Context: an optimization exercise on an open-source flow, tuned for small area. The choices shown serve that exercise and are no tape-out recipe. At most, simulation tests tie the RTL to the original design; equivalence was not proved. Some runs may be left out. An edit can pass the tests and still lose a function that they never use. Only the layout flow was run in run 2; the RTL was not checked for function there. Power figures rest on the tool's default switching activity, not on a simulated workload.

--- flow/design.v ---
module PongGame_Board1 (
    input clock,
    input reset,             
    input [1:0] p0_move,
    input [1:0] p1_move,
    input [2:0] p0_colour,
    input [2:0] p1_colour,
    input p0_play,
    input p1_play,
    output [6:0] hex0,
    output [6:0] hex5,
    output [6:0] hex4,
    output [9:0] led,
    output [3:0] p1_scoreOut,
    output vga_clk,
    output vga_hs,
    output vga_vs,
    output [7:0] vga_R,
    output [7:0] vga_G,
    output [7:0] vga_B
);
    localparam XO = 145;     
    localparam YO = 35;      
    reg [2:0] q8;
    reg [4:0] a25;
    reg [2:0] b5;
    wire a_wrap = a25[4] & a25[3];       
    wire b_wrap = b5[2];                 
    wire pix        = ~q8[0];
    wire pmove_tick = a_wrap & ~q8[2] & q8[1] & q8[0];           
    wire bally_tick = a_wrap & b_wrap & ~q8[0];                  
    wire ballx_tick = a_wrap & b_wrap & ~q8[1] & q8[0];          
    always @(posedge clock) begin
        if (reset) begin
            q8 <= 3'd0;
            a25 <= 5'd0;
            b5 <= 3'd0;
        end else begin
            q8 <= q8 + 3'd1;
            a25 <= a_wrap ? 5'd0 : a25 + 5'd1;
            if (a_wrap) b5 <= b_wrap ? 3'd0 : b5 + 3'd1;
        end
    end
    assign vga_clk = q8[0];
    reg [9:0] h;
    reg [9:0] v;
    reg hs, vs;
    wire h_end = h[9] & h[8] & h[5];             
    wire v_end = v[9] & v[3] & v[2] & v[0];      
    always @(posedge clock) begin
        if (reset) begin
            h <= 10'd0;
            v <= 10'd0;
            hs <= 1'b0;
            vs <= 1'b0;
        end else if (pix) begin
            h <= h_end ? 10'd0 : h + 10'd1;
            if (h_end) v <= v_end ? 10'd0 : v + 10'd1;
            hs <= (h >= 10'd96);
            vs <= (v >= 10'd2);
        end
    end
    assign vga_hs = hs;
    assign vga_vs = vs;
    wire inD = (h >= 10'd145) & (h < 10'd785) & (v >= 10'd35) & (v < 10'd515);
    reg [9:0] bx;
    reg [8:0] by;
    reg xDir, yDir;
    reg [3:0] s0, s1;
    reg [8:0] p0, p1;
    wire inPlay = p0_play & p1_play;
    wire p0_win = s0[3] & s0[1];         
    wire p1_win = s1[3] & s1[1];
    wire win = p0_win | p1_win;
    wire gameOver = win & inPlay;
    wire newGame = win & ~inPlay;
    localparam [9:0] BX_INIT = 10'd310 + XO;
    localparam [9:0] BX_MIN  = 10'd16 + XO;
    localparam [9:0] BX_MAX  = 10'd610 + XO;
    localparam [8:0] BY_INIT = 9'd230 + YO;
    localparam [8:0] BY_MIN  = 9'd21 + YO;
    localparam [8:0] BY_MAX  = 9'd439 + YO;
    localparam [8:0] P_INIT  = 9'd229 + YO;
    localparam [8:0] P_MIN   = 9'd21 + YO;
    localparam [8:0] P_MAX   = 9'd379 + YO;
    wire [9:0] c0 = {1'b0, by} - {1'b0, p0} + 10'd19;
    wire [9:0] c1 = {1'b0, by} - {1'b0, p1} + 10'd19;
    wire p0_coll = (c0 < 10'd99);
    wire p1_coll = (c1 < 10'd99);
    always @(posedge clock) begin
        if (reset) begin
            by <= BY_INIT;
            yDir <= 1'b0;
        end else if (gameOver) begin
            by <= BY_INIT;
        end else if (bally_tick & inPlay) begin
            if (!yDir) begin
                if (by == BY_MIN) yDir <= 1'b1;
                else by <= by - 9'd1;
            end else begin
                if (by == BY_MAX) yDir <= 1'b0;
                else by <= by + 9'd1;
            end
        end
    end
    always @(posedge clock) begin
        if (reset) begin
            bx <= BX_INIT;
            xDir <= 1'b0;
            s0 <= 4'd0;
            s1 <= 4'd0;
        end else if (gameOver) begin
            bx <= BX_INIT;
        end else if (ballx_tick) begin
            if (newGame) begin
                bx <= BX_INIT;
                s0 <= 4'd0;
                s1 <= 4'd0;
            end else if (inPlay) begin
                if (!xDir) begin
                    if (bx == BX_MIN) begin
                        if (p0_coll) xDir <= 1'b1;
                        else begin
                            bx <= BX_INIT;
                            s1 <= s1 + 4'd1;
                        end
                    end else bx <= bx - 10'd1;
                end else begin
                    if (bx == BX_MAX) begin
                        if (p1_coll) xDir <= 1'b0;
                        else begin
                            bx <= BX_INIT;
                            s0 <= s0 + 4'd1;
                        end
                    end else bx <= bx + 10'd1;
                end
            end
        end
    end
    wire pmove = pmove_tick & inPlay;
    always @(posedge clock) begin
        if (reset | gameOver) begin
            p0 <= P_INIT;
            p1 <= P_INIT;
        end else if (pmove) begin
            if (~p0_move[0]) begin
                if (p0 != P_MIN) p0 <= p0 - 9'd1;
            end else if (~p0_move[1]) begin
                if (p0 != P_MAX) p0 <= p0 + 9'd1;
            end
            if (~p1_move[0]) begin
                if (p1 != P_MIN) p1 <= p1 - 9'd1;
            end else if (~p1_move[1]) begin
                if (p1 != P_MAX) p1 <= p1 + 9'd1;
            end
        end
    end
    wire [9:0] dbx = h - bx;
    wire [9:0] dby = v - {1'b0, by};
    wire [9:0] dp0 = v - {1'b0, p0};
    wire [9:0] dp1 = v - {1'b0, p1};
    wire ballHit = inD & (dbx < 10'd15) & (dby < 10'd20);
    wire p0Hit = inD & (h >= 10'd11 + XO) & (h < 10'd16 + XO) & (dp0 < 10'd80);
    wire p1Hit = inD & (h >= 10'd625 + XO) & (h < 10'd630 + XO) & (dp1 < 10'd80);
    wire anyBox = ballHit | p0Hit | p1Hit;
    wire [2:0] f0 = p0_colour | {~|p0_colour, 2'b00};
    wire [2:0] f1 = p1_colour | {~|p1_colour, 2'b00};
    wire [2:0] boxCol = {3{ballHit}} | ({3{p0Hit}} & f0) | ({3{p1Hit}} & f1);
    wire inBorder = inD & (
        (((h == 10'd10 + XO) | (h == 10'd630 + XO)) & (v >= 10'd20 + YO) & (v < 10'd460 + YO)) |
        (((v == 10'd20 + YO) | (v == 10'd460 + YO)) & (h >= 10'd10 + XO) & (h < 10'd630 + XO)));
    wire t_p = ((h == (242) + XO) & ((v >= (150) + YO) & (v < (230) + YO))) | ((h == (272) + XO) & ((v >= (150) + YO) & (v < (190) + YO))) |
               (((v == (150) + YO) | (v == (190) + YO)) & ((h >= (242) + XO) & (h < (272) + XO)));
    wire t_1 = (h == (286) + XO) & ((v >= (150) + YO) & (v < (230) + YO));
    wire t_2 = ((h == (286) + XO) & ((v >= (190) + YO) & (v < (230) + YO))) | ((h == (316) + XO) & ((v >= (150) + YO) & (v < (190) + YO))) |
               (((v == (150) + YO) | (v == (190) + YO) | (v == (230) + YO)) & ((h >= (286) + XO) & (h < (316) + XO)));
    wire t_w = (((h == (208) + XO) | (h == (238) + XO)) & ((v >= (250) + YO) & (v < (330) + YO))) | ((v == (330) + YO) & ((h >= (208) + XO) & (h < (238) + XO))) |
               ((h == (223) + XO) & ((v >= (290) + YO) & (v < (330) + YO)));
    wire t_i = (h == (252) + XO) & ((v >= (250) + YO) & (v < (330) + YO));
    wire t_n = (((h == (276) + XO) | (h == (306) + XO)) & ((v >= (250) + YO) & (v < (330) + YO))) | ((v == (250) + YO) & ((h >= (276) + XO) & (h < (306) + XO)));
    wire t_s = ((h == (320) + XO) & ((v >= (250) + YO) & (v < (290) + YO))) | ((h == (350) + XO) & ((v >= (290) + YO) & (v < (330) + YO))) |
               (((v == (250) + YO) | (v == (290) + YO) | (v == (330) + YO)) & ((h >= (320) + XO) & (h < (350) + XO)));
    wire t_common = t_p | t_w | t_i | t_n | t_s;
    wire winDraw = inD & ((p0_win & (t_common | t_1)) | (p1_win & (t_common | t_2)));
    wire [2:0] winCol = p0_win ? f0 : f1;
    reg [2:0] col;
    reg isBox;
    reg [2:0] rgb;
    always @(posedge clock) begin
        if (pix) begin
            col <= {3{inBorder}} | (gameOver ? ({3{winDraw}} & winCol) : boxCol);
            isBox <= ~gameOver & anyBox;
        end else if (gameOver & isBox) begin
            col <= 3'd0;
            isBox <= 1'b0;
        end
    end
    always @(posedge clock) begin
        if (reset) rgb <= 3'd0;
        else if (pix) rgb <= inD ? col : 3'd0;
    end
    assign vga_R = {8{rgb[2]}};
    assign vga_G = {8{rgb[1]}};
    assign vga_B = {8{rgb[0]}};
    assign p1_scoreOut = s1;
    assign hex5 = 7'b0001100;
    assign hex4 = 7'b1111001;
    reg [6:0] seg;
    always @* begin
        case (s0)
            4'h0: seg = 7'b1000000;
            4'h1: seg = 7'b1111001;
            4'h2: seg = 7'b0100100;
            4'h3: seg = 7'b0110000;
            4'h4: seg = 7'b0011001;
            4'h5: seg = 7'b0010010;
            4'h6: seg = 7'b0000010;
            4'h7: seg = 7'b1111000;
            4'h8: seg = 7'b0000000;
            4'h9: seg = 7'b0011000;
            4'hA: seg = 7'b0001000;
            4'hB: seg = 7'b0000011;
            4'hC: seg = 7'b1000110;
            4'hD: seg = 7'b0100001;
            4'hE: seg = 7'b0000110;
            default: seg = 7'b0001110;
        endcase
    end
    assign hex0 = seg;
    assign led = {s0 >= 4'd10, s0 >= 4'd9, s0 >= 4'd8, s0 >= 4'd7, s0 >= 4'd6,
                  s0 >= 4'd5, s0 >= 4'd4, s0 >= 4'd3, s0 >= 4'd2, s0 >= 4'd1};
endmodule
--- flow/run.sh ---
#!/bin/bash
# synth_recipe.tcl (not shown) runs the flow's synth.tcl, then flattens the netlist and writes it again
# the make line also repeats each setting of config.mk as NAME=value (left out here)
make -C /OpenROAD-flow-scripts/flow DESIGN_CONFIG=/design/flow/config.mk WORK_HOME=/design/flow/orfs CLKGATE_MAP_FILE= SYNTH_SCRIPT=/design/flow/synth_recipe.tcl finish
--- flow/config.mk ---
export PLATFORM = sky130hd
export DESIGN_NAME = PongGame_Board1
export DESIGN_NICKNAME = PongGame_Board1
export VERILOG_FILES = /design/flow/design.v
export SDC_FILE = /design/flow/constraint.sdc
export NUM_CORES = 4
export LEC_CHECK = 0
export CAP_MARGIN = 20
export CORE_MARGIN = 2
export CORE_UTILIZATION = 40
export SLEW_MARGIN = 20
--- flow/constraint.sdc ---
create_clock -name core_clock -period 10.0 [get_ports {clock}]
set_input_delay 2.0000 -clock core_clock [delete_from_list [all_inputs] [get_ports {clock}]]
set_output_delay 2.0000 -clock core_clock [all_outputs]
set_load 0.01 [all_outputs]
==> run summary, run 1 <==
DR iter-0 viols 683; cell leakage power 4.25 nW; Ports 76; critical path startpoint p1_play; proportion of power drawn by flip-flops and latches 0.477; chip width 158 um; # clock sinks 94; registers with the most flip-flops bx (10), h (10), v (10); area fraction in and, or, nand and nor cells after synthesis 0.248; buffer and inverter count on the worst path 3; Arr. time, crit path 5.08 ns; die outline height 158 um; number of detailed-routing iterations run before antenna repair 5; final-report max-slew violation count 0; main combinational cell family by area after synthesis simple AND/OR/NAND/NOR gates; detailed-route DRC error count 0; sink of the worst hold path a25[0]; internal cell power 0.610 mW; count of multi-input combinational gates 965; die outline area 24,900 sq um; pwr dens 78.7 nW/um^2; Met2 Routed Length 11.1 mm; Total Neg Setup Slack 0 ns; Post-synth top cells sky130_fd_sc_hd__nor2_1 (134), sky130_fd_sc_hd__ha_1 (112), sky130_fd_sc_hd__inv_1 (96); worst slack at placement 4.86 ns; hold buffer count at CTS 0; Adder-Cell Fraction of Synth Area 0.161; timing-limited maximum frequency 207 MHz; HPWL after detailed placement 18.6 mm; switching portion of total power 0.254; flop and latch count out of synthesis 94; Final setup viols 0; antenna diode instance count 0; initial antenna violation count 0; number of buffers added by the clock tree synthesis step 9; worst hold margin 0.456 ns; clock network fraction of total power 0.428; Post-DP Area 10,100 sq um; max-capacitance violation count 0; combined area of the multi-input logic cells 6760 sq um; number of cells in the finished layout apart from fillers 1,556; Crit path largest cell delay 0.56 ns; cell type of the slowest stage on the worst timing path sky130_fd_sc_hd__clkdlybuf4s50_1; multiplexer area fraction after synthesis 0.0188; Worst Slack Setup Final 5.18 ns; multi-input gate share of total cell area 0.651; primary flip-flop cell chosen by synthesis mapping sky130_fd_sc_hd__dfxtp_1; Starting Density 0.405; global-route layer with the greatest usage met2; switching power 0.207 mW; xor and xnor fraction of the mapped netlist area 0.0600; non-clock buffer share of cell area 0.0629; critical path start-end classification in2reg; clock-pin slew of the registers on the worst-case setup and hold paths 0.07 ns; worst reg-to-reg setup slack 5.24 ns; largest cell class by area multi-input combinational cells; CTS tree built; buffers inserted during post-CTS setup optimization 0; sequential element share of the synthesized area 0.203; Placed Cells incl. Taps 1,539; final cell utilization of the core 0.445; hold path cells 1; non-clock buffer count in the final layout 67; met3 track utilization from global routing 0.0189; fin crit period 4.82 ns; unrepaired setup endpoints after global routing false; routed vias/inst 5.65; layout cell share with drive strength beyond 1 0.0477; type of the tightest min-delay check reg2reg; capturing element type of the critical path flip-flop; final worst clock skew 0.0120 ns; sequential cell area in the final layout 1920 sq um; count of standard-cell rows 56; number of global-route vias before repair 7,859; Async S/R FF share, synth 0; Worst IR Drop VDD 0.0677 mV; # port buffers 61; fraction of the mapped netlist area in compound gates 0.220; most used cell along the critical path sky130_fd_sc_hd__nand2_1; final-layout clock buffer total 10; critical path, cell by cell clkdlybuf4s50_1, nand2_1, a21oi_1, nand2_1, nor2_1, nand3_1, a21oi_1, inv_1, ha_1, inv_1, nand2_1, mux2_2, a22o_1; final estimated routing congestion in global placement 0.916; most area-consuming cells after synthesis sky130_fd_sc_hd__dfxtp_1 (19%), sky130_fd_sc_hd__ha_1 (15%), sky130_fd_sc_hd__nor2_1 (5.3%); GRT Util Overall 0.201; highest metal layer with signal wires met4; number of flops mapped to enable cells by yosys 4; Least-Margin Pin Slew 1.04 ns; Inverters excl. clock 96; fin crit share 0.482; Core Region 23,300 sq um; run status timing/DRC/antenna clean; worst endpoint required time 10.26 ns; Area Overhead vs Synth 9.72%; logic depth of the worst register-to-register path 19; dominant cell by count in the synthesized netlist sky130_fd_sc_hd__nor2_1; startpoint of the most critical register-to-register path p1[1]; power attributed to sequential cells 0.390 mW
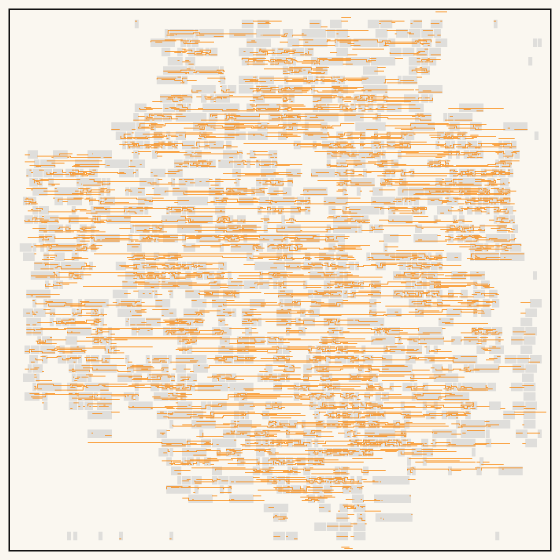
Fig. 1. Met1 routing (run 1).
main direction: horizontal
longest straight run: 46.0 um
wire length on this layer: 12,000 um
Detailed Route WL: 24.7 mm
met1 layer usage reported by global route: 0.282
via count of the routed design: 8,792

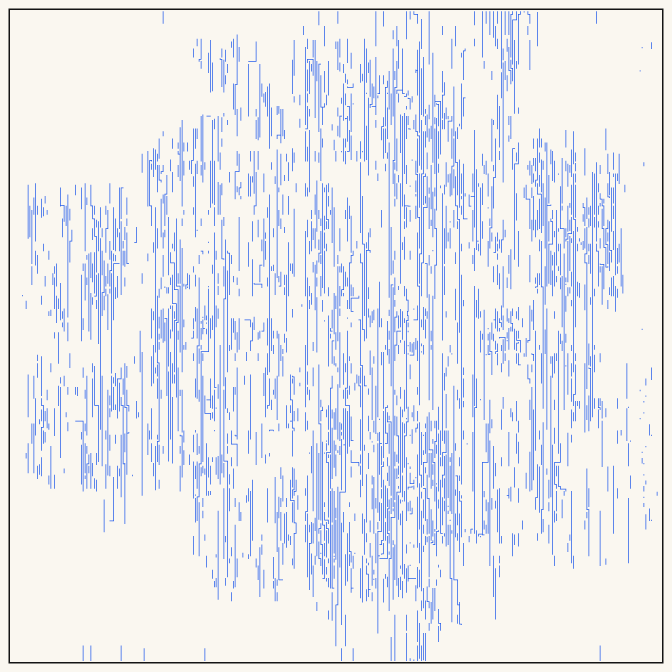
Fig. 2. Met2 routing (run 1).
nets with wire on the layer: 1,117
main direction: vertical
wire length on this layer: 11,100 um
longest straight run: 59.2 um
share of all routed wire: 45%
M2 GR Usage: 0.321

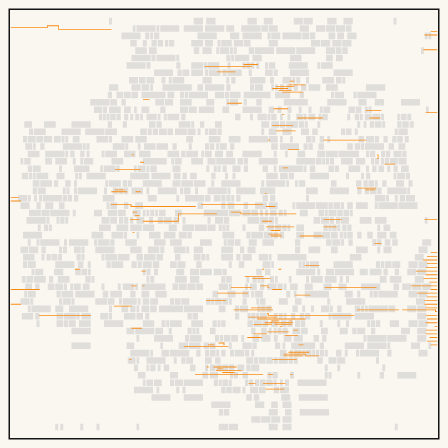
Fig. 3. M3 wires (run 1).
nets with wire on the layer: 110
main direction: horizontal

Fig. 4: run 1, routing congestion
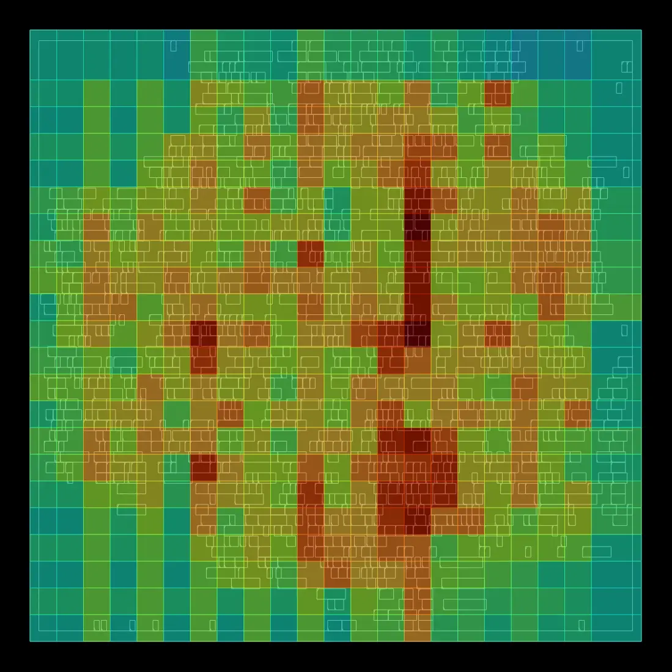

## Run 2: files that changed since run 1, shown whole
removed: flow/run.sh
==> flow/design.v <==
module PongGame_Board1 (
    input clock,
    input reset,             
    input [1:0] p0_move,
    input [1:0] p1_move,
    input [2:0] p0_colour,
    input [2:0] p1_colour,
    input p0_play,
    input p1_play,
    output [6:0] hex0,
    output [6:0] hex5,
    output [6:0] hex4,
    output [9:0] led,
    output [3:0] p1_scoreOut,
    output vga_clk,
    output vga_hs,
    output vga_vs,
    output [7:0] vga_R,
    output [7:0] vga_G,
    output [7:0] vga_B
);
    localparam XO = 145;     
    localparam YO = 35;      
    reg [2:0] q8;
    reg [4:0] a25;
    reg [2:0] b5;
    wire a_wrap = a25[4] & a25[3];       
    wire b_wrap = b5[2];                 
    wire pix        = ~q8[0];
    wire pmove_tick = a_wrap & ~q8[2] & q8[1] & q8[0];           
    wire bally_tick = a_wrap & b_wrap & ~q8[0];                  
    wire ballx_tick = a_wrap & b_wrap & ~q8[1] & q8[0];          
    always @(posedge clock) begin
        if (reset) begin
            q8 <= 3'd0;
            a25 <= 5'd0;
            b5 <= 3'd0;
        end else begin
            q8 <= q8 + 3'd1;
            a25 <= a_wrap ? 5'd0 : a25 + 5'd1;
            if (a_wrap) b5 <= b_wrap ? 3'd0 : b5 + 3'd1;
        end
    end
    assign vga_clk = q8[0];
    reg [9:0] h;
    reg [9:0] v;
    reg hs, vs;
    wire h_end = h[9] & h[8] & h[5];             
    wire v_end = v[9] & v[3] & v[2] & v[0];      
    always @(posedge clock) begin
        if (reset) begin
            h <= 10'd0;
            v <= 10'd0;
            hs <= 1'b0;
            vs <= 1'b0;
        end else if (pix) begin
            h <= h_end ? 10'd0 : h + 10'd1;
            if (h_end) v <= v_end ? 10'd0 : v + 10'd1;
            hs <= (h >= 10'd96);
            vs <= (v >= 10'd2);
        end
    end
    assign vga_hs = hs;
    assign vga_vs = vs;
    wire inD = (h >= 10'd145) & (h < 10'd785) & (v >= 10'd35) & (v < 10'd515);
    reg [9:0] bx;
    reg [8:0] by;
    reg xDir, yDir;
    reg [3:0] s0, s1;
    reg [8:0] p0, p1;
    wire inPlay = p0_play & p1_play;
    wire p0_win = s0[3] & s0[1];         
    wire p1_win = s1[3] & s1[1];
    wire win = p0_win | p1_win;
    wire gameOver = win & inPlay;
    wire newGame = win & ~inPlay;
    localparam [9:0] BX_INIT = 10'd310 + XO;
    localparam [9:0] BX_MIN  = 10'd16 + XO;
    localparam [9:0] BX_MAX  = 10'd610 + XO;
    localparam [8:0] BY_INIT = 9'd230 + YO;
    localparam [8:0] BY_MIN  = 9'd21 + YO;
    localparam [8:0] BY_MAX  = 9'd439 + YO;
    localparam [8:0] P_INIT  = 9'd229 + YO;
    localparam [8:0] P_MIN   = 9'd21 + YO;
    localparam [8:0] P_MAX   = 9'd379 + YO;
    wire pcol = ((h >= 10'd11 + XO) & (h < 10'd16 + XO)) |
                ((h >= 10'd625 + XO) & (h < 10'd630 + XO));
    wire selP1 = pix ? h[9] : xDir;
    wire [8:0] psel = selP1 ? p1 : p0;
    wire [8:0] bsel = (pix & ~pcol) ? by : psel;
    wire [9:0] asel = pix ? v : {1'b0, by};
    wire [9:0] d = asel - {1'b0, bsel};
    wire in20 = (d < 10'd20);
    wire in80 = (d < 10'd80);
    wire coll = in80 | (d >= 10'd1005);      
    wire yt = bally_tick & inPlay & ~gameOver;
    wire yEdge = yDir ? (by == BY_MAX) : (by == BY_MIN);
    wire [8:0] ty;
    assign ty[0] = yt & ~yEdge;
    genvar gi;
    generate for (gi = 1; gi < 9; gi = gi + 1) begin : g_ty
        assign ty[gi] = ty[gi-1] & (by[gi-1] ^ ~yDir);
    end endgenerate
    always @(posedge clock) begin
        if (reset | gameOver) by <= BY_INIT;
        else by <= by ^ ty;
        if (reset) yDir <= 1'b0;
        else if (yt & yEdge) yDir <= ~yDir;
    end
    wire xt = ballx_tick & inPlay & ~gameOver;
    wire xEdge = xDir ? (bx == BX_MAX) : (bx == BX_MIN);
    wire [9:0] tx;
    assign tx[0] = xt & ~xEdge;
    generate for (gi = 1; gi < 10; gi = gi + 1) begin : g_tx
        assign tx[gi] = tx[gi-1] & (bx[gi-1] ^ ~xDir);
    end endgenerate
    wire miss = xt & xEdge & ~coll;
    wire newG = ballx_tick & newGame;
    always @(posedge clock) begin
        if (reset | gameOver | newG | miss) bx <= BX_INIT;
        else bx <= bx ^ tx;
        if (reset) xDir <= 1'b0;
        else if (xt & xEdge & coll) xDir <= ~xDir;
        if (reset | newG) begin
            s0 <= 4'd0;
            s1 <= 4'd0;
        end else if (miss) begin
            if (xDir) s0 <= s0 + 4'd1;
            else s1 <= s1 + 4'd1;
        end
    end
    wire pmove = pmove_tick & inPlay;
    wire up0 = ~p0_move[0], dn0 = p0_move[0] & ~p0_move[1];
    wire up1 = ~p1_move[0], dn1 = p1_move[0] & ~p1_move[1];
    wire [8:0] t0, t1;
    assign t0[0] = pmove & (up0 ? (p0 != P_MIN) : (dn0 & (p0 != P_MAX)));
    assign t1[0] = pmove & (up1 ? (p1 != P_MIN) : (dn1 & (p1 != P_MAX)));
    generate for (gi = 1; gi < 9; gi = gi + 1) begin : g_tp
        assign t0[gi] = t0[gi-1] & (p0[gi-1] ^ up0);
        assign t1[gi] = t1[gi-1] & (p1[gi-1] ^ up1);
    end endgenerate
    always @(posedge clock) begin
        if (reset | gameOver) begin
            p0 <= P_INIT;
            p1 <= P_INIT;
        end else begin
            p0 <= p0 ^ t0;
            p1 <= p1 ^ t1;
        end
    end
    wire [9:0] dbx = h - bx;
    wire ballHit = inD & (dbx < 10'd15) & in20;
    wire padHit = inD & pcol & in80;
    wire anyBox = ballHit | padHit;
    wire [2:0] f0 = p0_colour | {~|p0_colour, 2'b00};
    wire [2:0] f1 = p1_colour | {~|p1_colour, 2'b00};
    wire [2:0] boxCol = {3{ballHit}} | ({3{padHit}} & (h[9] ? f1 : f0));
    wire inBorder = inD & (
        (((h == 10'd10 + XO) | (h == 10'd630 + XO)) & (v >= 10'd20 + YO) & (v < 10'd460 + YO)) |
        (((v == 10'd20 + YO) | (v == 10'd460 + YO)) & (h >= 10'd10 + XO) & (h < 10'd630 + XO)));
    wire t_p = ((h == (242) + XO) & ((v >= (150) + YO) & (v < (230) + YO))) | ((h == (272) + XO) & ((v >= (150) + YO) & (v < (190) + YO))) |
               (((v == (150) + YO) | (v == (190) + YO)) & ((h >= (242) + XO) & (h < (272) + XO)));
    wire t_1 = (h == (286) + XO) & ((v >= (150) + YO) & (v < (230) + YO));
    wire t_2 = ((h == (286) + XO) & ((v >= (190) + YO) & (v < (230) + YO))) | ((h == (316) + XO) & ((v >= (150) + YO) & (v < (190) + YO))) |
               (((v == (150) + YO) | (v == (190) + YO) | (v == (230) + YO)) & ((h >= (286) + XO) & (h < (316) + XO)));
    wire t_w = (((h == (208) + XO) | (h == (238) + XO)) & ((v >= (250) + YO) & (v < (330) + YO))) | ((v == (330) + YO) & ((h >= (208) + XO) & (h < (238) + XO))) |
               ((h == (223) + XO) & ((v >= (290) + YO) & (v < (330) + YO)));
    wire t_i = (h == (252) + XO) & ((v >= (250) + YO) & (v < (330) + YO));
    wire t_n = (((h == (276) + XO) | (h == (306) + XO)) & ((v >= (250) + YO) & (v < (330) + YO))) | ((v == (250) + YO) & ((h >= (276) + XO) & (h < (306) + XO)));
    wire t_s = ((h == (320) + XO) & ((v >= (250) + YO) & (v < (290) + YO))) | ((h == (350) + XO) & ((v >= (290) + YO) & (v < (330) + YO))) |
               (((v == (250) + YO) | (v == (290) + YO) | (v == (330) + YO)) & ((h >= (320) + XO) & (h < (350) + XO)));
    wire t_common = t_p | t_w | t_i | t_n | t_s;
    wire winDraw = inD & ((p0_win & (t_common | t_1)) | (p1_win & (t_common | t_2)));
    wire [2:0] winCol = p0_win ? f0 : f1;
    reg [2:0] col;
    reg isBox;
    reg [2:0] rgb;
    always @(posedge clock) begin
        if (pix) begin
            col <= {3{inBorder}} | (gameOver ? ({3{winDraw}} & winCol) : boxCol);
            isBox <= ~gameOver & anyBox;
        end else if (gameOver & isBox) begin
            col <= 3'd0;
            isBox <= 1'b0;
        end
    end
    always @(posedge clock) begin
        if (reset) rgb <= 3'd0;
        else if (pix) rgb <= inD ? col : 3'd0;
    end
    assign vga_R = {8{rgb[2]}};
    assign vga_G = {8{rgb[1]}};
    assign vga_B = {8{rgb[0]}};
    assign p1_scoreOut = s1;
    assign hex5 = 7'b0001100;
    assign hex4 = 7'b1111001;
    wire [3:0] s = s0;
    assign hex0[0] = ~s[3] & ~s[1] & (s[2] ^ s[0]);
    assign hex0[1] = s[2] & (s[1] ^ s[0]);
    assign hex0[2] = ~s[3] & ~s[2] & s[1] & ~s[0];
    assign hex0[3] = (s[0] & ~(s[2] ^ s[1])) | (s[2] & ~s[1] & ~s[0]) | (s[3] & s[1]);
    assign hex0[4] = s[0] | (s[2] & ~s[1]);
    assign hex0[5] = (s[1] & s[0]) | (~s[3] & ~s[2] & (s[1] | s[0]));
    assign hex0[6] = (~s[3] & ~s[2] & ~s[1]) | (s[2] & s[1] & s[0]);
    assign led = {s[3] & s[1], s[3] & (s[1] | s[0]), s[3], s[3] | (s[2] & s[1] & s[0]),
                  s[3] | (s[2] & s[1]), s[3] | (s[2] & (s[1] | s[0])), s[3] | s[2],
                  s[3] | s[2] | (s[1] & s[0]), s[3] | s[2] | s[1], |s};
endmodule
==> flow/flow/run.sh <==
#!/bin/bash
# Layout flow: the standard ORFS flow (standard.sh) with three changes
# that only affect cell sizing/selection, not the design or constraints:
#  - synthesis maps logic with an area-oriented ABC script (flow/abc_area.script)
#    instead of ORFS's speed script; everything else in synthesis is unchanged
#    (same synth_recipe.tcl, same registers and names);
#  - port buffers use the smallest buffer cell (buf_1);
#  - clock tree uses small clock buffers and no dummy loads.
set -euo pipefail
HERE=$(pwd)
SCRIPT=$HERE/flow/abc_area.script

# ORFS synth.tcl with the ABC script swapped
sed "s#log_cmd abc {\*}\$abc_args#log_cmd abc {*}[lreplace \$abc_args 1 1 $SCRIPT]#" \
    "$FLOW_HOME/scripts/synth.tcl" > "$HERE/synth_area.tcl"
grep -q "abc_area.script" "$HERE/synth_area.tcl"
# The standard flow's synthesis script, sourcing the patched synth.tcl
sed "s#\$::env(SCRIPTS_DIR)/synth.tcl#$HERE/synth_area.tcl#" synth_recipe.tcl > "$HERE/synth_recipe_area.tcl"
grep -q "synth_area.tcl" "$HERE/synth_recipe_area.tcl"

bash standard.sh \
    SYNTH_SCRIPT="$HERE/synth_recipe_area.tcl" \
    "BUFFER_PORTS_ARGS=-buffer_cell sky130_fd_sc_hd__buf_1" \
    "CTS_ARGS=-sink_clustering_enable -repair_clock_nets -dont_use_dummy_load -buf_list sky130_fd_sc_hd__clkbuf_8" \
    finish > "$HERE/standard.log" 2>&1
==> flow/flow/abc_area.script <==
strash
dc2
balance
rewrite
refactor
balance
rewrite
rewrite -z
balance
refactor -z
rewrite -z
balance
dc2
&get -n
&dch -f
&nf -R 1000
&put
==> flow/standard.sh <==
#!/bin/bash
# synth_recipe.tcl (not shown) runs the flow's synth.tcl, then flattens the netlist and writes it again
# the make line also repeats each setting of config.mk as NAME=value (left out here)
make -C /OpenROAD-flow-scripts/flow DESIGN_CONFIG=/design/flow/config.mk WORK_HOME=/design/flow/orfs CLKGATE_MAP_FILE= SYNTH_SCRIPT=/design/flow/synth_recipe.tcl "${@:-finish}"
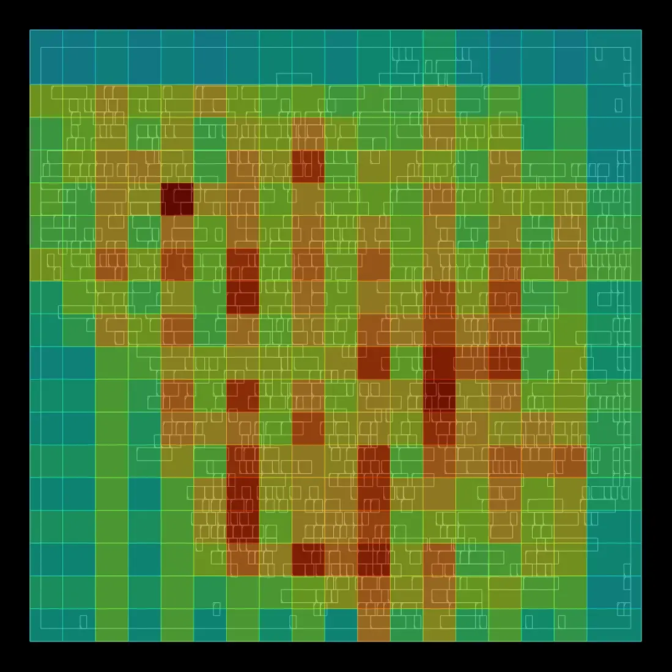
Fig. 5. Routing congestion (run 2).
wire length per cell: 14.7 um
final cell utilization of the core: 0.436

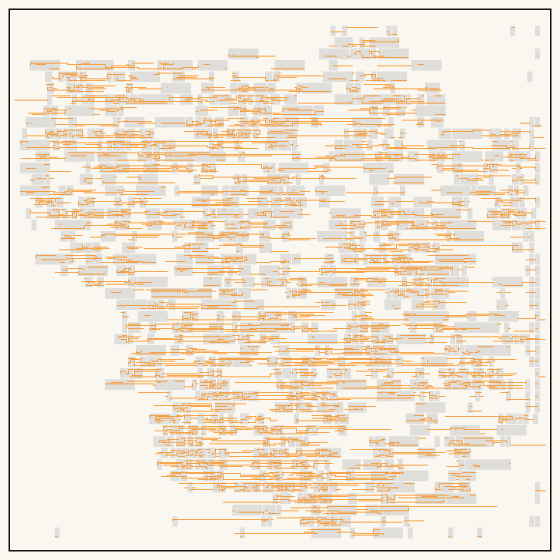
Fig. 6. Met1 routing (run 2).
main direction: horizontal
wire length on this layer: 7,660 um
Detailed Route WL: 15.5 mm
via count of the routed design: 5,820
met1 layer usage reported by global route: 0.264

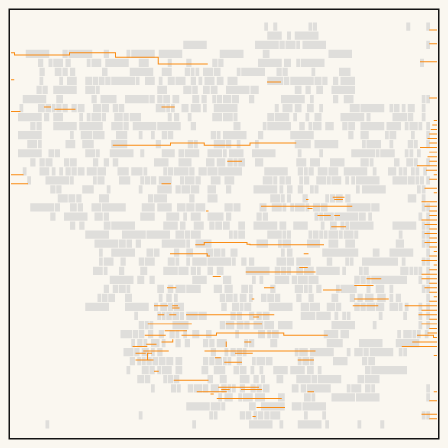
Fig. 7. M3 wires (run 2).
main direction: horizontal
nets with wire on the layer: 108
longest straight run: 33.1 um
met3 track utilization from global routing: 0.0362

==> run summary, run 2 <==
sink of the worst hold path a25[0]; critical path startpoint h[9]; M2 GR Usage 0.304 (-0.0163); hold buffer count at CTS 0 (unchanged); Ports 76 (unchanged); # port buffers 61 (unchanged); type of the tightest min-delay check reg2reg; switching portion of total power 0.263 (+0.00937); non-clock buffer count in the final layout 65 (-3.0%); Post-synth top cells sky130_fd_sc_hd__nor2_1 (99), sky130_fd_sc_hd__dfxtp_1 (83), sky130_fd_sc_hd__a21oi_1 (82); cell leakage power 2.45 nW (-42%); flop and latch count out of synthesis 87 (-7.4%); Post-DP Area 6490 sq um (-36%); fin crit share 0.588 (+0.106); DR iter-0 viols 301 (-56%); area fraction in and, or, nand and nor cells after synthesis 0.273 (+0.0252); final worst clock skew 0.0226 ns (+0.0106 ns); max-capacitance violation count 0 (unchanged); cell type of the slowest stage on the worst timing path sky130_fd_sc_hd__dfxtp_1; run status timing/DRC/antenna clean; clock network latency to the later pin of the worst-skew pair 0.38 ns; timing-limited maximum frequency 170 MHz (-18%); power attributed to sequential cells 0.358 mW (-8.2%); Slew headroom 0.278; Total Neg Setup Slack 0 ns (unchanged); number of cells in the finished layout apart from fillers 1,055 (-32%); combined area of the multi-input logic cells 4090 sq um (-39%); dominant cell by count in the synthesized netlist sky130_fd_sc_hd__nor2_1; critical path, cell by cell nand2_1, nor3_1, nand4_1, o21ai_0, o21ai_0, nor2_2, nor2_1, a21oi_1, ha_1, a21o_1, a21o_1, a21oi_1, o21bai_1, a21oi_1, o21bai_1, a21o_1, a21oi_1, xnor2_1, or3_1, o22ai_1, nor3_1, nor3_1, o211ai_1; logic depth of the worst register-to-register path 23 (+4); Placed Cells incl. Taps 1,046 (-32%); fraction of the mapped netlist area in compound gates 0.188 (-0.0320); multi-input gate share of total cell area 0.618 (-0.0334); fin crit period 5.88 ns (+1.06 ns); Core Region 15,200 sq um (-35%); final estimated routing congestion in global placement 0.906 (-1.1%); proportion of cell area occupied by registers 0.269; final-layout clock buffer total 9 (-1); clock-pin slew of the registers on the worst-case setup and hold paths 0.09 ns (+0.02 ns); Starting Density 0.410 (+0.00425); multiplexer area fraction after synthesis 0.0319 (+0.0132); Final setup viols 0 (unchanged); buffers inserted during post-CTS setup optimization 0 (unchanged); sequential cell area in the final layout 1780 sq um (-7.3%); layout cell share with drive strength beyond 1 0.0173 (-0.0304); primary flip-flop cell chosen by synthesis mapping sky130_fd_sc_hd__dfxtp_1; number of global-route vias before repair 5,122 (-35%); die outline height 129 um (-18%); number of flops mapped to enable cells by yosys 4 (unchanged); most used cell along the critical path sky130_fd_sc_hd__a21oi_1; die outline area 16,600 sq um (-33%); Adder-Cell Fraction of Synth Area 0.0747 (-0.0861); Least-Margin Pin Slew 1.07 ns (+0.0362 ns); # clock sinks 87 (-7.4%); HPWL after detailed placement 11.8 mm (-37%); GRT Util Overall 0.192 (-0.00973); main combinational cell family by area after synthesis simple AND/OR/NAND/NOR gates; clock network fraction of total power 0.317 (-0.111); non-clock buffer share of cell area 0.0391 (-0.0238); Area Overhead vs Synth 6.33%; largest cell class by area multi-input combinational cells; proportion of power drawn by flip-flops and latches 0.575 (+0.098); most area-consuming cells after synthesis sky130_fd_sc_hd__dfxtp_1 (27%), sky130_fd_sc_hd__ha_1 (6.8%), sky130_fd_sc_hd__a21oi_1 (6.6%); worst hold margin 0.458 ns (+0.00239 ns); Async S/R FF share, synth 0 (unchanged); xor and xnor fraction of the mapped netlist area 0.0787 (+0.0187); pwr dens 94.0 nW/um^2 (+19%); initial antenna violation count 0 (unchanged); Met2 Routed Length 6.77 mm (-39%); buffer and inverter count on the worst path 0 (-3); hold path cells 1 (unchanged); worst reg-to-reg setup slack 4.12 ns (-1.12 ns); internal cell power 0.459 mW (-25%); global-route layer with the greatest usage met2; capturing element type of the critical path flip-flop; routed vias/inst 5.52 (-2.4%); switching power 0.164 mW (-21%); Crit path largest cell delay 0.59 ns (+0.03 ns); critical path start-end classification reg2reg; worst endpoint required time 10.21 ns (-0.05 ns); registers with the most flip-flops bx (10), h (10), v (10); final-report max-slew violation count 0 (unchanged); detailed-route DRC error count 0 (unchanged); chip width 129 um (-18%); CTS tree built
Fig. 8: run 2, met2 routing
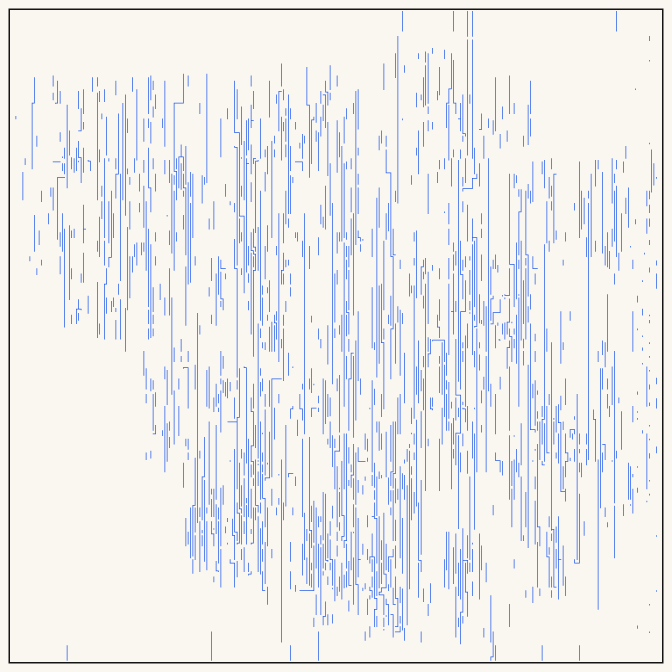

--- run 3 (changed files replaced; the others as in run 2) ---
==> flow/design.v <==
module M_ticks(input clock, input reset, output pix, output pmove_tick, output bally_tick, output ballx_tick, output vga_clk);
    reg [2:0] q8;
    reg [4:0] a25;
    reg [2:0] b5;
    wire a_wrap = a25[4] & a25[3];
    wire b_wrap = b5[2];
    assign pix        = ~q8[0];
    assign pmove_tick = a_wrap & ~q8[2] & q8[1] & q8[0];
    assign bally_tick = a_wrap & b_wrap & ~q8[0];
    assign ballx_tick = a_wrap & b_wrap & ~q8[1] & q8[0];
    always @(posedge clock) begin
        if (reset) begin q8 <= 3'd0; a25 <= 5'd0; b5 <= 3'd0; end
        else begin
            q8 <= q8 + 3'd1;
            a25 <= a_wrap ? 5'd0 : a25 + 5'd1;
            if (a_wrap) b5 <= b_wrap ? 3'd0 : b5 + 3'd1;
        end
    end
    assign vga_clk = q8[0];
endmodule
module M_vga(input clock, input reset, input pix, output reg [9:0] h, output reg [9:0] v, output reg hs, output reg vs, output inD);
    wire h_end = h[9] & h[8] & h[5];
    wire v_end = v[9] & v[3] & v[2] & v[0];
    wire [9:0] th, tv;
    assign th[0] = pix;
    assign tv[0] = pix & h_end;
    genvar i;
    generate for (i = 1; i < 10; i = i + 1) begin : g
        assign th[i] = th[i-1] & h[i-1];
        assign tv[i] = tv[i-1] & v[i-1];
    end endgenerate
    always @(posedge clock) begin
        if (reset | (pix & h_end)) h <= 10'd0;
        else h <= h ^ th;
        if (reset | (pix & h_end & v_end)) v <= 10'd0;
        else v <= v ^ tv;
        if (reset) begin hs <= 1'b0; vs <= 1'b0; end
        else if (pix) begin
            hs <= (h >= 10'd96);
            vs <= (v >= 10'd2);
        end
    end
    assign inD = (h >= 10'd145) & (h < 10'd785) & (v >= 10'd35) & (v < 10'd515);
endmodule
module M_bally(input clock, input reset, input gameOver, input yt0, output reg [8:0] by);
    localparam [8:0] BY_INIT = 9'd265, BY_MIN = 9'd56, BY_MAX = 9'd474;
    reg yDir;
    wire yt = yt0 & ~gameOver;
    wire yEdge = yDir ? (by == BY_MAX) : (by == BY_MIN);
    wire [8:0] ty;
    assign ty[0] = yt & ~yEdge;
    genvar gi;
    generate for (gi = 1; gi < 9; gi = gi + 1) begin : g_ty
        assign ty[gi] = ty[gi-1] & (by[gi-1] ^ ~yDir);
    end endgenerate
    always @(posedge clock) begin
        if (reset | gameOver) by <= BY_INIT;
        else by <= by ^ ty;
        if (reset) yDir <= 1'b0;
        else if (yt & yEdge) yDir <= ~yDir;
    end
endmodule
module M_ballx(input clock, input reset, input gameOver, input newGame, input inPlay, input ballx_tick, input coll,
               output reg [9:0] bx, output reg xDir, output reg [3:0] s0, output reg [3:0] s1);
    localparam [9:0] BX_INIT = 10'd455, BX_MIN = 10'd161, BX_MAX = 10'd755;
    wire xt = ballx_tick & inPlay & ~gameOver;
    wire xEdge = xDir ? (bx == BX_MAX) : (bx == BX_MIN);
    wire [9:0] tx;
    assign tx[0] = xt & ~xEdge;
    genvar gi;
    generate for (gi = 1; gi < 10; gi = gi + 1) begin : g_tx
        assign tx[gi] = tx[gi-1] & (bx[gi-1] ^ ~xDir);
    end endgenerate
    wire miss = xt & xEdge & ~coll;
    wire newG = ballx_tick & newGame;
    always @(posedge clock) begin
        if (reset | gameOver | newG | miss) bx <= BX_INIT;
        else bx <= bx ^ tx;
        if (reset) xDir <= 1'b0;
        else if (xt & xEdge & coll) xDir <= ~xDir;
        if (reset | newG) begin s0 <= 4'd0; s1 <= 4'd0; end
        else if (miss) begin
            if (xDir) s0 <= s0 + 4'd1;
            else s1 <= s1 + 4'd1;
        end
    end
endmodule
module M_paddle(input clock, input rst, input pmove, input [1:0] mv, output reg [8:0] p0);
    localparam [8:0] P_INIT = 9'd264, P_MIN = 9'd56, P_MAX = 9'd414;
    wire up0 = ~mv[0], dn0 = mv[0] & ~mv[1];
    wire [8:0] t0;
    assign t0[0] = pmove & (up0 ? (p0 != P_MIN) : (dn0 & (p0 != P_MAX)));
    genvar gi;
    generate for (gi = 1; gi < 9; gi = gi + 1) begin : g_tp
        assign t0[gi] = t0[gi-1] & (p0[gi-1] ^ up0);
    end endgenerate
    always @(posedge clock) begin
        if (rst) p0 <= P_INIT;
        else p0 <= p0 ^ t0;
    end
endmodule
module M_sub(input pix, input [9:0] h, input [9:0] v, input [9:0] bx, input [8:0] by, input [8:0] p0, input [8:0] p1,
             input xDir, input pcol, output in20, output in80, output coll, output xin);
    wire selP1 = pix ? h[9] : xDir;
    wire [8:0] psel = selP1 ? p1 : p0;
    wire [8:0] bsel = (pix & ~pcol) ? by : psel;
    wire [9:0] asel = pix ? v : {1'b0, by};
    wire [9:0] bb = ~{1'b0, bsel};
    wire [10:0] c;
    assign c[0] = 1'b1;
    wire [9:0] d;
    genvar i;
    generate for (i = 0; i < 10; i = i + 1) begin : g
        wire p = asel[i] ^ bb[i];
        assign d[i] = p ^ c[i];
        assign c[i+1] = p ? c[i] : asel[i];
    end endgenerate
    assign in20 = (d < 10'd20);
    assign in80 = (d < 10'd80);
    assign coll = in80 | (d >= 10'd1005);
    wire [9:0] bb2 = ~bx;
    wire [10:0] c2;
    assign c2[0] = 1'b1;
    wire [9:0] dbx;
    generate for (i = 0; i < 10; i = i + 1) begin : g2
        wire p = h[i] ^ bb2[i];
        assign dbx[i] = p ^ c2[i];
        assign c2[i+1] = p ? c2[i] : h[i];
    end endgenerate
    assign xin = dbx < 10'd15;
endmodule
module M_text(input [9:0] h, input [9:0] v, output t_common, output t_1, output t_2, output inBorder, output pcol);
    localparam XO = 145;
    localparam YO = 35;
    wire t_p = ((h == (242) + XO) & ((v >= (150) + YO) & (v < (230) + YO))) | ((h == (272) + XO) & ((v >= (150) + YO) & (v < (190) + YO))) |
               (((v == (150) + YO) | (v == (190) + YO)) & ((h >= (242) + XO) & (h < (272) + XO)));
    assign t_1 = (h == (286) + XO) & ((v >= (150) + YO) & (v < (230) + YO));
    assign t_2 = ((h == (286) + XO) & ((v >= (190) + YO) & (v < (230) + YO))) | ((h == (316) + XO) & ((v >= (150) + YO) & (v < (190) + YO))) |
               (((v == (150) + YO) | (v == (190) + YO) | (v == (230) + YO)) & ((h >= (286) + XO) & (h < (316) + XO)));
    wire t_w = (((h == (208) + XO) | (h == (238) + XO)) & ((v >= (250) + YO) & (v < (330) + YO))) | ((v == (330) + YO) & ((h >= (208) + XO) & (h < (238) + XO))) |
               ((h == (223) + XO) & ((v >= (290) + YO) & (v < (330) + YO)));
    wire t_i = (h == (252) + XO) & ((v >= (250) + YO) & (v < (330) + YO));
    wire t_n = (((h == (276) + XO) | (h == (306) + XO)) & ((v >= (250) + YO) & (v < (330) + YO))) | ((v == (250) + YO) & ((h >= (276) + XO) & (h < (306) + XO)));
    wire t_s = ((h == (320) + XO) & ((v >= (250) + YO) & (v < (290) + YO))) | ((h == (350) + XO) & ((v >= (290) + YO) & (v < (330) + YO))) |
               (((v == (250) + YO) | (v == (290) + YO) | (v == (330) + YO)) & ((h >= (320) + XO) & (h < (350) + XO)));
    assign t_common = t_p | t_w | t_i | t_n | t_s;
    assign inBorder =
        (((h == 10'd10 + XO) | (h == 10'd630 + XO)) & (v >= 10'd20 + YO) & (v < 10'd460 + YO)) |
        (((v == 10'd20 + YO) | (v == 10'd460 + YO)) & (h >= 10'd10 + XO) & (h < 10'd630 + XO));
    assign pcol = ((h >= 10'd11 + XO) & (h < 10'd16 + XO)) | ((h >= 10'd625 + XO) & (h < 10'd630 + XO));
endmodule
module M_out(input clock, input reset, input pix, input inD, input gameOver, input p0_win, input p1_win,
             input [2:0] p0_colour, input [2:0] p1_colour, input h9, input xin, input in20, input in80, input pcol,
             input t_common, input t_1, input t_2, input inBorder, output reg [2:0] rgb);
    wire ballHit = inD & xin & in20;
    wire padHit = inD & pcol & in80;
    wire anyBox = ballHit | padHit;
    wire [2:0] f0 = p0_colour | {~|p0_colour, 2'b00};
    wire [2:0] f1 = p1_colour | {~|p1_colour, 2'b00};
    wire [2:0] boxCol = {3{ballHit}} | ({3{padHit}} & (h9 ? f1 : f0));
    wire winDraw = inD & ((p0_win & (t_common | t_1)) | (p1_win & (t_common | t_2)));
    wire [2:0] winCol = p0_win ? f0 : f1;
    reg [2:0] col;
    reg isBox;
    always @(posedge clock) begin
        if (pix) begin
            col <= {3{inD & inBorder}} | (gameOver ? ({3{winDraw}} & winCol) : boxCol);
            isBox <= ~gameOver & anyBox;
        end else if (gameOver & isBox) begin
            col <= 3'd0;
            isBox <= 1'b0;
        end
    end
    always @(posedge clock) begin
        if (reset) rgb <= 3'd0;
        else if (pix) rgb <= inD ? col : 3'd0;
    end
endmodule
module M_hex(input [3:0] s, output [6:0] hex0, output [9:0] led);
    assign hex0[0] = ~s[3] & ~s[1] & (s[2] ^ s[0]);
    assign hex0[1] = s[2] & (s[1] ^ s[0]);
    assign hex0[2] = ~s[3] & ~s[2] & s[1] & ~s[0];
    assign hex0[3] = (s[0] & ~(s[2] ^ s[1])) | (s[2] & ~s[1] & ~s[0]) | (s[3] & s[1]);
    assign hex0[4] = s[0] | (s[2] & ~s[1]);
    assign hex0[5] = (s[1] & s[0]) | (~s[3] & ~s[2] & (s[1] | s[0]));
    assign hex0[6] = (~s[3] & ~s[2] & ~s[1]) | (s[2] & s[1] & s[0]);
    assign led = {s[3] & s[1], s[3] & (s[1] | s[0]), s[3], s[3] | (s[2] & s[1] & s[0]),
                  s[3] | (s[2] & s[1]), s[3] | (s[2] & (s[1] | s[0])), s[3] | s[2],
                  s[3] | s[2] | (s[1] & s[0]), s[3] | s[2] | s[1], |s};
endmodule
module PongGame_Board1 (
    input clock, input reset,
    input [1:0] p0_move, input [1:0] p1_move,
    input [2:0] p0_colour, input [2:0] p1_colour,
    input p0_play, input p1_play,
    output [6:0] hex0, output [6:0] hex5, output [6:0] hex4,
    output [9:0] led, output [3:0] p1_scoreOut,
    output vga_clk, output vga_hs, output vga_vs,
    output [7:0] vga_R, output [7:0] vga_G, output [7:0] vga_B
);
    wire pix, pmove_tick, bally_tick, ballx_tick;
    M_ticks u_ticks(.clock(clock), .reset(reset), .pix(pix), .pmove_tick(pmove_tick), .bally_tick(bally_tick),
                    .ballx_tick(ballx_tick), .vga_clk(vga_clk));
    wire [9:0] h, v;
    wire inD;
    M_vga u_vga(.clock(clock), .reset(reset), .pix(pix), .h(h), .v(v), .hs(vga_hs), .vs(vga_vs), .inD(inD));
    wire [9:0] bx; wire [8:0] by, p0, p1; wire xDir; wire [3:0] s0, s1;
    wire inPlay = p0_play & p1_play;
    wire p0_win = s0[3] & s0[1];
    wire p1_win = s1[3] & s1[1];
    wire win = p0_win | p1_win;
    wire gameOver = win & inPlay;
    wire newGame = win & ~inPlay;
    wire in20, in80, coll, xin, pcol, t_common, t_1, t_2, inBorder;
    M_bally u_bally(.clock(clock), .reset(reset), .gameOver(gameOver), .yt0(bally_tick & inPlay), .by(by));
    M_ballx u_ballx(.clock(clock), .reset(reset), .gameOver(gameOver), .newGame(newGame), .inPlay(inPlay),
                    .ballx_tick(ballx_tick), .coll(coll), .bx(bx), .xDir(xDir), .s0(s0), .s1(s1));
    M_paddle u_p0(.clock(clock), .rst(reset | gameOver), .pmove(pmove_tick & inPlay), .mv(p0_move), .p0(p0));
    M_paddle u_p1(.clock(clock), .rst(reset | gameOver), .pmove(pmove_tick & inPlay), .mv(p1_move), .p0(p1));
    M_sub u_sub(.pix(pix), .h(h), .v(v), .bx(bx), .by(by), .p0(p0), .p1(p1), .xDir(xDir), .pcol(pcol),
                .in20(in20), .in80(in80), .coll(coll), .xin(xin));
    M_text u_text(.h(h), .v(v), .t_common(t_common), .t_1(t_1), .t_2(t_2), .inBorder(inBorder), .pcol(pcol));
    wire [2:0] rgb;
    M_out u_out(.clock(clock), .reset(reset), .pix(pix), .inD(inD), .gameOver(gameOver), .p0_win(p0_win), .p1_win(p1_win),
                .p0_colour(p0_colour), .p1_colour(p1_colour), .h9(h[9]), .xin(xin), .in20(in20), .in80(in80), .pcol(pcol),
                .t_common(t_common), .t_1(t_1), .t_2(t_2), .inBorder(inBorder), .rgb(rgb));
    M_hex u_hex(.s(s0), .hex0(hex0), .led(led));
    assign p1_scoreOut = s1;
    assign hex5 = 7'b0001100;
    assign hex4 = 7'b1111001;
    assign vga_R = {8{rgb[2]}};
    assign vga_G = {8{rgb[1]}};
    assign vga_B = {8{rgb[0]}};
endmodule
==> flow/flow/run.sh <==
#!/bin/bash
# Layout flow: the standard ORFS flow (standard.sh) with three changes
# that only affect cell sizing/selection, not the design or constraints:
#  - synthesis maps logic with an area-oriented ABC script (flow/abc_area.script)
#    instead of ORFS's speed script, and leaves adders to ABC instead of
#    extracting them into half/full-adder cells (ADDER_MAP_FILE empty);
#    everything else in synthesis is unchanged (same synth_recipe.tcl, same
#    registers and names);
#  - port buffers use the smallest buffer cell (buf_1);
#  - clock tree uses small clock buffers and no dummy loads.
set -euo pipefail
HERE=$(pwd)
SCRIPT=$HERE/flow/abc_area.script

# ORFS synth.tcl with the ABC script swapped
sed "s#log_cmd abc {\*}\$abc_args#log_cmd abc {*}[lreplace \$abc_args 1 1 $SCRIPT]#" \
    "$FLOW_HOME/scripts/synth.tcl" > "$HERE/synth_area.tcl"
grep -q "abc_area.script" "$HERE/synth_area.tcl"
# The standard flow's synthesis script, sourcing the patched synth.tcl
sed "s#\$::env(SCRIPTS_DIR)/synth.tcl#$HERE/synth_area.tcl#" synth_recipe.tcl > "$HERE/synth_recipe_area.tcl"
grep -q "synth_area.tcl" "$HERE/synth_recipe_area.tcl"

bash standard.sh \
    SYNTH_SCRIPT="$HERE/synth_recipe_area.tcl" \
    ADDER_MAP_FILE= \
    "BUFFER_PORTS_ARGS=-buffer_cell sky130_fd_sc_hd__buf_1" \
    "CTS_ARGS=-sink_clustering_enable -repair_clock_nets -dont_use_dummy_load -root_buf sky130_fd_sc_hd__clkbuf_8 -buf_list sky130_fd_sc_hd__clkbuf_4" \
    finish > "$HERE/standard.log" 2>&1
==> flow/flow/abc_area.script <==
strash
&get -n
&deepsyn -T 20
&put
&get -n
&dch -f
&nf -R 1000
&put
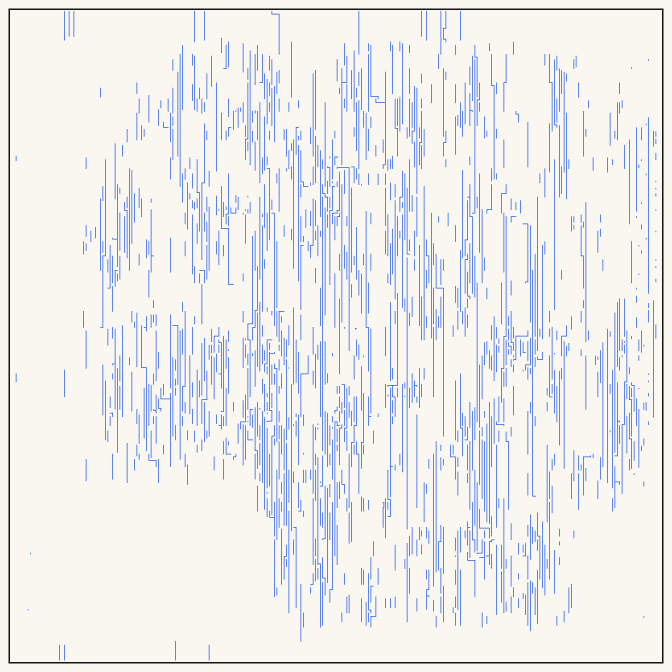
Fig. 9. Met2 routing (run 3).
main direction: vertical
wire length on this layer: 6,510 um
nets with wire on the layer: 673
share of all routed wire: 44%
longest straight run: 51.7 um
M2 GR Usage: 0.290
Detailed Route WL: 14.9 mm
via count of the routed design: 5,651

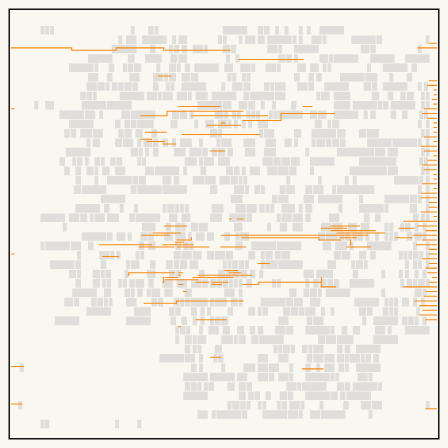
Fig. 10. M3 wires (run 3).
longest straight run: 42.3 um
nets with wire on the layer: 109
main direction: horizontal
wire length on this layer: 795 um
share of all routed wire: 5.4%
met3 track utilization from global routing: 0.0361

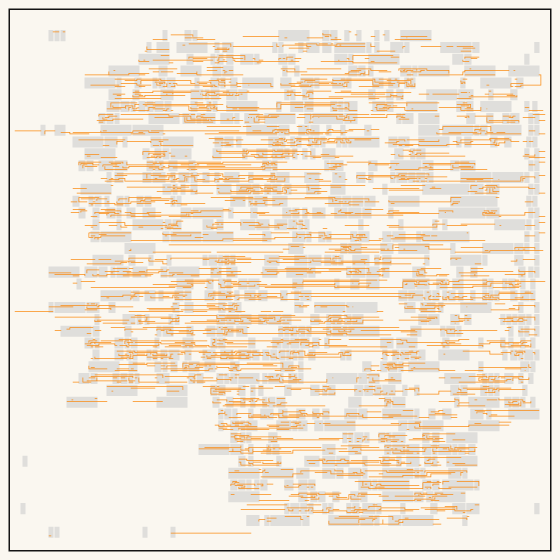
Fig. 11. Met1 routing (run 3).
nets with wire on the layer: 771
wire length on this layer: 7,390 um
share of all routed wire: 50%

==> run summary, run 3 <==
internal cell power 0.455 mW (-0.82%); worst reg-to-reg setup slack 2.99 ns (-1.13 ns); non-clock buffer share of cell area 0.0397 (+0.000607); clock-pin slew of the registers on the worst-case setup and hold paths 0.10 ns (about the same); HPWL after detailed placement 11.2 mm (-5.3%); Core Region 14,000 sq um (-8.0%); capturing element type of the critical path flip-flop; worst hold margin 0.461 ns (+0.00262 ns); worst endpoint required time 10.26 ns (+0.05 ns); buffer and inverter count on the worst path 0 (unchanged); final worst clock skew 0.0296 ns (+0.00700 ns); Total Neg Setup Slack 0 ns (unchanged); dominant cell by count in the synthesized netlist sky130_fd_sc_hd__nor2_1; xor and xnor fraction of the mapped netlist area 0.0773 (-0.00147); non-clock buffer count in the final layout 63 (-3.1%); final cell utilization of the core 0.439 (+0.00354); fin crit period 7.01 ns (+1.13 ns); die outline area 15,400 sq um (-7.0%); buffers inserted during post-CTS setup optimization 0 (unchanged); global-route layer with the greatest usage met2; # clock sinks 87 (unchanged); met1 layer usage reported by global route 0.274 (+0.0104); fin crit share 0.701 (+0.113); multiplexer area fraction after synthesis 0.0193 (-0.0127); max-capacitance violation count 0 (unchanged); flop and latch count out of synthesis 87 (unchanged); hold path cells 2 (+1); timing-limited maximum frequency 143 MHz (-16%); critical path, cell by cell o21ai_0, a32o_1, nor2_1, nor2_1, a22oi_1, o21ai_0, a311oi_1, maj3_1, nand2b_1, and3_1, nor2_1, nor2_1, maj3_1, maj3_1, xor2_1, a21boi_0, a21oi_1, nand2b_1, mux2_1, o32ai_1, nor2_1, or3_1, a21oi_1, o21ai_0; registers with the most flip-flops u_ballx.bx (10), u_vga.h (10), u_vga.v (10); clock network latency to the later pin of the worst-skew pair 0.38 ns (about the same); hold buffer count at CTS 0 (unchanged); critical path startpoint u_vga.h[5]; Placed Cells incl. Taps 998 (-4.6%); proportion of power drawn by flip-flops and latches 0.578 (+0.003); switching power 0.163 mW (-0.26%); cell leakage power 2.15 nW (-12%); sequential cell area in the final layout 1780 sq um (unchanged); Crit path largest cell delay 0.69 ns (+0.10 ns); CTS tree built; most used cell along the critical path sky130_fd_sc_hd__nor2_1; type of the tightest min-delay check reg2reg; number of flops mapped to enable cells by yosys 4 (unchanged); detailed-route DRC error count 0 (unchanged); sink of the worst hold path u_ticks.q8[2]; run status timing/DRC/antenna clean; critical path start-end classification reg2reg; Adder-Cell Fraction of Synth Area 0.00693 (-0.0678); pwr dens 101 nW/um^2 (+7.1%); Post-DP Area 6020 sq um (-7.3%); routed vias/inst 5.61 (+1.7%); layout cell share with drive strength beyond 1 0.0145 (-0.00279); GRT Util Overall 0.189 (-0.00235); chip width 124 um (-3.5%); multi-input gate share of total cell area 0.604 (-0.0135); die outline height 124 um (-3.5%); power attributed to sequential cells 0.358 mW (about the same); switching portion of total power 0.264 (+0.00108); Post-synth top cells sky130_fd_sc_hd__nor2_1 (131), sky130_fd_sc_hd__dfxtp_1 (83), sky130_fd_sc_hd__nand2_1 (71); Ports 76 (unchanged); # port buffers 61 (unchanged); Met2 Routed Length 6.51 mm (-3.9%); main combinational cell family by area after synthesis simple AND/OR/NAND/NOR gates; final estimated routing congestion in global placement 0.896 (-1.1%)
==> inputs of run 4 (changes only) <==
--- a/flow/flow/run.sh
+++ b/flow/flow/run.sh
@@ -25,4 +25,4 @@
     ADDER_MAP_FILE= \
     "BUFFER_PORTS_ARGS=-buffer_cell sky130_fd_sc_hd__buf_1" \
-    "CTS_ARGS=-sink_clustering_enable -repair_clock_nets -dont_use_dummy_load -root_buf sky130_fd_sc_hd__clkbuf_8 -buf_list sky130_fd_sc_hd__clkbuf_4" \
+    "CTS_ARGS=-sink_clustering_enable -repair_clock_nets -dont_use_dummy_load -buf_list sky130_fd_sc_hd__clkbuf_8" \
     finish > "$HERE/standard.log" 2>&1
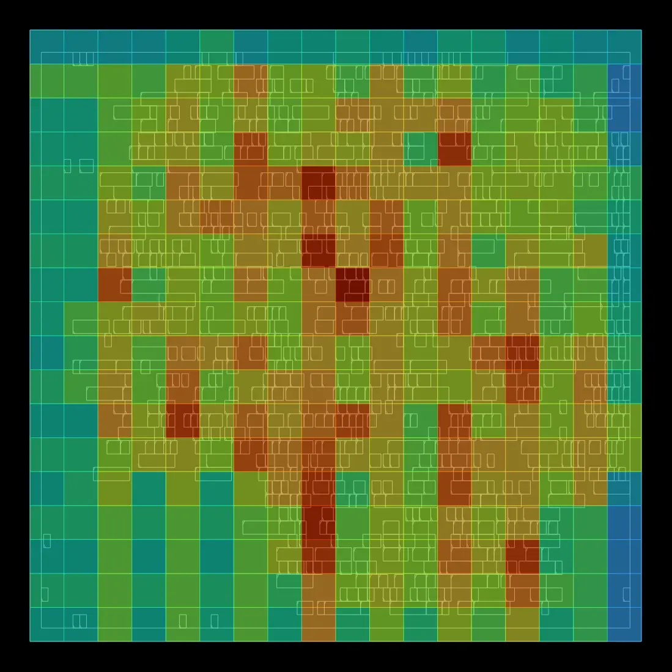
Fig. 12. Routing congestion (run 4).
GRT Util Overall: 0.189
final cell utilization of the core: 0.439

==> run summary, run 4 <==
run status timing/DRC/antenna clean; fin crit share 0.701 (unchanged); critical path start-end classification reg2reg; number of detailed-routing iterations run before antenna repair 5; worst endpoint required time 10.26 ns (about the same); Crit path largest cell delay 0.69 ns (about the same); cell leakage power 2.15 nW (unchanged); non-clock buffer count in the final layout 63 (unchanged); internal cell power 0.455 mW (unchanged); count of multi-input combinational gates 653; M2 GR Usage 0.290 (unchanged); fin crit period 7.01 ns (unchanged); sequential cell area in the final layout 1780 sq um (unchanged); Post-synth top cells sky130_fd_sc_hd__nor2_1 (131), sky130_fd_sc_hd__dfxtp_1 (83), sky130_fd_sc_hd__nand2_1 (71); mean cell area of the mapped netlist 7.41 sq um; most used cell along the critical path sky130_fd_sc_hd__nor2_1; timing-limited maximum frequency 143 MHz (unchanged); max-capacitance violation count 0 (unchanged); hold path cells 2 (unchanged); buffer levels on the longest clock path 2; switching power 0.163 mW (unchanged); sink of the worst hold path u_ticks.q8[2]; clock-pin slew of the registers on the worst-case setup and hold paths 0.10 ns (about the same); registers with the most flip-flops u_ballx.bx (10), u_vga.h (10), u_vga.v (10); Core Region 14,000 sq um (unchanged); Total Neg Setup Slack 0 ns (unchanged); # clock sinks 87 (unchanged); worst reg-to-reg setup slack 2.99 ns (about the same); global-route layer with the greatest usage met2; chip width 124 um (unchanged); xor and xnor fraction of the mapped netlist area 0.0773 (unchanged); count of standard-cell rows 43; type of the tightest min-delay check reg2reg; worst slack at placement 3.04 ns; detailed-route DRC error count 0 (unchanged); power attributed to sequential cells 0.358 mW (about the same); met1 layer usage reported by global route 0.274 (unchanged); clock network latency to the later pin of the worst-skew pair 0.38 ns (about the same); via count of the routed design 5,651 (unchanged); buffers inserted during post-CTS setup optimization 0 (unchanged); critical path, cell by cell o21ai_0, a32o_1, nor2_1, nor2_1, a22oi_1, o21ai_0, a311oi_1, maj3_1, nand2b_1, and3_1, nor2_1, nor2_1, maj3_1, maj3_1, xor2_1, a21boi_0, a21oi_1, nand2b_1, mux2_1, o32ai_1, nor2_1, or3_1, a21oi_1, o21ai_0; primary flip-flop cell chosen by synthesis mapping sky130_fd_sc_hd__dfxtp_1; Placed Cells incl. Taps 998 (unchanged); routed vias/inst 5.61 (unchanged); dominant cell by count in the synthesized netlist sky130_fd_sc_hd__nor2_1; proportion of power drawn by flip-flops and latches 0.578 (about the same); flop and latch count out of synthesis 87 (unchanged); final estimated routing congestion in global placement 0.896 (unchanged); non-clock buffer share of cell area 0.0397 (unchanged); critical path startpoint u_vga.h[5]; Detailed Route WL 14.9 mm (unchanged); number of flops mapped to enable cells by yosys 4 (unchanged); number of buffers added by the clock tree synthesis step 9; Synth top area share 0.287; Met2 Routed Length 6.51 mm (unchanged); # port buffers 61 (unchanged); multi-input gate share of total cell area 0.604 (unchanged); layout cell share with drive strength beyond 1 0.0145 (unchanged); multiplexer area fraction after synthesis 0.0193 (unchanged); pwr dens 101 nW/um^2 (unchanged); die outline height 124 um (unchanged); CTS tree built; capturing element type of the critical path flip-flop; die outline area 15,400 sq um (unchanged); Async S/R FF share, synth 0; Inverters excl. clock 15; worst hold margin 0.461 ns (unchanged); buffer and inverter count on the worst path 0 (unchanged); HPWL after detailed placement 11.2 mm (unchanged); Post-DP Area 6020 sq um (unchanged)
## Run 5: files that changed since run 4, shown whole
==> flow/design.v <==
module M_ticks(input clock, input reset, output pix, output pmove_tick, output bally_tick,
               output ballx_tick, output vga_clk);
    reg [2:0] q8;
    reg [4:0] a25;
    reg [2:0] b5;
    wire a_wrap = a25[4] & a25[3];                           
    wire b_wrap = b5[2];                                     
    assign pix        = ~q8[0];
    assign pmove_tick = a_wrap & ~q8[2] & q8[1] & q8[0];     
    assign bally_tick = a_wrap & b_wrap & ~q8[0];            
    assign ballx_tick = a_wrap & b_wrap & ~q8[1] & q8[0];    
    always @(posedge clock) begin
        if (reset) begin
            q8 <= 3'd0;
            a25 <= 5'd0;
            b5 <= 3'd0;
        end else begin
            q8 <= q8 + 3'd1;
            a25 <= a_wrap ? 5'd0 : a25 + 5'd1;
            if (a_wrap) b5 <= b_wrap ? 3'd0 : b5 + 3'd1;
        end
    end
    assign vga_clk = q8[0];
endmodule
module M_vga(input clock, input reset, input pix, output reg [9:0] h, output reg [9:0] v,
             output reg hs, output reg vs, output inD);
    wire h_end = (h[9] & ~h[8] & h[7] & h[4] & h[3] & h[2] & h[1] & h[0]);      
    wire v_end = (~v[9] & v[8] & v[7] & v[6] & v[5] & v[4] & v[2] & v[1]);      
    wire [9:0] th, tv;
    assign th[0] = pix;
    assign tv[0] = pix & h_end;
    genvar i;
    generate for (i = 1; i < 10; i = i + 1) begin : g
        assign th[i] = th[i-1] & h[i-1];
        assign tv[i] = tv[i-1] & v[i-1];
    end endgenerate
    always @(posedge clock) begin
        if (reset | (pix & h_end)) h <= 10'd895;
        else h <= h ^ th;
        if (reset | (pix & h_end & v_end)) v <= 10'd1001;
        else v <= v ^ tv;
        if (reset) begin
            hs <= 1'b0;
            vs <= 1'b0;
        end else if (pix) begin
            hs <= ((h >= 10'd991) | (h < 10'd672));
            vs <= ((v >= 10'd1003) | (v < 10'd503));
        end
    end
    assign inD = ((h >= 10'd16) & (h < 10'd656)) & ((v >= 10'd12) & (v < 10'd492));
endmodule
module M_bally(input clock, input reset, input gameOver, input yt0, output reg [8:0] by);
    reg yDir;
    wire yt = yt0 & ~gameOver;
    wire yEdge = yDir ? (by[8] & by[7] & by[6] & by[1] & by[0]) : (~by[8] & ~by[7] & ~by[6] & ~by[4] & ~by[3] & ~by[2] & ~by[1]);
    wire [8:0] ty;
    assign ty[0] = yt & ~yEdge;
    genvar gi;
    generate for (gi = 1; gi < 9; gi = gi + 1) begin : g_ty
        assign ty[gi] = ty[gi-1] & (by[gi-1] ^ ~yDir);
    end endgenerate
    always @(posedge clock) begin
        if (reset | gameOver) by <= 9'd242;
        else by <= by ^ ty;
        if (reset) yDir <= 1'b0;
        else if (yt & yEdge) yDir <= ~yDir;
    end
endmodule
module M_ballx(input clock, input reset, input gameOver, input newGame, input inPlay, input ballx_tick,
               input coll, output reg [9:0] bx, output reg xDir, output reg [3:0] s0, output reg [3:0] s1);
    wire xt = ballx_tick & inPlay & ~gameOver;
    wire xEdge = xDir ? (bx[9] & bx[6] & bx[5] & bx[4] & bx[1]) : (~bx[9] & ~bx[8] & ~bx[7] & ~bx[6] & ~bx[4] & ~bx[3] & ~bx[2] & ~bx[1] & ~bx[0]);
    wire [9:0] tx;
    assign tx[0] = xt & ~xEdge;
    genvar gi;
    generate for (gi = 1; gi < 10; gi = gi + 1) begin : g_tx
        assign tx[gi] = tx[gi-1] & (bx[gi-1] ^ ~xDir);
    end endgenerate
    wire miss = xt & xEdge & ~coll;
    wire newG = ballx_tick & newGame;
    always @(posedge clock) begin
        if (reset | gameOver | newG | miss) bx <= 10'd326;
        else bx <= bx ^ tx;
        if (reset) xDir <= 1'b0;
        else if (xt & xEdge & coll) xDir <= ~xDir;
        if (reset | newG) begin
            s0 <= 4'd0;
            s1 <= 4'd0;
        end else if (miss) begin
            if (xDir) s0 <= s0 + 4'd1;
            else s1 <= s1 + 4'd1;
        end
    end
endmodule
module M_paddle(input clock, input rst, input pmove, input [1:0] mv, output reg [8:0] p);
    wire up = ~mv[0];
    wire dn = mv[0] & ~mv[1];
    wire [8:0] t;
    assign t[0] = pmove & (up ? ~(~p[8] & ~p[7] & ~p[6] & ~p[4] & ~p[3] & ~p[2] & ~p[1]) : (dn & ~(p[8] & p[7] & p[2] & p[1] & p[0])));
    genvar gi;
    generate for (gi = 1; gi < 9; gi = gi + 1) begin : g_tp
        assign t[gi] = t[gi-1] & (p[gi-1] ^ up);
    end endgenerate
    always @(posedge clock) begin
        if (rst) p <= 9'd241;
        else p <= p ^ t;
    end
endmodule
module M_sub(input pix, input psel1, input [9:0] h, input [9:0] v, input [9:0] bx, input [8:0] by,
             input [8:0] p0, input [8:0] p1, input xDir, input pcol,
             output in20, output in80, output coll, output xin);
    wire selP1 = pix ? psel1 : xDir;
    wire [8:0] psel = selP1 ? p1 : p0;
    wire [8:0] bsel = (pix & ~pcol) ? by : psel;
    wire [9:0] asel = pix ? v : {1'b0, by};
    wire [9:0] bb = ~{1'b0, bsel};
    wire [10:0] c;
    wire [9:0] d;
    assign c[0] = 1'b1;
    genvar i;
    generate for (i = 0; i < 10; i = i + 1) begin : g
        wire p = asel[i] ^ bb[i];
        assign d[i] = p ^ c[i];
        assign c[i+1] = p ? c[i] : asel[i];
    end endgenerate
    assign in20 = (d < 10'd20);
    assign in80 = (d < 10'd80);
    assign coll = in80 | (d >= 10'd1005);    
    wire [9:0] bb2 = ~bx;
    wire [10:0] c2;
    wire [9:0] dbx;
    assign c2[0] = 1'b1;
    generate for (i = 0; i < 10; i = i + 1) begin : g2
        wire p = h[i] ^ bb2[i];
        assign dbx[i] = p ^ c2[i];
        assign c2[i+1] = p ? c2[i] : h[i];
    end endgenerate
    assign xin = (dbx < 10'd15);
endmodule
module M_text(input [9:0] h, input [9:0] v, output t_common, output t_1, output t_2,
              output inBorder, output pcol);
    wire t_p = ((h == 10'd258) & ((v >= 10'd162) & (v < 10'd242))) | ((h == 10'd288) & ((v >= 10'd162) & (v < 10'd202))) |
               (((v == 10'd162) | (v == 10'd202)) & ((h >= 10'd258) & (h < 10'd288)));
    assign t_1 = (h == 10'd302) & ((v >= 10'd162) & (v < 10'd242));
    assign t_2 = ((h == 10'd302) & ((v >= 10'd202) & (v < 10'd242))) | ((h == 10'd332) & ((v >= 10'd162) & (v < 10'd202))) |
               (((v == 10'd162) | (v == 10'd202) | (v == 10'd242)) & ((h >= 10'd302) & (h < 10'd332)));
    wire t_w = (((h == 10'd224) | (h == 10'd254)) & ((v >= 10'd262) & (v < 10'd342))) | ((v == 10'd342) & ((h >= 10'd224) & (h < 10'd254))) |
               ((h == 10'd239) & ((v >= 10'd302) & (v < 10'd342)));
    wire t_i = (h == 10'd268) & ((v >= 10'd262) & (v < 10'd342));
    wire t_n = (((h == 10'd292) | (h == 10'd322)) & ((v >= 10'd262) & (v < 10'd342))) | ((v == 10'd262) & ((h >= 10'd292) & (h < 10'd322)));
    wire t_s = ((h == 10'd336) & ((v >= 10'd262) & (v < 10'd302))) | ((h == 10'd366) & ((v >= 10'd302) & (v < 10'd342))) |
               (((v == 10'd262) | (v == 10'd302) | (v == 10'd342)) & ((h >= 10'd336) & (h < 10'd366)));
    assign t_common = t_p | t_w | t_i | t_n | t_s;
    assign inBorder =
        (((h == 10'd26) | (h == 10'd646)) & ((v >= 10'd32) & (v < 10'd472))) |
        (((v == 10'd32) | (v == 10'd472)) & ((h >= 10'd26) & (h < 10'd646)));
    assign pcol = ((h >= 10'd27) & (h < 10'd32)) | ((h >= 10'd641) & (h < 10'd646));
endmodule
module M_out(input clock, input reset, input pix, input inD, input gameOver, input p0_win, input p1_win,
             input [2:0] p0_colour, input [2:0] p1_colour, input psel1, input xin, input in20, input in80,
             input pcol, input t_common, input t_1, input t_2, input inBorder, output reg [2:0] rgb);
    wire ballHit = inD & xin & in20;
    wire padHit = inD & pcol & in80;
    wire anyBox = ballHit | padHit;
    wire [2:0] f0 = p0_colour | {~|p0_colour, 2'b00};     
    wire [2:0] f1 = p1_colour | {~|p1_colour, 2'b00};
    wire [2:0] boxCol = {3{ballHit}} | ({3{padHit}} & (psel1 ? f1 : f0));
    wire winDraw = inD & ((p0_win & (t_common | t_1)) | (p1_win & (t_common | t_2)));
    wire [2:0] winCol = p0_win ? f0 : f1;
    reg [2:0] col;
    reg isBox;
    always @(posedge clock) begin
        if (pix) begin
            col <= {3{inD & inBorder}} | (gameOver ? ({3{winDraw}} & winCol) : boxCol);
            isBox <= ~gameOver & anyBox;
        end else if (gameOver & isBox) begin
            col <= 3'd0;
            isBox <= 1'b0;
        end
    end
    always @(posedge clock) begin
        if (reset) rgb <= 3'd0;
        else if (pix) rgb <= inD ? col : 3'd0;
    end
endmodule
module M_hex(input [3:0] s, output [6:0] hex0, output [9:0] led);
    assign hex0[0] = ~s[3] & ~s[1] & (s[2] ^ s[0]);
    assign hex0[1] = s[2] & (s[1] ^ s[0]);
    assign hex0[2] = ~s[3] & ~s[2] & s[1] & ~s[0];
    assign hex0[3] = (s[0] & ~(s[2] ^ s[1])) | (s[2] & ~s[1] & ~s[0]) | (s[3] & s[1]);
    assign hex0[4] = s[0] | (s[2] & ~s[1]);
    assign hex0[5] = (s[1] & s[0]) | (~s[3] & ~s[2] & (s[1] | s[0]));
    assign hex0[6] = (~s[3] & ~s[2] & ~s[1]) | (s[2] & s[1] & s[0]);
    assign led = {s[3] & s[1], s[3] & (s[1] | s[0]), s[3], s[3] | (s[2] & s[1] & s[0]),
                  s[3] | (s[2] & s[1]), s[3] | (s[2] & (s[1] | s[0])), s[3] | s[2],
                  s[3] | s[2] | (s[1] & s[0]), s[3] | s[2] | s[1], |s};
endmodule
module PongGame_Board1 (
    input clock,
    input reset,             
    input [1:0] p0_move,
    input [1:0] p1_move,
    input [2:0] p0_colour,
    input [2:0] p1_colour,
    input p0_play,
    input p1_play,
    output [6:0] hex0,
    output [6:0] hex5,
    output [6:0] hex4,
    output [9:0] led,
    output [3:0] p1_scoreOut,
    output vga_clk,
    output vga_hs,
    output vga_vs,
    output [7:0] vga_R,
    output [7:0] vga_G,
    output [7:0] vga_B
);
    wire pix, pmove_tick, bally_tick, ballx_tick;
    M_ticks u_ticks(.clock(clock), .reset(reset), .pix(pix), .pmove_tick(pmove_tick),
                    .bally_tick(bally_tick), .ballx_tick(ballx_tick), .vga_clk(vga_clk));
    wire [9:0] h, v;
    wire inD;
    M_vga u_vga(.clock(clock), .reset(reset), .pix(pix), .h(h), .v(v), .hs(vga_hs), .vs(vga_vs), .inD(inD));
    wire [9:0] bx;
    wire [8:0] by, p0, p1;
    wire xDir;
    wire [3:0] s0, s1;
    wire inPlay = p0_play & p1_play;
    wire p0_win = s0[3] & s0[1];         
    wire p1_win = s1[3] & s1[1];
    wire win = p0_win | p1_win;
    wire gameOver = win & inPlay;
    wire newGame = win & ~inPlay;
    wire psel1 = h[9];      
    wire in20, in80, coll, xin, pcol, t_common, t_1, t_2, inBorder;
    M_bally u_bally(.clock(clock), .reset(reset), .gameOver(gameOver), .yt0(bally_tick & inPlay), .by(by));
    M_ballx u_ballx(.clock(clock), .reset(reset), .gameOver(gameOver), .newGame(newGame), .inPlay(inPlay),
                    .ballx_tick(ballx_tick), .coll(coll), .bx(bx), .xDir(xDir), .s0(s0), .s1(s1));
    M_paddle u_p0(.clock(clock), .rst(reset | gameOver), .pmove(pmove_tick & inPlay), .mv(p0_move), .p(p0));
    M_paddle u_p1(.clock(clock), .rst(reset | gameOver), .pmove(pmove_tick & inPlay), .mv(p1_move), .p(p1));
    M_sub u_sub(.pix(pix), .psel1(psel1), .h(h), .v(v), .bx(bx), .by(by), .p0(p0), .p1(p1), .xDir(xDir),
                .pcol(pcol), .in20(in20), .in80(in80), .coll(coll), .xin(xin));
    M_text u_text(.h(h), .v(v), .t_common(t_common), .t_1(t_1), .t_2(t_2), .inBorder(inBorder), .pcol(pcol));
    wire [2:0] rgb;
    M_out u_out(.clock(clock), .reset(reset), .pix(pix), .inD(inD), .gameOver(gameOver), .p0_win(p0_win),
                .p1_win(p1_win), .p0_colour(p0_colour), .p1_colour(p1_colour), .psel1(psel1), .xin(xin),
                .in20(in20), .in80(in80), .pcol(pcol), .t_common(t_common), .t_1(t_1), .t_2(t_2),
                .inBorder(inBorder), .rgb(rgb));
    M_hex u_hex(.s(s0), .hex0(hex0), .led(led));
    assign p1_scoreOut = s1;
    assign hex5 = 7'b0001100;    
    assign hex4 = 7'b1111001;    
    assign vga_R = {8{rgb[2]}};
    assign vga_G = {8{rgb[1]}};
    assign vga_B = {8{rgb[0]}};
endmodule
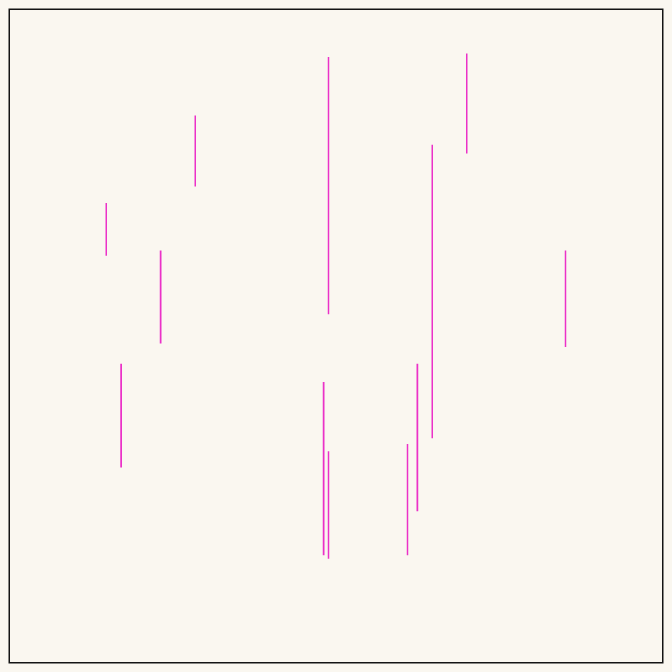
Fig. 13. M4 wires (run 5).
wire length on this layer: 296 um
main direction: vertical
nets with wire on the layer: 11
longest straight run: 54.4 um
share of all routed wire: 2.1%

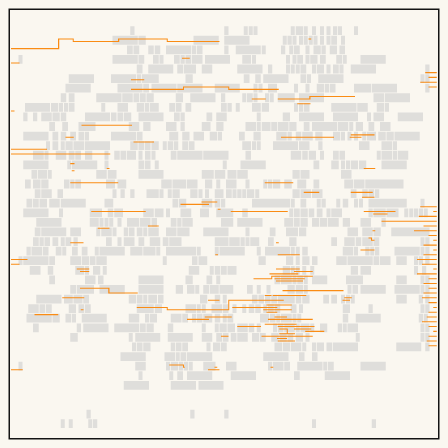
Fig. 14. M3 wires (run 5).
share of all routed wire: 5.4%
longest straight run: 27.8 um
wire length on this layer: 761 um
nets with wire on the layer: 101
main direction: horizontal

==> run summary, run 5 <==
worst hold margin 0.482 ns (+0.0208 ns); HPWL after detailed placement 10.4 mm (-6.4%); M2 GR Usage 0.325 (+0.0355); Placed Cells incl. Taps 949 (-4.9%); dominant cell by count in the synthesized netlist sky130_fd_sc_hd__nor2_1; count of standard-cell rows 42 (-2.3%); initial antenna violation count 0; registers with the most flip-flops u_ballx.bx (10), u_vga.h (10), u_vga.v (10); worst reg-to-reg setup slack 3.46 ns (+0.47 ns); xor and xnor fraction of the mapped netlist area 0.0964 (+0.0191); die outline height 121 um (-2.2%); number of detailed-routing iterations run before antenna repair 5 (unchanged); flop and latch count out of synthesis 87 (unchanged); pwr dens 121 nW/um^2 (+20%); detailed-route DRC error count 0 (unchanged); multi-input gate share of total cell area 0.589 (-0.0149); worst slack at placement 3.57 ns (+0.528 ns); buffers inserted during post-CTS setup optimization 0 (unchanged); Area Overhead vs Synth 6.39%; # port buffers 61 (unchanged); critical path startpoint u_vga.h[5]; # clock sinks 87 (unchanged); final estimated routing congestion in global placement 0.927 (+3.4%); Total Neg Setup Slack 0 ns (unchanged); global-route layer with the greatest usage met2; Post-synth top cells sky130_fd_sc_hd__nor2_1 (105), sky130_fd_sc_hd__dfxtp_1 (83), sky130_fd_sc_hd__nand2_1 (76); sequential cell area in the final layout 1780 sq um (unchanged); final hold viol count 0; Post-DP Area 5740 sq um (-4.6%); multiplexer area fraction after synthesis 0.0186 (-0.000674); proportion of power drawn by flip-flops and latches 0.544 (-0.034); switching power 0.223 mW (+36%); clock-pin slew of the registers on the worst-case setup and hold paths 0.10 ns (about the same); chip width 121 um (-2.2%); buffer and inverter count on the worst path 0 (unchanged); Power Combinational 0.126 mW; layout cell share with drive strength beyond 1 0.0141 (-0.000444); run status timing/DRC/antenna clean; CP Depth 27; mean cell area of the mapped netlist 7.50 sq um (+1.2%); clock network latency to the later pin of the worst-skew pair 0.39 ns (about the same); cell leakage power 2.02 nW (-6.2%); capturing element type of the critical path flip-flop; die outline area 14,800 sq um (-4.4%); max-capacitance violation count 0 (unchanged); Met2 Routed Length 6.49 mm (-0.28%); critical path start-end classification reg2reg; non-clock buffer share of cell area 0.0403 (+0.000558); Crit path largest cell delay 0.65 ns (-0.04 ns); CTS tree built; final cell utilization of the core 0.440 (+0.000737); GRT Util Overall 0.198 (+0.00831); type of the tightest min-delay check reg2reg; met1 layer usage reported by global route 0.251 (-0.0237); Async S/R FF share, synth 0 (unchanged); fin crit period 6.54 ns (-0.474 ns); hold path cells 1 (-1); biggest power consumer among the groups registers; Core Region 13,300 sq um (-4.6%); via count of the routed design 5,409 (-4.3%); routed vias/inst 5.65 (+0.61%); combined area of the multi-input logic cells 3460 sq um; buffer levels on the longest clock path 2 (unchanged); power attributed to sequential cells 0.387 mW (+8.1%); Inverters excl. clock 13 (-2); fin crit share 0.654 (-0.0474)
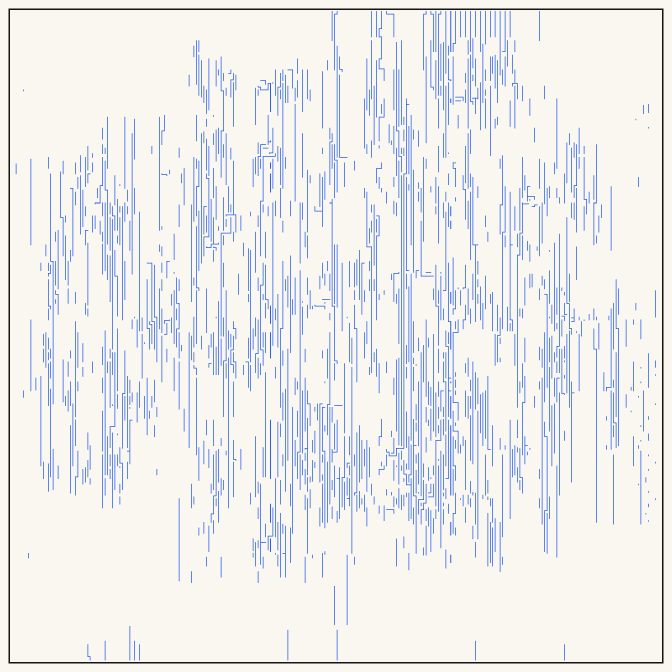
Fig. 15. Met2 routing (run 5).
longest straight run: 51.2 um
main direction: vertical
nets with wire on the layer: 670

Fig. 16: run 5, routing congestion
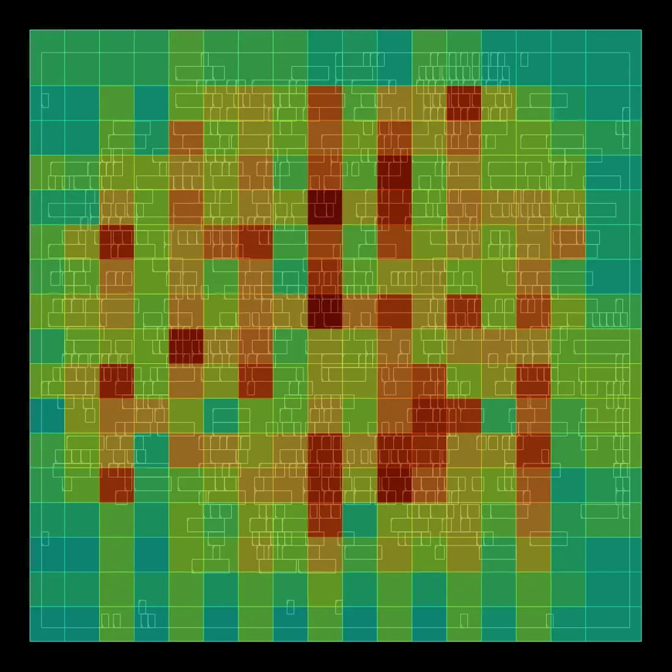

==> inputs of run 6 (changes only) <==
--- a/flow/flow/run.sh
+++ b/flow/flow/run.sh
@@ -24,4 +24,5 @@
     SYNTH_SCRIPT="$HERE/synth_recipe_area.tcl" \
     ADDER_MAP_FILE= \
+    SKIP_REPAIR_TIE_FANOUT=1 \
     "BUFFER_PORTS_ARGS=-buffer_cell sky130_fd_sc_hd__buf_1" \
     "CTS_ARGS=-sink_clustering_enable -repair_clock_nets -dont_use_dummy_load -buf_list sky130_fd_sc_hd__clkbuf_8" \
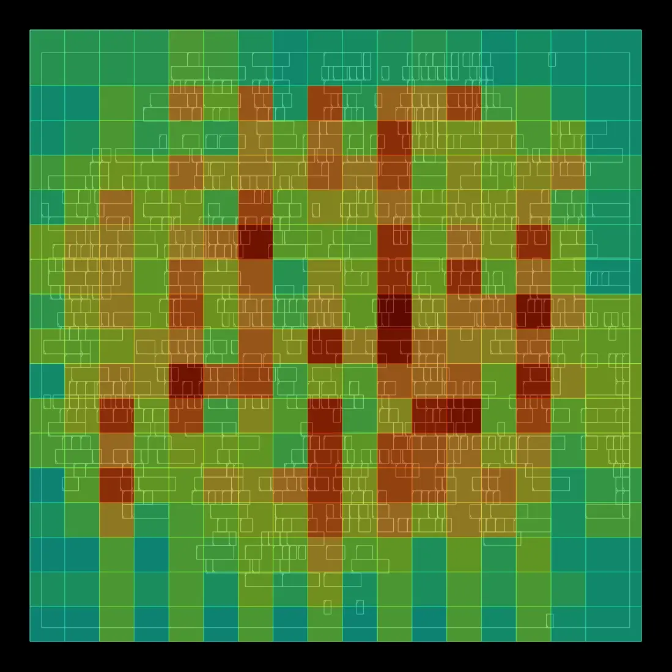
Fig. 17. Routing congestion (run 6).
met3 track utilization from global routing: 0.0475
met1 layer usage reported by global route: 0.243
GRT Util Overall: 0.199
wire length per cell: 15.3 um
M2 GR Usage: 0.333

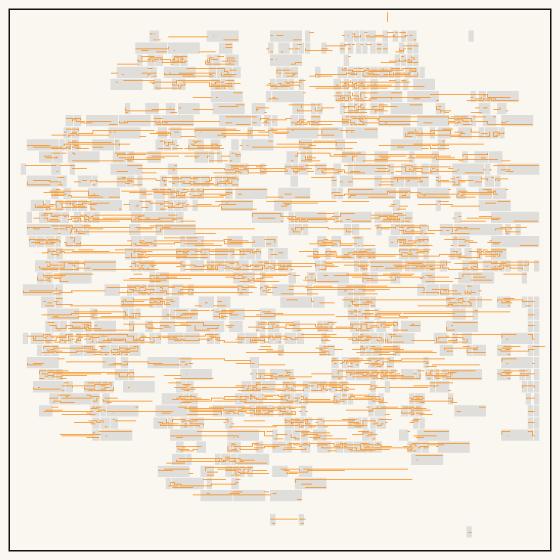
Fig. 18. Met1 routing (run 6).
main direction: horizontal
longest straight run: 29.5 um

==> run summary, run 6 <==
xor and xnor fraction of the mapped netlist area 0.0964 (unchanged); Met2 Routed Length 6.95 mm (+7.1%); buffers inserted during post-CTS setup optimization 0 (unchanged); Arr. time, crit path 6.98 ns; hold path cells 1 (unchanged); cell leakage power 1.98 nW (-1.9%); final-report max-slew violation count 0; clock network fraction of total power 0.282; Slew headroom 0.354; most common library cell in the layout ignoring fill and taps sky130_fd_sc_hd__nor2_1; Post-DP Area 5700 sq um (-0.78%); power drawn by the clock network 0.203 mW; critical path startpoint u_vga.h[5]; final hold viol count 0 (unchanged); Area Overhead vs Synth 5.58%; routed vias/inst 5.65 (about the same); final estimated routing congestion in global placement 0.939 (+1.4%); Design Power 0.718 mW; Power Combinational 0.128 mW (about the same); clock network latency to the later pin of the worst-skew pair 0.38 ns (about the same); count of cells resized by post-cts repair 0; number of flip-flops and latches 87; power attributed to sequential cells 0.387 mW (about the same); critical path start-end classification reg2reg; pwr dens 123 nW/um^2 (+1.5%); worst hold margin 0.475 ns (-0.00695 ns); multi-input gate share of total cell area 0.586 (-0.00317); Detailed Route WL 14.4 mm; Adder-Cell Fraction of Synth Area 0.00181; Starting Density 0.413; dominant cell by count in the synthesized netlist sky130_fd_sc_hd__nor2_1; Ys Warns 6; registers with the most flip-flops u_ballx.bx (10), u_vga.h (10), u_vga.v (10); logic depth of the worst register-to-register path 27; Ports 76; die outline height 121 um (unchanged); non-clock buffer count in the final layout 62; multiplexer area fraction after synthesis 0.0186 (unchanged); Synth top area share 0.301; combined area of the multi-input logic cells 3420 sq um (-1.3%); number of flops mapped to enable cells by yosys 4; sink of the worst hold path u_ticks.a25[1]; post-route cell area 5830 sq um; timing endpoint of the critical path u_ballx.bx[2]; launching element type of the critical path flip-flop; hold path start u_ticks.a25[1]; switching power 0.228 mW (+2.4%); area fraction in and, or, nand and nor cells after synthesis 0.288; count of standard-cell rows 42 (unchanged); primary flip-flop cell chosen by synthesis mapping sky130_fd_sc_hd__dfxtp_1; proportion of power drawn by flip-flops and latches 0.539 (-0.005); fill cell instance count of the final layout 1,380; wire length on met1 6.37 mm; cell area after technology mapping 5520 sq um; cell taking the most area after synthesis sky130_fd_sc_hd__dfxtp_1; area fraction of clock buffers and clock inverters 0.0213; CTS H-tree depth 3; antenna diode instance count 0; Async S/R FF share, synth 0 (unchanged); flop and latch count out of synthesis 87 (unchanged); startpoint of the most critical register-to-register path u_vga.h[5]; Worst IR Drop VDD 0.0803 mV; post-synthesis instance total 736; # port buffers 61 (unchanged); clock-pin slew of the registers on the worst-case setup and hold paths 0.09 ns (about the same); Top Family by Delay on Critical Path compound AO/OA/AOI/OAI gates; count of inserted tapcells 176; biggest power consumer among the groups registers; layout cell share with drive strength beyond 1 0.0143 (+0.000219); mean cell area of the mapped netlist 7.50 sq um (unchanged); internal cell power 0.490 mW; sequential element share of the synthesized area 0.323; worst slack at placement 3.49 ns (-0.0781 ns); remaining global-route overflow 0; fin crit share 0.672 (+0.0177); Least-Margin Pin Slew 0.966 ns; fin crit period 6.72 ns (+0.177 ns); chip width 121 um (unchanged); die outline area 14,800 sq um (unchanged); switching portion of total power 0.318; Inverters excl. clock 13 (unchanged); Critical R2R Capture u_ballx.bx[2]; count of multi-input combinational gates 599; unrepaired setup endpoints after global routing false; number of nets in the layout 786; hold buffer count at CTS 0; capturing element type of the critical path flip-flop; Core Region 13,300 sq um (unchanged); worst reg-to-reg setup slack 3.28 ns (-0.18 ns); detailed route wirelength on metal3 769 um; Worst Slack Setup Final 3.28 ns; buffer levels on the longest clock path 2 (unchanged); cell type of the slowest stage on the worst timing path sky130_fd_sc_hd__a21oi_1; CP Depth 27 (unchanged); non-clock buffer share of cell area 0.0406 (+0.000311); maximum fanout along the worst path 15; Crit path largest cell delay 0.68 ns (+0.03 ns); via count of the routed design 5,346 (-1.2%); highest metal layer with signal wires met4; Final setup viols 0; commonest cells after routing, fill and taps aside sky130_fd_sc_hd__nor2_1 (105), sky130_fd_sc_hd__dfxtp_1 (83), sky130_fd_sc_hd__nand2_1 (76); largest cell class by area multi-input combinational cells; pin count of the biggest net entering global routing 23; first-pass GRT wire length 23.2 mm; Post-synth top cells sky130_fd_sc_hd__nor2_1 (105), sky130_fd_sc_hd__dfxtp_1 (83), sky130_fd_sc_hd__nand2_1 (76); number of cells in the finished layout apart from fillers 946; worst endpoint required time 10.26 ns; antenna viol nets, final 0; portion of total power attributed to combinational logic 0.178; initial antenna violation count 0 (unchanged); number of detailed-routing iterations run before antenna repair 5 (unchanged); main combinational cell family by area after synthesis simple AND/OR/NAND/NOR gates; buffer and inverter count on the worst path 0 (unchanged); final worst clock skew 0.0140 ns; proportion of cell area occupied by registers 0.306; final-layout clock buffer total 9; most area-consuming cells after synthesis sky130_fd_sc_hd__dfxtp_1 (30%), sky130_fd_sc_hd__nor2_1 (7.1%), sky130_fd_sc_hd__o21ai_0 (6.0%); number of distinct library cells after synthesis 56; HPWL after detailed placement 10.7 mm (+2.1%); global-route layer with the greatest usage met2; # clock sinks 87 (unchanged); number of buffers added by the clock tree synthesis step 9; Total Neg Setup Slack 0 ns (unchanged); type of the tightest min-delay check reg2reg; fraction of the mapped netlist area in compound gates 0.212; run status timing/DRC/antenna clean; Placed Cells incl. Taps 937 (-1.3%); timing-limited maximum frequency 149 MHz; max-capacitance violation count 0 (unchanged); sequential cell area in the final layout 1780 sq um (unchanged); CTS tree built; number of global-route vias before repair 4,756; detailed-route DRC error count 0 (unchanged); buffer type at the clock tree root sky130_fd_sc_hd__clkbuf_8; DR iter-0 viols 359; final cell utilization of the core 0.437 (-0.00338)
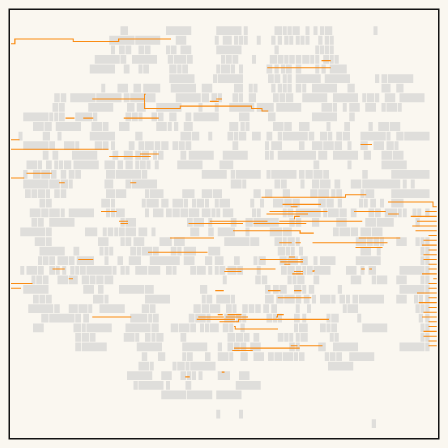
Fig. 19. M3 wires (run 6).
nets with wire on the layer: 84
longest straight run: 27.4 um

Fig. 20: run 6, met2 routing
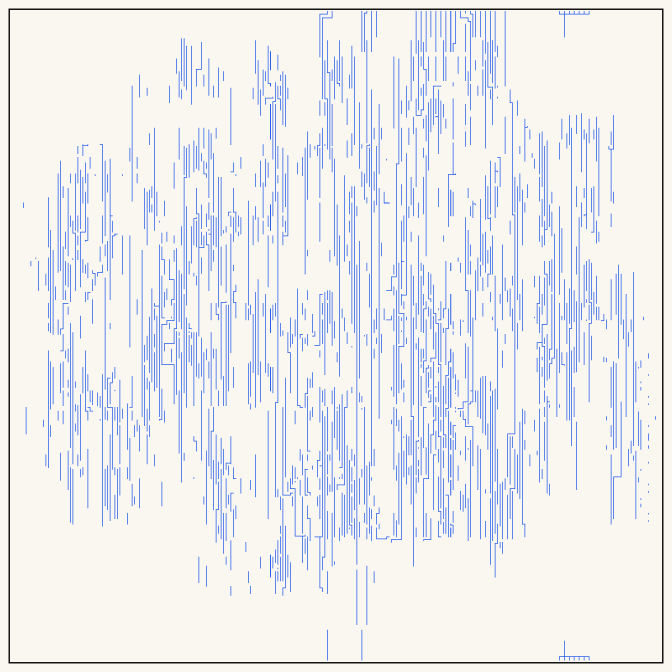

==> inputs of run 7 (changes only) <==
--- a/flow/flow/run.sh
+++ b/flow/flow/run.sh
@@ -26,4 +26,4 @@
     SKIP_REPAIR_TIE_FANOUT=1 \
     "BUFFER_PORTS_ARGS=-buffer_cell sky130_fd_sc_hd__buf_1" \
-    "CTS_ARGS=-sink_clustering_enable -repair_clock_nets -dont_use_dummy_load -buf_list sky130_fd_sc_hd__clkbuf_8" \
+    "CTS_ARGS=-sink_clustering_enable -repair_clock_nets -dont_use_dummy_load -buf_list sky130_fd_sc_hd__clkbuf_16 -sink_clustering_size 50 -sink_clustering_max_diameter 500" \
     finish > "$HERE/standard.log" 2>&1
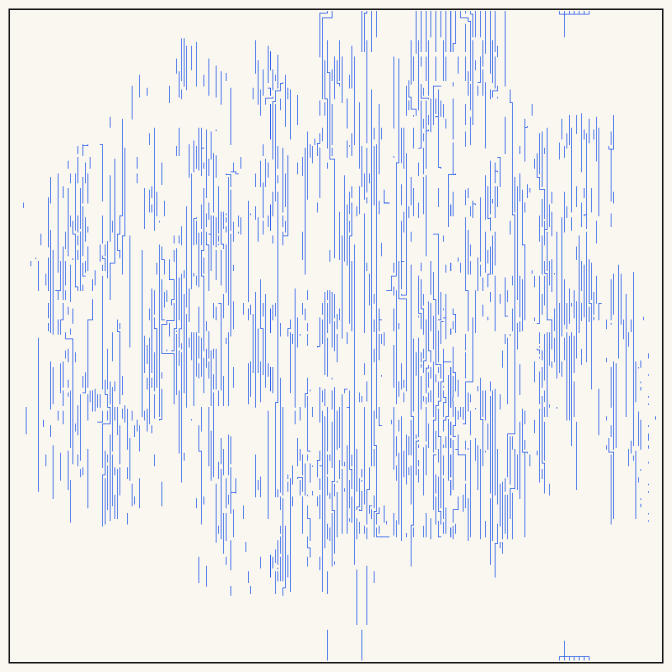
Fig. 21. Met2 routing (run 7).
main direction: vertical
wire length on this layer: 6,930 um
longest straight run: 70.0 um
share of all routed wire: 48%
nets with wire on the layer: 657
Detailed Route WL: 14.4 mm
M2 GR Usage: 0.334
via count of the routed design: 5,355

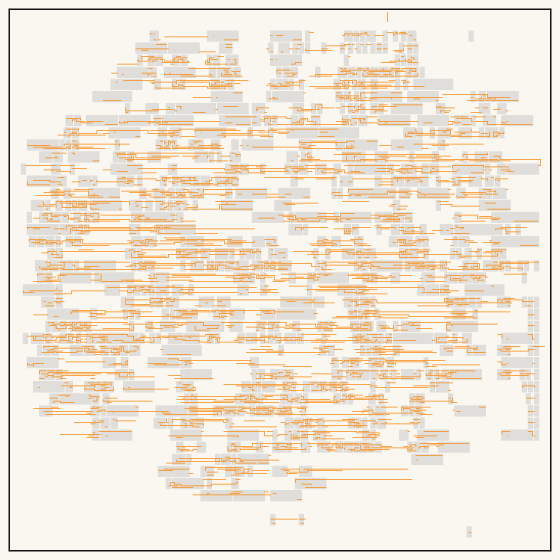
Fig. 22. Met1 routing (run 7).
main direction: horizontal
nets with wire on the layer: 721
wire length on this layer: 6,450 um
share of all routed wire: 45%
met1 layer usage reported by global route: 0.243

==> run summary, run 7 <==
clock network fraction of total power 0.358 (+0.076); capturing element type of the critical path flip-flop; startpoint of the most critical register-to-register path u_vga.h[5]; Final setup viols 0 (unchanged); number of flip-flops and latches 87 (unchanged); buffer type at the clock tree root sky130_fd_sc_hd__clkbuf_16; GRT Util Overall 0.199 (unchanged); Synth top area share 0.301 (unchanged); post-synthesis instance total 736 (unchanged); power attributed to sequential cells 0.387 mW (about the same); Adder-Cell Fraction of Synth Area 0.00181 (unchanged); number of global-route vias before repair 4,752 (-0.084%); worst hold margin 0.471 ns (-0.00378 ns); CTS tree built; Met2 Routed Length 6.93 mm (-0.37%); flop and latch count out of synthesis 87 (unchanged); hold buffer count at CTS 0 (unchanged); buffer and inverter count on the worst path 0 (unchanged); clock-pin slew of the registers on the worst-case setup and hold paths 0.06 ns (-0.03 ns); multi-input gate share of total cell area 0.576 (-0.0100); Power Combinational 0.128 mW (about the same); CTS H-tree depth 3 (unchanged); area fraction in and, or, nand and nor cells after synthesis 0.288 (unchanged); buffers inserted during post-CTS setup optimization 0 (unchanged); combined area of the multi-input logic cells 3420 sq um (unchanged); remaining global-route overflow 0 (unchanged); Area Overhead vs Synth 7.41%; internal cell power 0.568 mW (+16%); HPWL after detailed placement 10.7 mm (unchanged); cell leakage power 2.02 nW (+2.3%); Post-synth top cells sky130_fd_sc_hd__nor2_1 (105), sky130_fd_sc_hd__dfxtp_1 (83), sky130_fd_sc_hd__nand2_1 (76); Core Region 13,300 sq um (unchanged); biggest power consumer among the groups registers; wire length per cell 15.2 um (-0.13%); antenna diode instance count 0 (unchanged); timing-limited maximum frequency 149 MHz (-0.22%); worst slack at placement 3.49 ns (unchanged); power drawn by the clock network 0.288 mW (+42%); non-clock buffer count in the final layout 62 (unchanged); Async S/R FF share, synth 0 (unchanged); number of buffers added by the clock tree synthesis step 9 (unchanged); number of nets in the layout 786 (unchanged); hold path cells 1 (unchanged); run status timing/DRC/antenna clean; cell type of the slowest stage on the worst timing path sky130_fd_sc_hd__a21oi_1; final hold viol count 0 (unchanged); Arr. time, crit path 6.96 ns (-0.02 ns); max-capacitance violation count 0 (unchanged); number of detailed-routing iterations run before antenna repair 5 (unchanged); final estimated routing congestion in global placement 0.939 (unchanged); most area-consuming cells after synthesis sky130_fd_sc_hd__dfxtp_1 (30%), sky130_fd_sc_hd__nor2_1 (7.1%), sky130_fd_sc_hd__o21ai_0 (6.0%); Inverters excl. clock 13 (unchanged); type of the tightest min-delay check reg2reg; CP Depth 27 (unchanged); multiplexer area fraction after synthesis 0.0186 (unchanged); sequential element share of the synthesized area 0.323 (unchanged); cell taking the most area after synthesis sky130_fd_sc_hd__dfxtp_1; DR iter-0 viols 412 (+15%); dominant cell by count in the synthesized netlist sky130_fd_sc_hd__nor2_1; wire length on met1 6.45 mm (+1.2%); Top Family by Delay on Critical Path compound AO/OA/AOI/OAI gates; count of standard-cell rows 42 (unchanged); final worst clock skew 0.00951 ns (-0.00450 ns); number of distinct library cells after synthesis 56 (unchanged); count of cells resized by post-cts repair 0 (unchanged); count of multi-input combinational gates 599 (unchanged); layout cell share with drive strength beyond 1 0.0143 (unchanged); area fraction of clock buffers and clock inverters 0.0380 (+0.0167); detailed-route DRC error count 0 (unchanged); xor and xnor fraction of the mapped netlist area 0.0964 (unchanged); launching element type of the critical path flip-flop; maximum fanout along the worst path 15 (unchanged); Design Power 0.803 mW (+12%); Slew headroom 0.368 (+0.0143); Post-DP Area 5700 sq um (unchanged); switching portion of total power 0.293 (-0.0249); logic depth of the worst register-to-register path 27 (unchanged); antenna viol nets, final 0 (unchanged); registers with the most flip-flops u_ballx.bx (10), u_vga.h (10), u_vga.v (10); # clock sinks 87 (unchanged); post-route cell area 5930 sq um (+1.7%); Worst IR Drop VDD 0.0858 mV (+6.8%); commonest cells after routing, fill and taps aside sky130_fd_sc_hd__nor2_1 (105), sky130_fd_sc_hd__dfxtp_1 (83), sky130_fd_sc_hd__nand2_1 (76); number of cells in the finished layout apart from fillers 946 (unchanged); portion of total power attributed to combinational logic 0.159 (-0.019); number of flops mapped to enable cells by yosys 4 (unchanged); Ports 76 (unchanged); initial antenna violation count 0 (unchanged); sequential cell area in the final layout 1780 sq um (unchanged); worst endpoint required time 10.22 ns (-0.04 ns); Worst Slack Setup Final 3.27 ns (-0.0150 ns); critical path start-end classification reg2reg; proportion of power drawn by flip-flops and latches 0.483 (-0.056); clock network latency to the later pin of the worst-skew pair 0.35 ns (-0.03 ns); Total Neg Setup Slack 0 ns (unchanged); first-pass GRT wire length 23.2 mm (-0.15%); pin count of the biggest net entering global routing 23 (unchanged); pwr dens 135 nW/um^2 (+10%); Starting Density 0.413 (unchanged); count of inserted tapcells 176 (unchanged); Ys Warns 6 (unchanged); unrepaired setup endpoints after global routing false; worst reg-to-reg setup slack 3.27 ns (-0.02 ns); cell area after technology mapping 5520 sq um (unchanged); final-layout clock buffer total 9 (unchanged); # port buffers 61 (unchanged); Crit path largest cell delay 0.67 ns (about the same); hold path start u_ticks.a25[1]; non-clock buffer share of cell area 0.0399 (-0.000694); chip width 121 um (unchanged); fin crit period 6.73 ns (+0.0150 ns); proportion of cell area occupied by registers 0.301 (-0.00523); routed vias/inst 5.66 (+0.17%); fin crit share 0.673 (+0.00150); main combinational cell family by area after synthesis simple AND/OR/NAND/NOR gates; Least-Margin Pin Slew 0.944 ns (-0.0213 ns); most common library cell in the layout ignoring fill and taps sky130_fd_sc_hd__nor2_1; die outline area 14,800 sq um (unchanged); highest metal layer with signal wires met4; critical path startpoint u_vga.h[5]
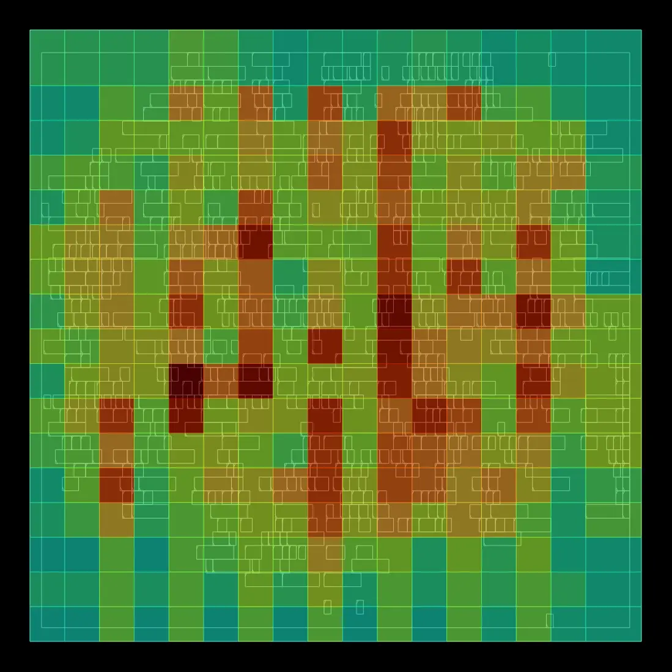
Fig. 23. Routing congestion (run 7).
final cell utilization of the core: 0.444
global-route layer with the greatest usage: met2
met3 track utilization from global routing: 0.0573

==> inputs of run 8 (changes only) <==
--- a/flow/flow/run.sh
+++ b/flow/flow/run.sh
@@ -26,4 +26,4 @@
     SKIP_REPAIR_TIE_FANOUT=1 \
     "BUFFER_PORTS_ARGS=-buffer_cell sky130_fd_sc_hd__buf_1" \
-    "CTS_ARGS=-sink_clustering_enable -repair_clock_nets -dont_use_dummy_load -buf_list sky130_fd_sc_hd__clkbuf_16 -sink_clustering_size 50 -sink_clustering_max_diameter 500" \
+    "CTS_ARGS=-sink_clustering_enable -repair_clock_nets -dont_use_dummy_load -buf_list sky130_fd_sc_hd__clkbuf_8 -sink_clustering_size 30 -sink_clustering_max_diameter 300 -sink_clustering_levels 1" \
     finish > "$HERE/standard.log" 2>&1
==> run summary, run 8 <==
Ys Warns 6 (unchanged); Synth top area share 0.301 (unchanged); non-clock buffer share of cell area 0.0406 (+0.000694); buffer and inverter count on the worst path 0 (unchanged); proportion of cell area occupied by registers 0.306 (+0.00523); met1 layer usage reported by global route 0.243 (+0.000290); registers with the most flip-flops u_ballx.bx (10), u_vga.h (10), u_vga.v (10); count of standard-cell rows 42 (unchanged); antenna diode instance count 0 (unchanged); number of flip-flops and latches 87 (unchanged); non-clock buffer count in the final layout 62 (unchanged); biggest power consumer among the groups registers; fin crit period 6.72 ns (-0.0150 ns); Worst Slack Setup Final 3.28 ns (+0.0150 ns); sequential cell area in the final layout 1780 sq um (unchanged); critical path startpoint u_vga.h[5]; Critical R2R Capture u_ballx.bx[2]; Worst IR Drop VDD 0.0803 mV (-6.4%); worst slack at placement 3.49 ns (unchanged); maximum fanout along the worst path 15 (unchanged); multi-input gate share of total cell area 0.586 (+0.0100); max-capacitance violation count 0 (unchanged); launching element type of the critical path flip-flop; startpoint of the most critical register-to-register path u_vga.h[5]; proportion of power drawn by flip-flops and latches 0.539 (+0.056); CTS H-tree depth 3 (unchanged); fill cell instance count of the final layout 1,380; number of cells in the finished layout apart from fillers 946 (unchanged); Placed Cells incl. Taps 937; most common library cell in the layout ignoring fill and taps sky130_fd_sc_hd__nor2_1; worst hold margin 0.475 ns (+0.00378 ns); buffers inserted during post-CTS setup optimization 0 (unchanged); run status timing/DRC/antenna clean; number of nets in the layout 786 (unchanged); highest metal layer with signal wires met4; fraction of the mapped netlist area in compound gates 0.212; Async S/R FF share, synth 0 (unchanged); power attributed to sequential cells 0.387 mW (about the same); layout cell share with drive strength beyond 1 0.0143 (unchanged); Top Family by Delay on Critical Path compound AO/OA/AOI/OAI gates; CTS tree built; buffer type at the clock tree root sky130_fd_sc_hd__clkbuf_8; Met2 Routed Length 6.95 mm (+0.38%); # port buffers 61 (unchanged); via count of the routed design 5,346 (-0.17%); final worst clock skew 0.0140 ns (+0.00450 ns); count of multi-input combinational gates 599 (unchanged); count of cells resized by post-cts repair 0 (unchanged); fin crit share 0.672 (-0.00150); type of the tightest min-delay check reg2reg; sink of the worst hold path u_ticks.a25[1]; DR iter-0 viols 359 (-13%); primary flip-flop cell chosen by synthesis mapping sky130_fd_sc_hd__dfxtp_1; GRT Util Overall 0.199 (unchanged); logic depth of the worst register-to-register path 27 (unchanged); unrepaired setup endpoints after global routing false; met3 track utilization from global routing 0.0475 (-0.00987); xor and xnor fraction of the mapped netlist area 0.0964 (unchanged); Design Power 0.718 mW (-11%); wire length per cell 15.3 um (+0.13%); largest cell class by area multi-input combinational cells; cell leakage power 1.98 nW (-2.3%); first-pass GRT wire length 23.2 mm (+0.15%); initial antenna violation count 0 (unchanged); worst reg-to-reg setup slack 3.28 ns (+0.02 ns); Power Combinational 0.128 mW (about the same); remaining global-route overflow 0 (unchanged); Detailed Route WL 14.4 mm (+0.13%); commonest cells after routing, fill and taps aside sky130_fd_sc_hd__nor2_1 (105), sky130_fd_sc_hd__dfxtp_1 (83), sky130_fd_sc_hd__nand2_1 (76); hold path cells 1 (unchanged); Post-DP Area 5700 sq um (unchanged); most area-consuming cells after synthesis sky130_fd_sc_hd__dfxtp_1 (30%), sky130_fd_sc_hd__nor2_1 (7.1%), sky130_fd_sc_hd__o21ai_0 (6.0%); cell taking the most area after synthesis sky130_fd_sc_hd__dfxtp_1; buffer levels on the longest clock path 2; post-route cell area 5830 sq um (-1.7%); hold path start u_ticks.a25[1]; Core Region 13,300 sq um (unchanged); die outline area 14,800 sq um (unchanged); final-layout clock buffer total 9 (unchanged); combined area of the multi-input logic cells 3420 sq um (unchanged); timing endpoint of the critical path u_ballx.bx[2]; HPWL after detailed placement 10.7 mm (unchanged); CP Depth 27 (unchanged); number of global-route vias before repair 4,756 (+0.084%); area fraction in and, or, nand and nor cells after synthesis 0.288 (unchanged); area fraction of clock buffers and clock inverters 0.0213 (-0.0167); capturing element type of the critical path flip-flop; Arr. time, crit path 6.98 ns (+0.02 ns); Inverters excl. clock 13 (unchanged); detailed-route DRC error count 0 (unchanged); Adder-Cell Fraction of Synth Area 0.00181 (unchanged); detailed route wirelength on metal3 769 um; power drawn by the clock network 0.203 mW (-30%); global-route layer with the greatest usage met2; Starting Density 0.413 (unchanged); clock network fraction of total power 0.282 (-0.076); sequential element share of the synthesized area 0.323 (unchanged); final estimated routing congestion in global placement 0.939 (unchanged); multiplexer area fraction after synthesis 0.0186 (unchanged); worst endpoint required time 10.26 ns (+0.04 ns); Post-synth top cells sky130_fd_sc_hd__nor2_1 (105), sky130_fd_sc_hd__dfxtp_1 (83), sky130_fd_sc_hd__nand2_1 (76); pwr dens 123 nW/um^2 (-9.1%); Ports 76 (unchanged); routed vias/inst 5.65 (-0.17%); Final setup viols 0 (unchanged); flop and latch count out of synthesis 87 (unchanged); switching portion of total power 0.318 (+0.0249); final cell utilization of the core 0.437 (-0.00759); pin count of the biggest net entering global routing 23 (unchanged); # clock sinks 87 (unchanged); Slew headroom 0.354 (-0.0143); post-synthesis instance total 736 (unchanged); wire length on met1 6.37 mm (-1.2%); Total Neg Setup Slack 0 ns (unchanged); cell area after technology mapping 5520 sq um (unchanged); clock-pin slew of the registers on the worst-case setup and hold paths 0.09 ns (+0.03 ns); cell type of the slowest stage on the worst timing path sky130_fd_sc_hd__a21oi_1; timing-limited maximum frequency 149 MHz (+0.22%); antenna viol nets, final 0 (unchanged); main combinational cell family by area after synthesis simple AND/OR/NAND/NOR gates; count of inserted tapcells 176 (unchanged); hold buffer count at CTS 0 (unchanged); switching power 0.228 mW; dominant cell by count in the synthesized netlist sky130_fd_sc_hd__nor2_1; portion of total power attributed to combinational logic 0.178 (+0.019); Least-Margin Pin Slew 0.966 ns (+0.0213 ns); internal cell power 0.490 mW (-14%); number of flops mapped to enable cells by yosys 4 (unchanged); Crit path largest cell delay 0.68 ns (about the same); Area Overhead vs Synth 5.58%; critical path start-end classification reg2reg; chip width 121 um (unchanged); final hold viol count 0 (unchanged); number of buffers added by the clock tree synthesis step 9 (unchanged); clock network latency to the later pin of the worst-skew pair 0.38 ns (+0.03 ns); number of distinct library cells after synthesis 56 (unchanged); mean cell area of the mapped netlist 7.50 sq um; die outline height 121 um; final-report max-slew violation count 0; number of detailed-routing iterations run before antenna repair 5 (unchanged); M2 GR Usage 0.333 (-0.000702)
==> inputs of run 9 (changes only) <==
==> flow/flow/run.sh (replaced) <==
#!/bin/bash
# Layout flow: the standard ORFS flow (standard.sh) with changes that only
# affect how the netlist is mapped and how cells are sized/selected, not the
# design, the constraints or the registers:
#  - synthesis maps logic with an area-oriented ABC script (flow/abc_area.script),
#    run with several random seeds, keeping the smallest result
#    (flow/multi_abc.tcl), instead of ORFS's speed script; adders are left to
#    ABC instead of being extracted into half/full-adder cells (ADDER_MAP_FILE
#    empty); everything else in synthesis is unchanged (same synth_recipe.tcl,
#    same registers and names);
#  - port buffers use the smallest buffer cell (buf_1);
#  - the constant outputs share one tie cell per value (no tie-fanout repair);
#  - the clock tree uses clkbuf_8 buffers and no dummy loads.
set -euo pipefail
HERE=$(pwd)
FLOWDIR=$HERE/flow

for s in 0 1 2 3 4 5; do
    sed "s/SEED/$s/" "$FLOWDIR/abc_area.script" > "$HERE/abc_seed_$s.script"
done

# ORFS synth.tcl with the ABC call replaced by the multi-seed mapping
sed "s#log_cmd abc {\*}\$abc_args#set my_flow_dir $HERE; source $FLOWDIR/multi_abc.tcl#" \
    "$FLOW_HOME/scripts/synth.tcl" > "$HERE/synth_area.tcl"
grep -q "multi_abc.tcl" "$HERE/synth_area.tcl"
# The standard flow's synthesis script, sourcing the patched synth.tcl
sed "s#\$::env(SCRIPTS_DIR)/synth.tcl#$HERE/synth_area.tcl#" synth_recipe.tcl > "$HERE/synth_recipe_area.tcl"
grep -q "synth_area.tcl" "$HERE/synth_recipe_area.tcl"

bash standard.sh \
    SYNTH_SCRIPT="$HERE/synth_recipe_area.tcl" \
    ADDER_MAP_FILE= \
    SKIP_REPAIR_TIE_FANOUT=1 \
    "BUFFER_PORTS_ARGS=-buffer_cell sky130_fd_sc_hd__buf_1" \
    "CTS_ARGS=-sink_clustering_enable -repair_clock_nets -dont_use_dummy_load -buf_list sky130_fd_sc_hd__clkbuf_8" \
    finish > "$HERE/standard.log" 2>&1
==> flow/flow/abc_area.script (replaced) <==
strash
&get -n
&deepsyn -S SEED -T 20
&put
&get -n
&dch -f
&nf -R 1000
&put
==> flow/flow/multi_abc.tcl (new file) <==
# Technology mapping with an area-oriented ABC script, tried with several
# random seeds of ABC's &deepsyn; the smallest mapped netlist is kept.
# Sourced by synth_area.tcl in place of ORFS's single "abc" call, with
# abc_args and lib_args as ORFS's synth.tcl sets them; my_flow_dir is
# set by run.sh.
design -save my_pre_abc
set my_best_area -1
set my_best_seed -1
foreach my_seed {0 1 2 3 4 5} {
  design -load my_pre_abc
  set my_script [file join $my_flow_dir abc_seed_$my_seed.script]
  log_cmd abc {*}[lreplace $abc_args 1 1 $my_script]
  set my_stat [tee -q -s result.string stat {*}$lib_args]
  if { ![regexp {Chip area for (?:top )?module '[^']*': ([0-9.]+)} $my_stat -> my_area] } {
    error "multi_abc: no area in stat output"
  }
  puts "multi_abc: seed $my_seed area $my_area"
  if { $my_best_area < 0 || $my_area < $my_best_area } {
    set my_best_area $my_area
    set my_best_seed $my_seed
    design -save my_best_abc
  }
}
design -load my_best_abc
puts "multi_abc: kept seed $my_best_seed area $my_best_area"
==> run summary, run 9 <==
run status timing/DRC/antenna clean; final-layout clock buffer total 9 (unchanged); portion of total power attributed to combinational logic 0.178 (about the same); chip width 121 um (unchanged); non-clock buffer share of cell area 0.0406 (unchanged); power attributed to sequential cells 0.387 mW (about the same); clock network fraction of total power 0.282 (about the same); met3 track utilization from global routing 0.0475 (unchanged); final cell utilization of the core 0.437 (unchanged); launching element type of the critical path flip-flop; sink of the worst hold path u_ticks.a25[1]; most common library cell in the layout ignoring fill and taps sky130_fd_sc_hd__nor2_1; worst endpoint required time 10.26 ns (about the same); # port buffers 61 (unchanged); main combinational cell family by area after synthesis simple AND/OR/NAND/NOR gates; met1 layer usage reported by global route 0.243 (unchanged); timing endpoint of the critical path u_ballx.bx[2]; worst slack at placement 3.49 ns (unchanged); final estimated routing congestion in global placement 0.939 (unchanged); timing-limited maximum frequency 149 MHz (unchanged); multi-input gate share of total cell area 0.586 (unchanged); xor and xnor fraction of the mapped netlist area 0.0964 (unchanged); fill cell instance count of the final layout 1,380 (unchanged); count of inserted tapcells 176 (unchanged); Inverters excl. clock 13 (unchanged); flop and latch count out of synthesis 87 (unchanged); Detailed Route WL 14.4 mm (unchanged); CTS tree built; # clock sinks 87 (unchanged); number of cells in the finished layout apart from fillers 946 (unchanged); worst reg-to-reg setup slack 3.28 ns (about the same); Arr. time, crit path 6.98 ns (about the same); initial antenna violation count 0 (unchanged); Power Combinational 0.128 mW (about the same); fin crit period 6.72 ns (unchanged); Least-Margin Pin Slew 0.966 ns (unchanged); fraction of the mapped netlist area in compound gates 0.212 (unchanged); type of the tightest min-delay check reg2reg; final hold viol count 0 (unchanged); max-capacitance violation count 0 (unchanged); buffer levels on the longest clock path 2 (unchanged); via count of the routed design 5,346 (unchanged); DR iter-0 viols 359 (unchanged); proportion of cell area occupied by registers 0.306 (unchanged); GRT Util Overall 0.199 (unchanged); pin count of the biggest net entering global routing 23 (unchanged); registers with the most flip-flops u_ballx.bx (10), u_vga.h (10), u_vga.v (10); highest metal layer with signal wires met4; largest cell class by area multi-input combinational cells; Core Region 13,300 sq um (unchanged); internal cell power 0.490 mW (unchanged); startpoint of the most critical register-to-register path u_vga.h[5]; cell taking the most area after synthesis sky130_fd_sc_hd__dfxtp_1; dominant cell by count in the synthesized netlist sky130_fd_sc_hd__nor2_1; combined area of the multi-input logic cells 3420 sq um (unchanged); CTS H-tree depth 3 (unchanged); global-route layer with the greatest usage met2; count of cells resized by post-cts repair 0 (unchanged); Synth top area share 0.301 (unchanged); cell leakage power 1.98 nW (unchanged); Crit path largest cell delay 0.68 ns (about the same); wire length on met1 6.37 mm (unchanged); power drawn by the clock network 0.203 mW (about the same); Ports 76 (unchanged); cell type of the slowest stage on the worst timing path sky130_fd_sc_hd__a21oi_1; die outline height 121 um (unchanged); Final setup viols 0 (unchanged); Adder-Cell Fraction of Synth Area 0.00181 (unchanged); proportion of power drawn by flip-flops and latches 0.539 (about the same); buffer and inverter count on the worst path 0 (unchanged); detailed route wirelength on metal3 769 um (unchanged); hold path start u_ticks.a25[1]; Async S/R FF share, synth 0 (unchanged); count of standard-cell rows 42 (unchanged); critical path startpoint u_vga.h[5]; die outline area 14,800 sq um (unchanged); Design Power 0.718 mW (unchanged); antenna diode instance count 0 (unchanged); buffer type at the clock tree root sky130_fd_sc_hd__clkbuf_8; detailed-route DRC error count 0 (unchanged); number of distinct library cells after synthesis 56 (unchanged); number of buffers added by the clock tree synthesis step 9 (unchanged); logic depth of the worst register-to-register path 27 (unchanged); primary flip-flop cell chosen by synthesis mapping sky130_fd_sc_hd__dfxtp_1; sequential element share of the synthesized area 0.323 (unchanged); number of detailed-routing iterations run before antenna repair 5 (unchanged); post-route cell area 5830 sq um (unchanged); final worst clock skew 0.0140 ns (unchanged); number of flops mapped to enable cells by yosys 4 (unchanged); routed vias/inst 5.65 (unchanged); HPWL after detailed placement 10.7 mm (unchanged); Top Family by Delay on Critical Path compound AO/OA/AOI/OAI gates; Post-synth top cells sky130_fd_sc_hd__nor2_1 (105), sky130_fd_sc_hd__dfxtp_1 (83), sky130_fd_sc_hd__nand2_1 (76); number of flip-flops and latches 87 (unchanged); final-report max-slew violation count 0 (unchanged); commonest cells after routing, fill and taps aside sky130_fd_sc_hd__nor2_1 (105), sky130_fd_sc_hd__dfxtp_1 (83), sky130_fd_sc_hd__nand2_1 (76); count of multi-input combinational gates 599 (unchanged); Worst Slack Setup Final 3.28 ns (unchanged); Area Overhead vs Synth 5.58% (unchanged); clock network latency to the later pin of the worst-skew pair 0.38 ns (about the same); capturing element type of the critical path flip-flop; sequential cell area in the final layout 1780 sq um (unchanged); wire length per cell 15.3 um (unchanged); fin crit share 0.672 (unchanged); biggest power consumer among the groups registers; number of global-route vias before repair 4,756 (unchanged); area fraction of clock buffers and clock inverters 0.0213 (unchanged); switching power 0.228 mW (unchanged); area fraction in and, or, nand and nor cells after synthesis 0.288 (unchanged); Ys Warns 6 (unchanged); cell area after technology mapping 5520 sq um (unchanged); hold path cells 1 (unchanged); worst hold margin 0.475 ns (unchanged); switching portion of total power 0.318 (unchanged); Worst IR Drop VDD 0.0803 mV (unchanged); Starting Density 0.413 (unchanged); buffers inserted during post-CTS setup optimization 0 (unchanged); maximum fanout along the worst path 15 (unchanged); clock-pin slew of the registers on the worst-case setup and hold paths 0.09 ns (about the same); first-pass GRT wire length 23.2 mm (unchanged); post-synthesis instance total 736 (unchanged)

==> re-timing with driven ports <==
In the flow no input, the clock included, has a driving cell. The finished layouts below were timed again as built, in two steps. Step 1 sets driving cells, clkbuf_16 on the clock port and buf_2 on the other inputs (assumed; they add their load-dependent delay and slew). Step 2 moves the port delays by t, midway between the first and last clock arrival at a register: inputs arrive t later, outputs are due t later. That takes back most of the time a late clock gives input paths. a / b / c = ideal / step 1 / step 2; a / b = the first two.
run | shift t [ns] | setup slack, ns | worst setup path after step 2
run 1 | 0.397 | 5.177 / 5.198 / 4.802 | input to register
run 2 | 0.406 | 4.116 / 4.116 / 4.116 | register to register
run 3 | 0.398 | 2.986 / 2.986 / 2.986 | register to register
run 4 | 0.398 | 2.986 / 2.986 / 2.986 | register to register
run 5 | 0.410 | 3.460 / 3.460 / 3.460 | register to register
run 6 | 0.415 | 3.282 / 3.282 / 3.282 | register to register
run 7 | 0.388 | 3.267 / 3.267 / 3.267 | register to register
run 8 | 0.415 | 3.282 / 3.282 / 3.282 | register to register
run 9 | 0.415 | 3.282 / 3.282 / 3.282 | register to register
After both steps every run listed still meets setup and hold. The setup slack of run 1, which loses most, moves by +0.021 ns with the drivers and by -0.375 ns with both steps.
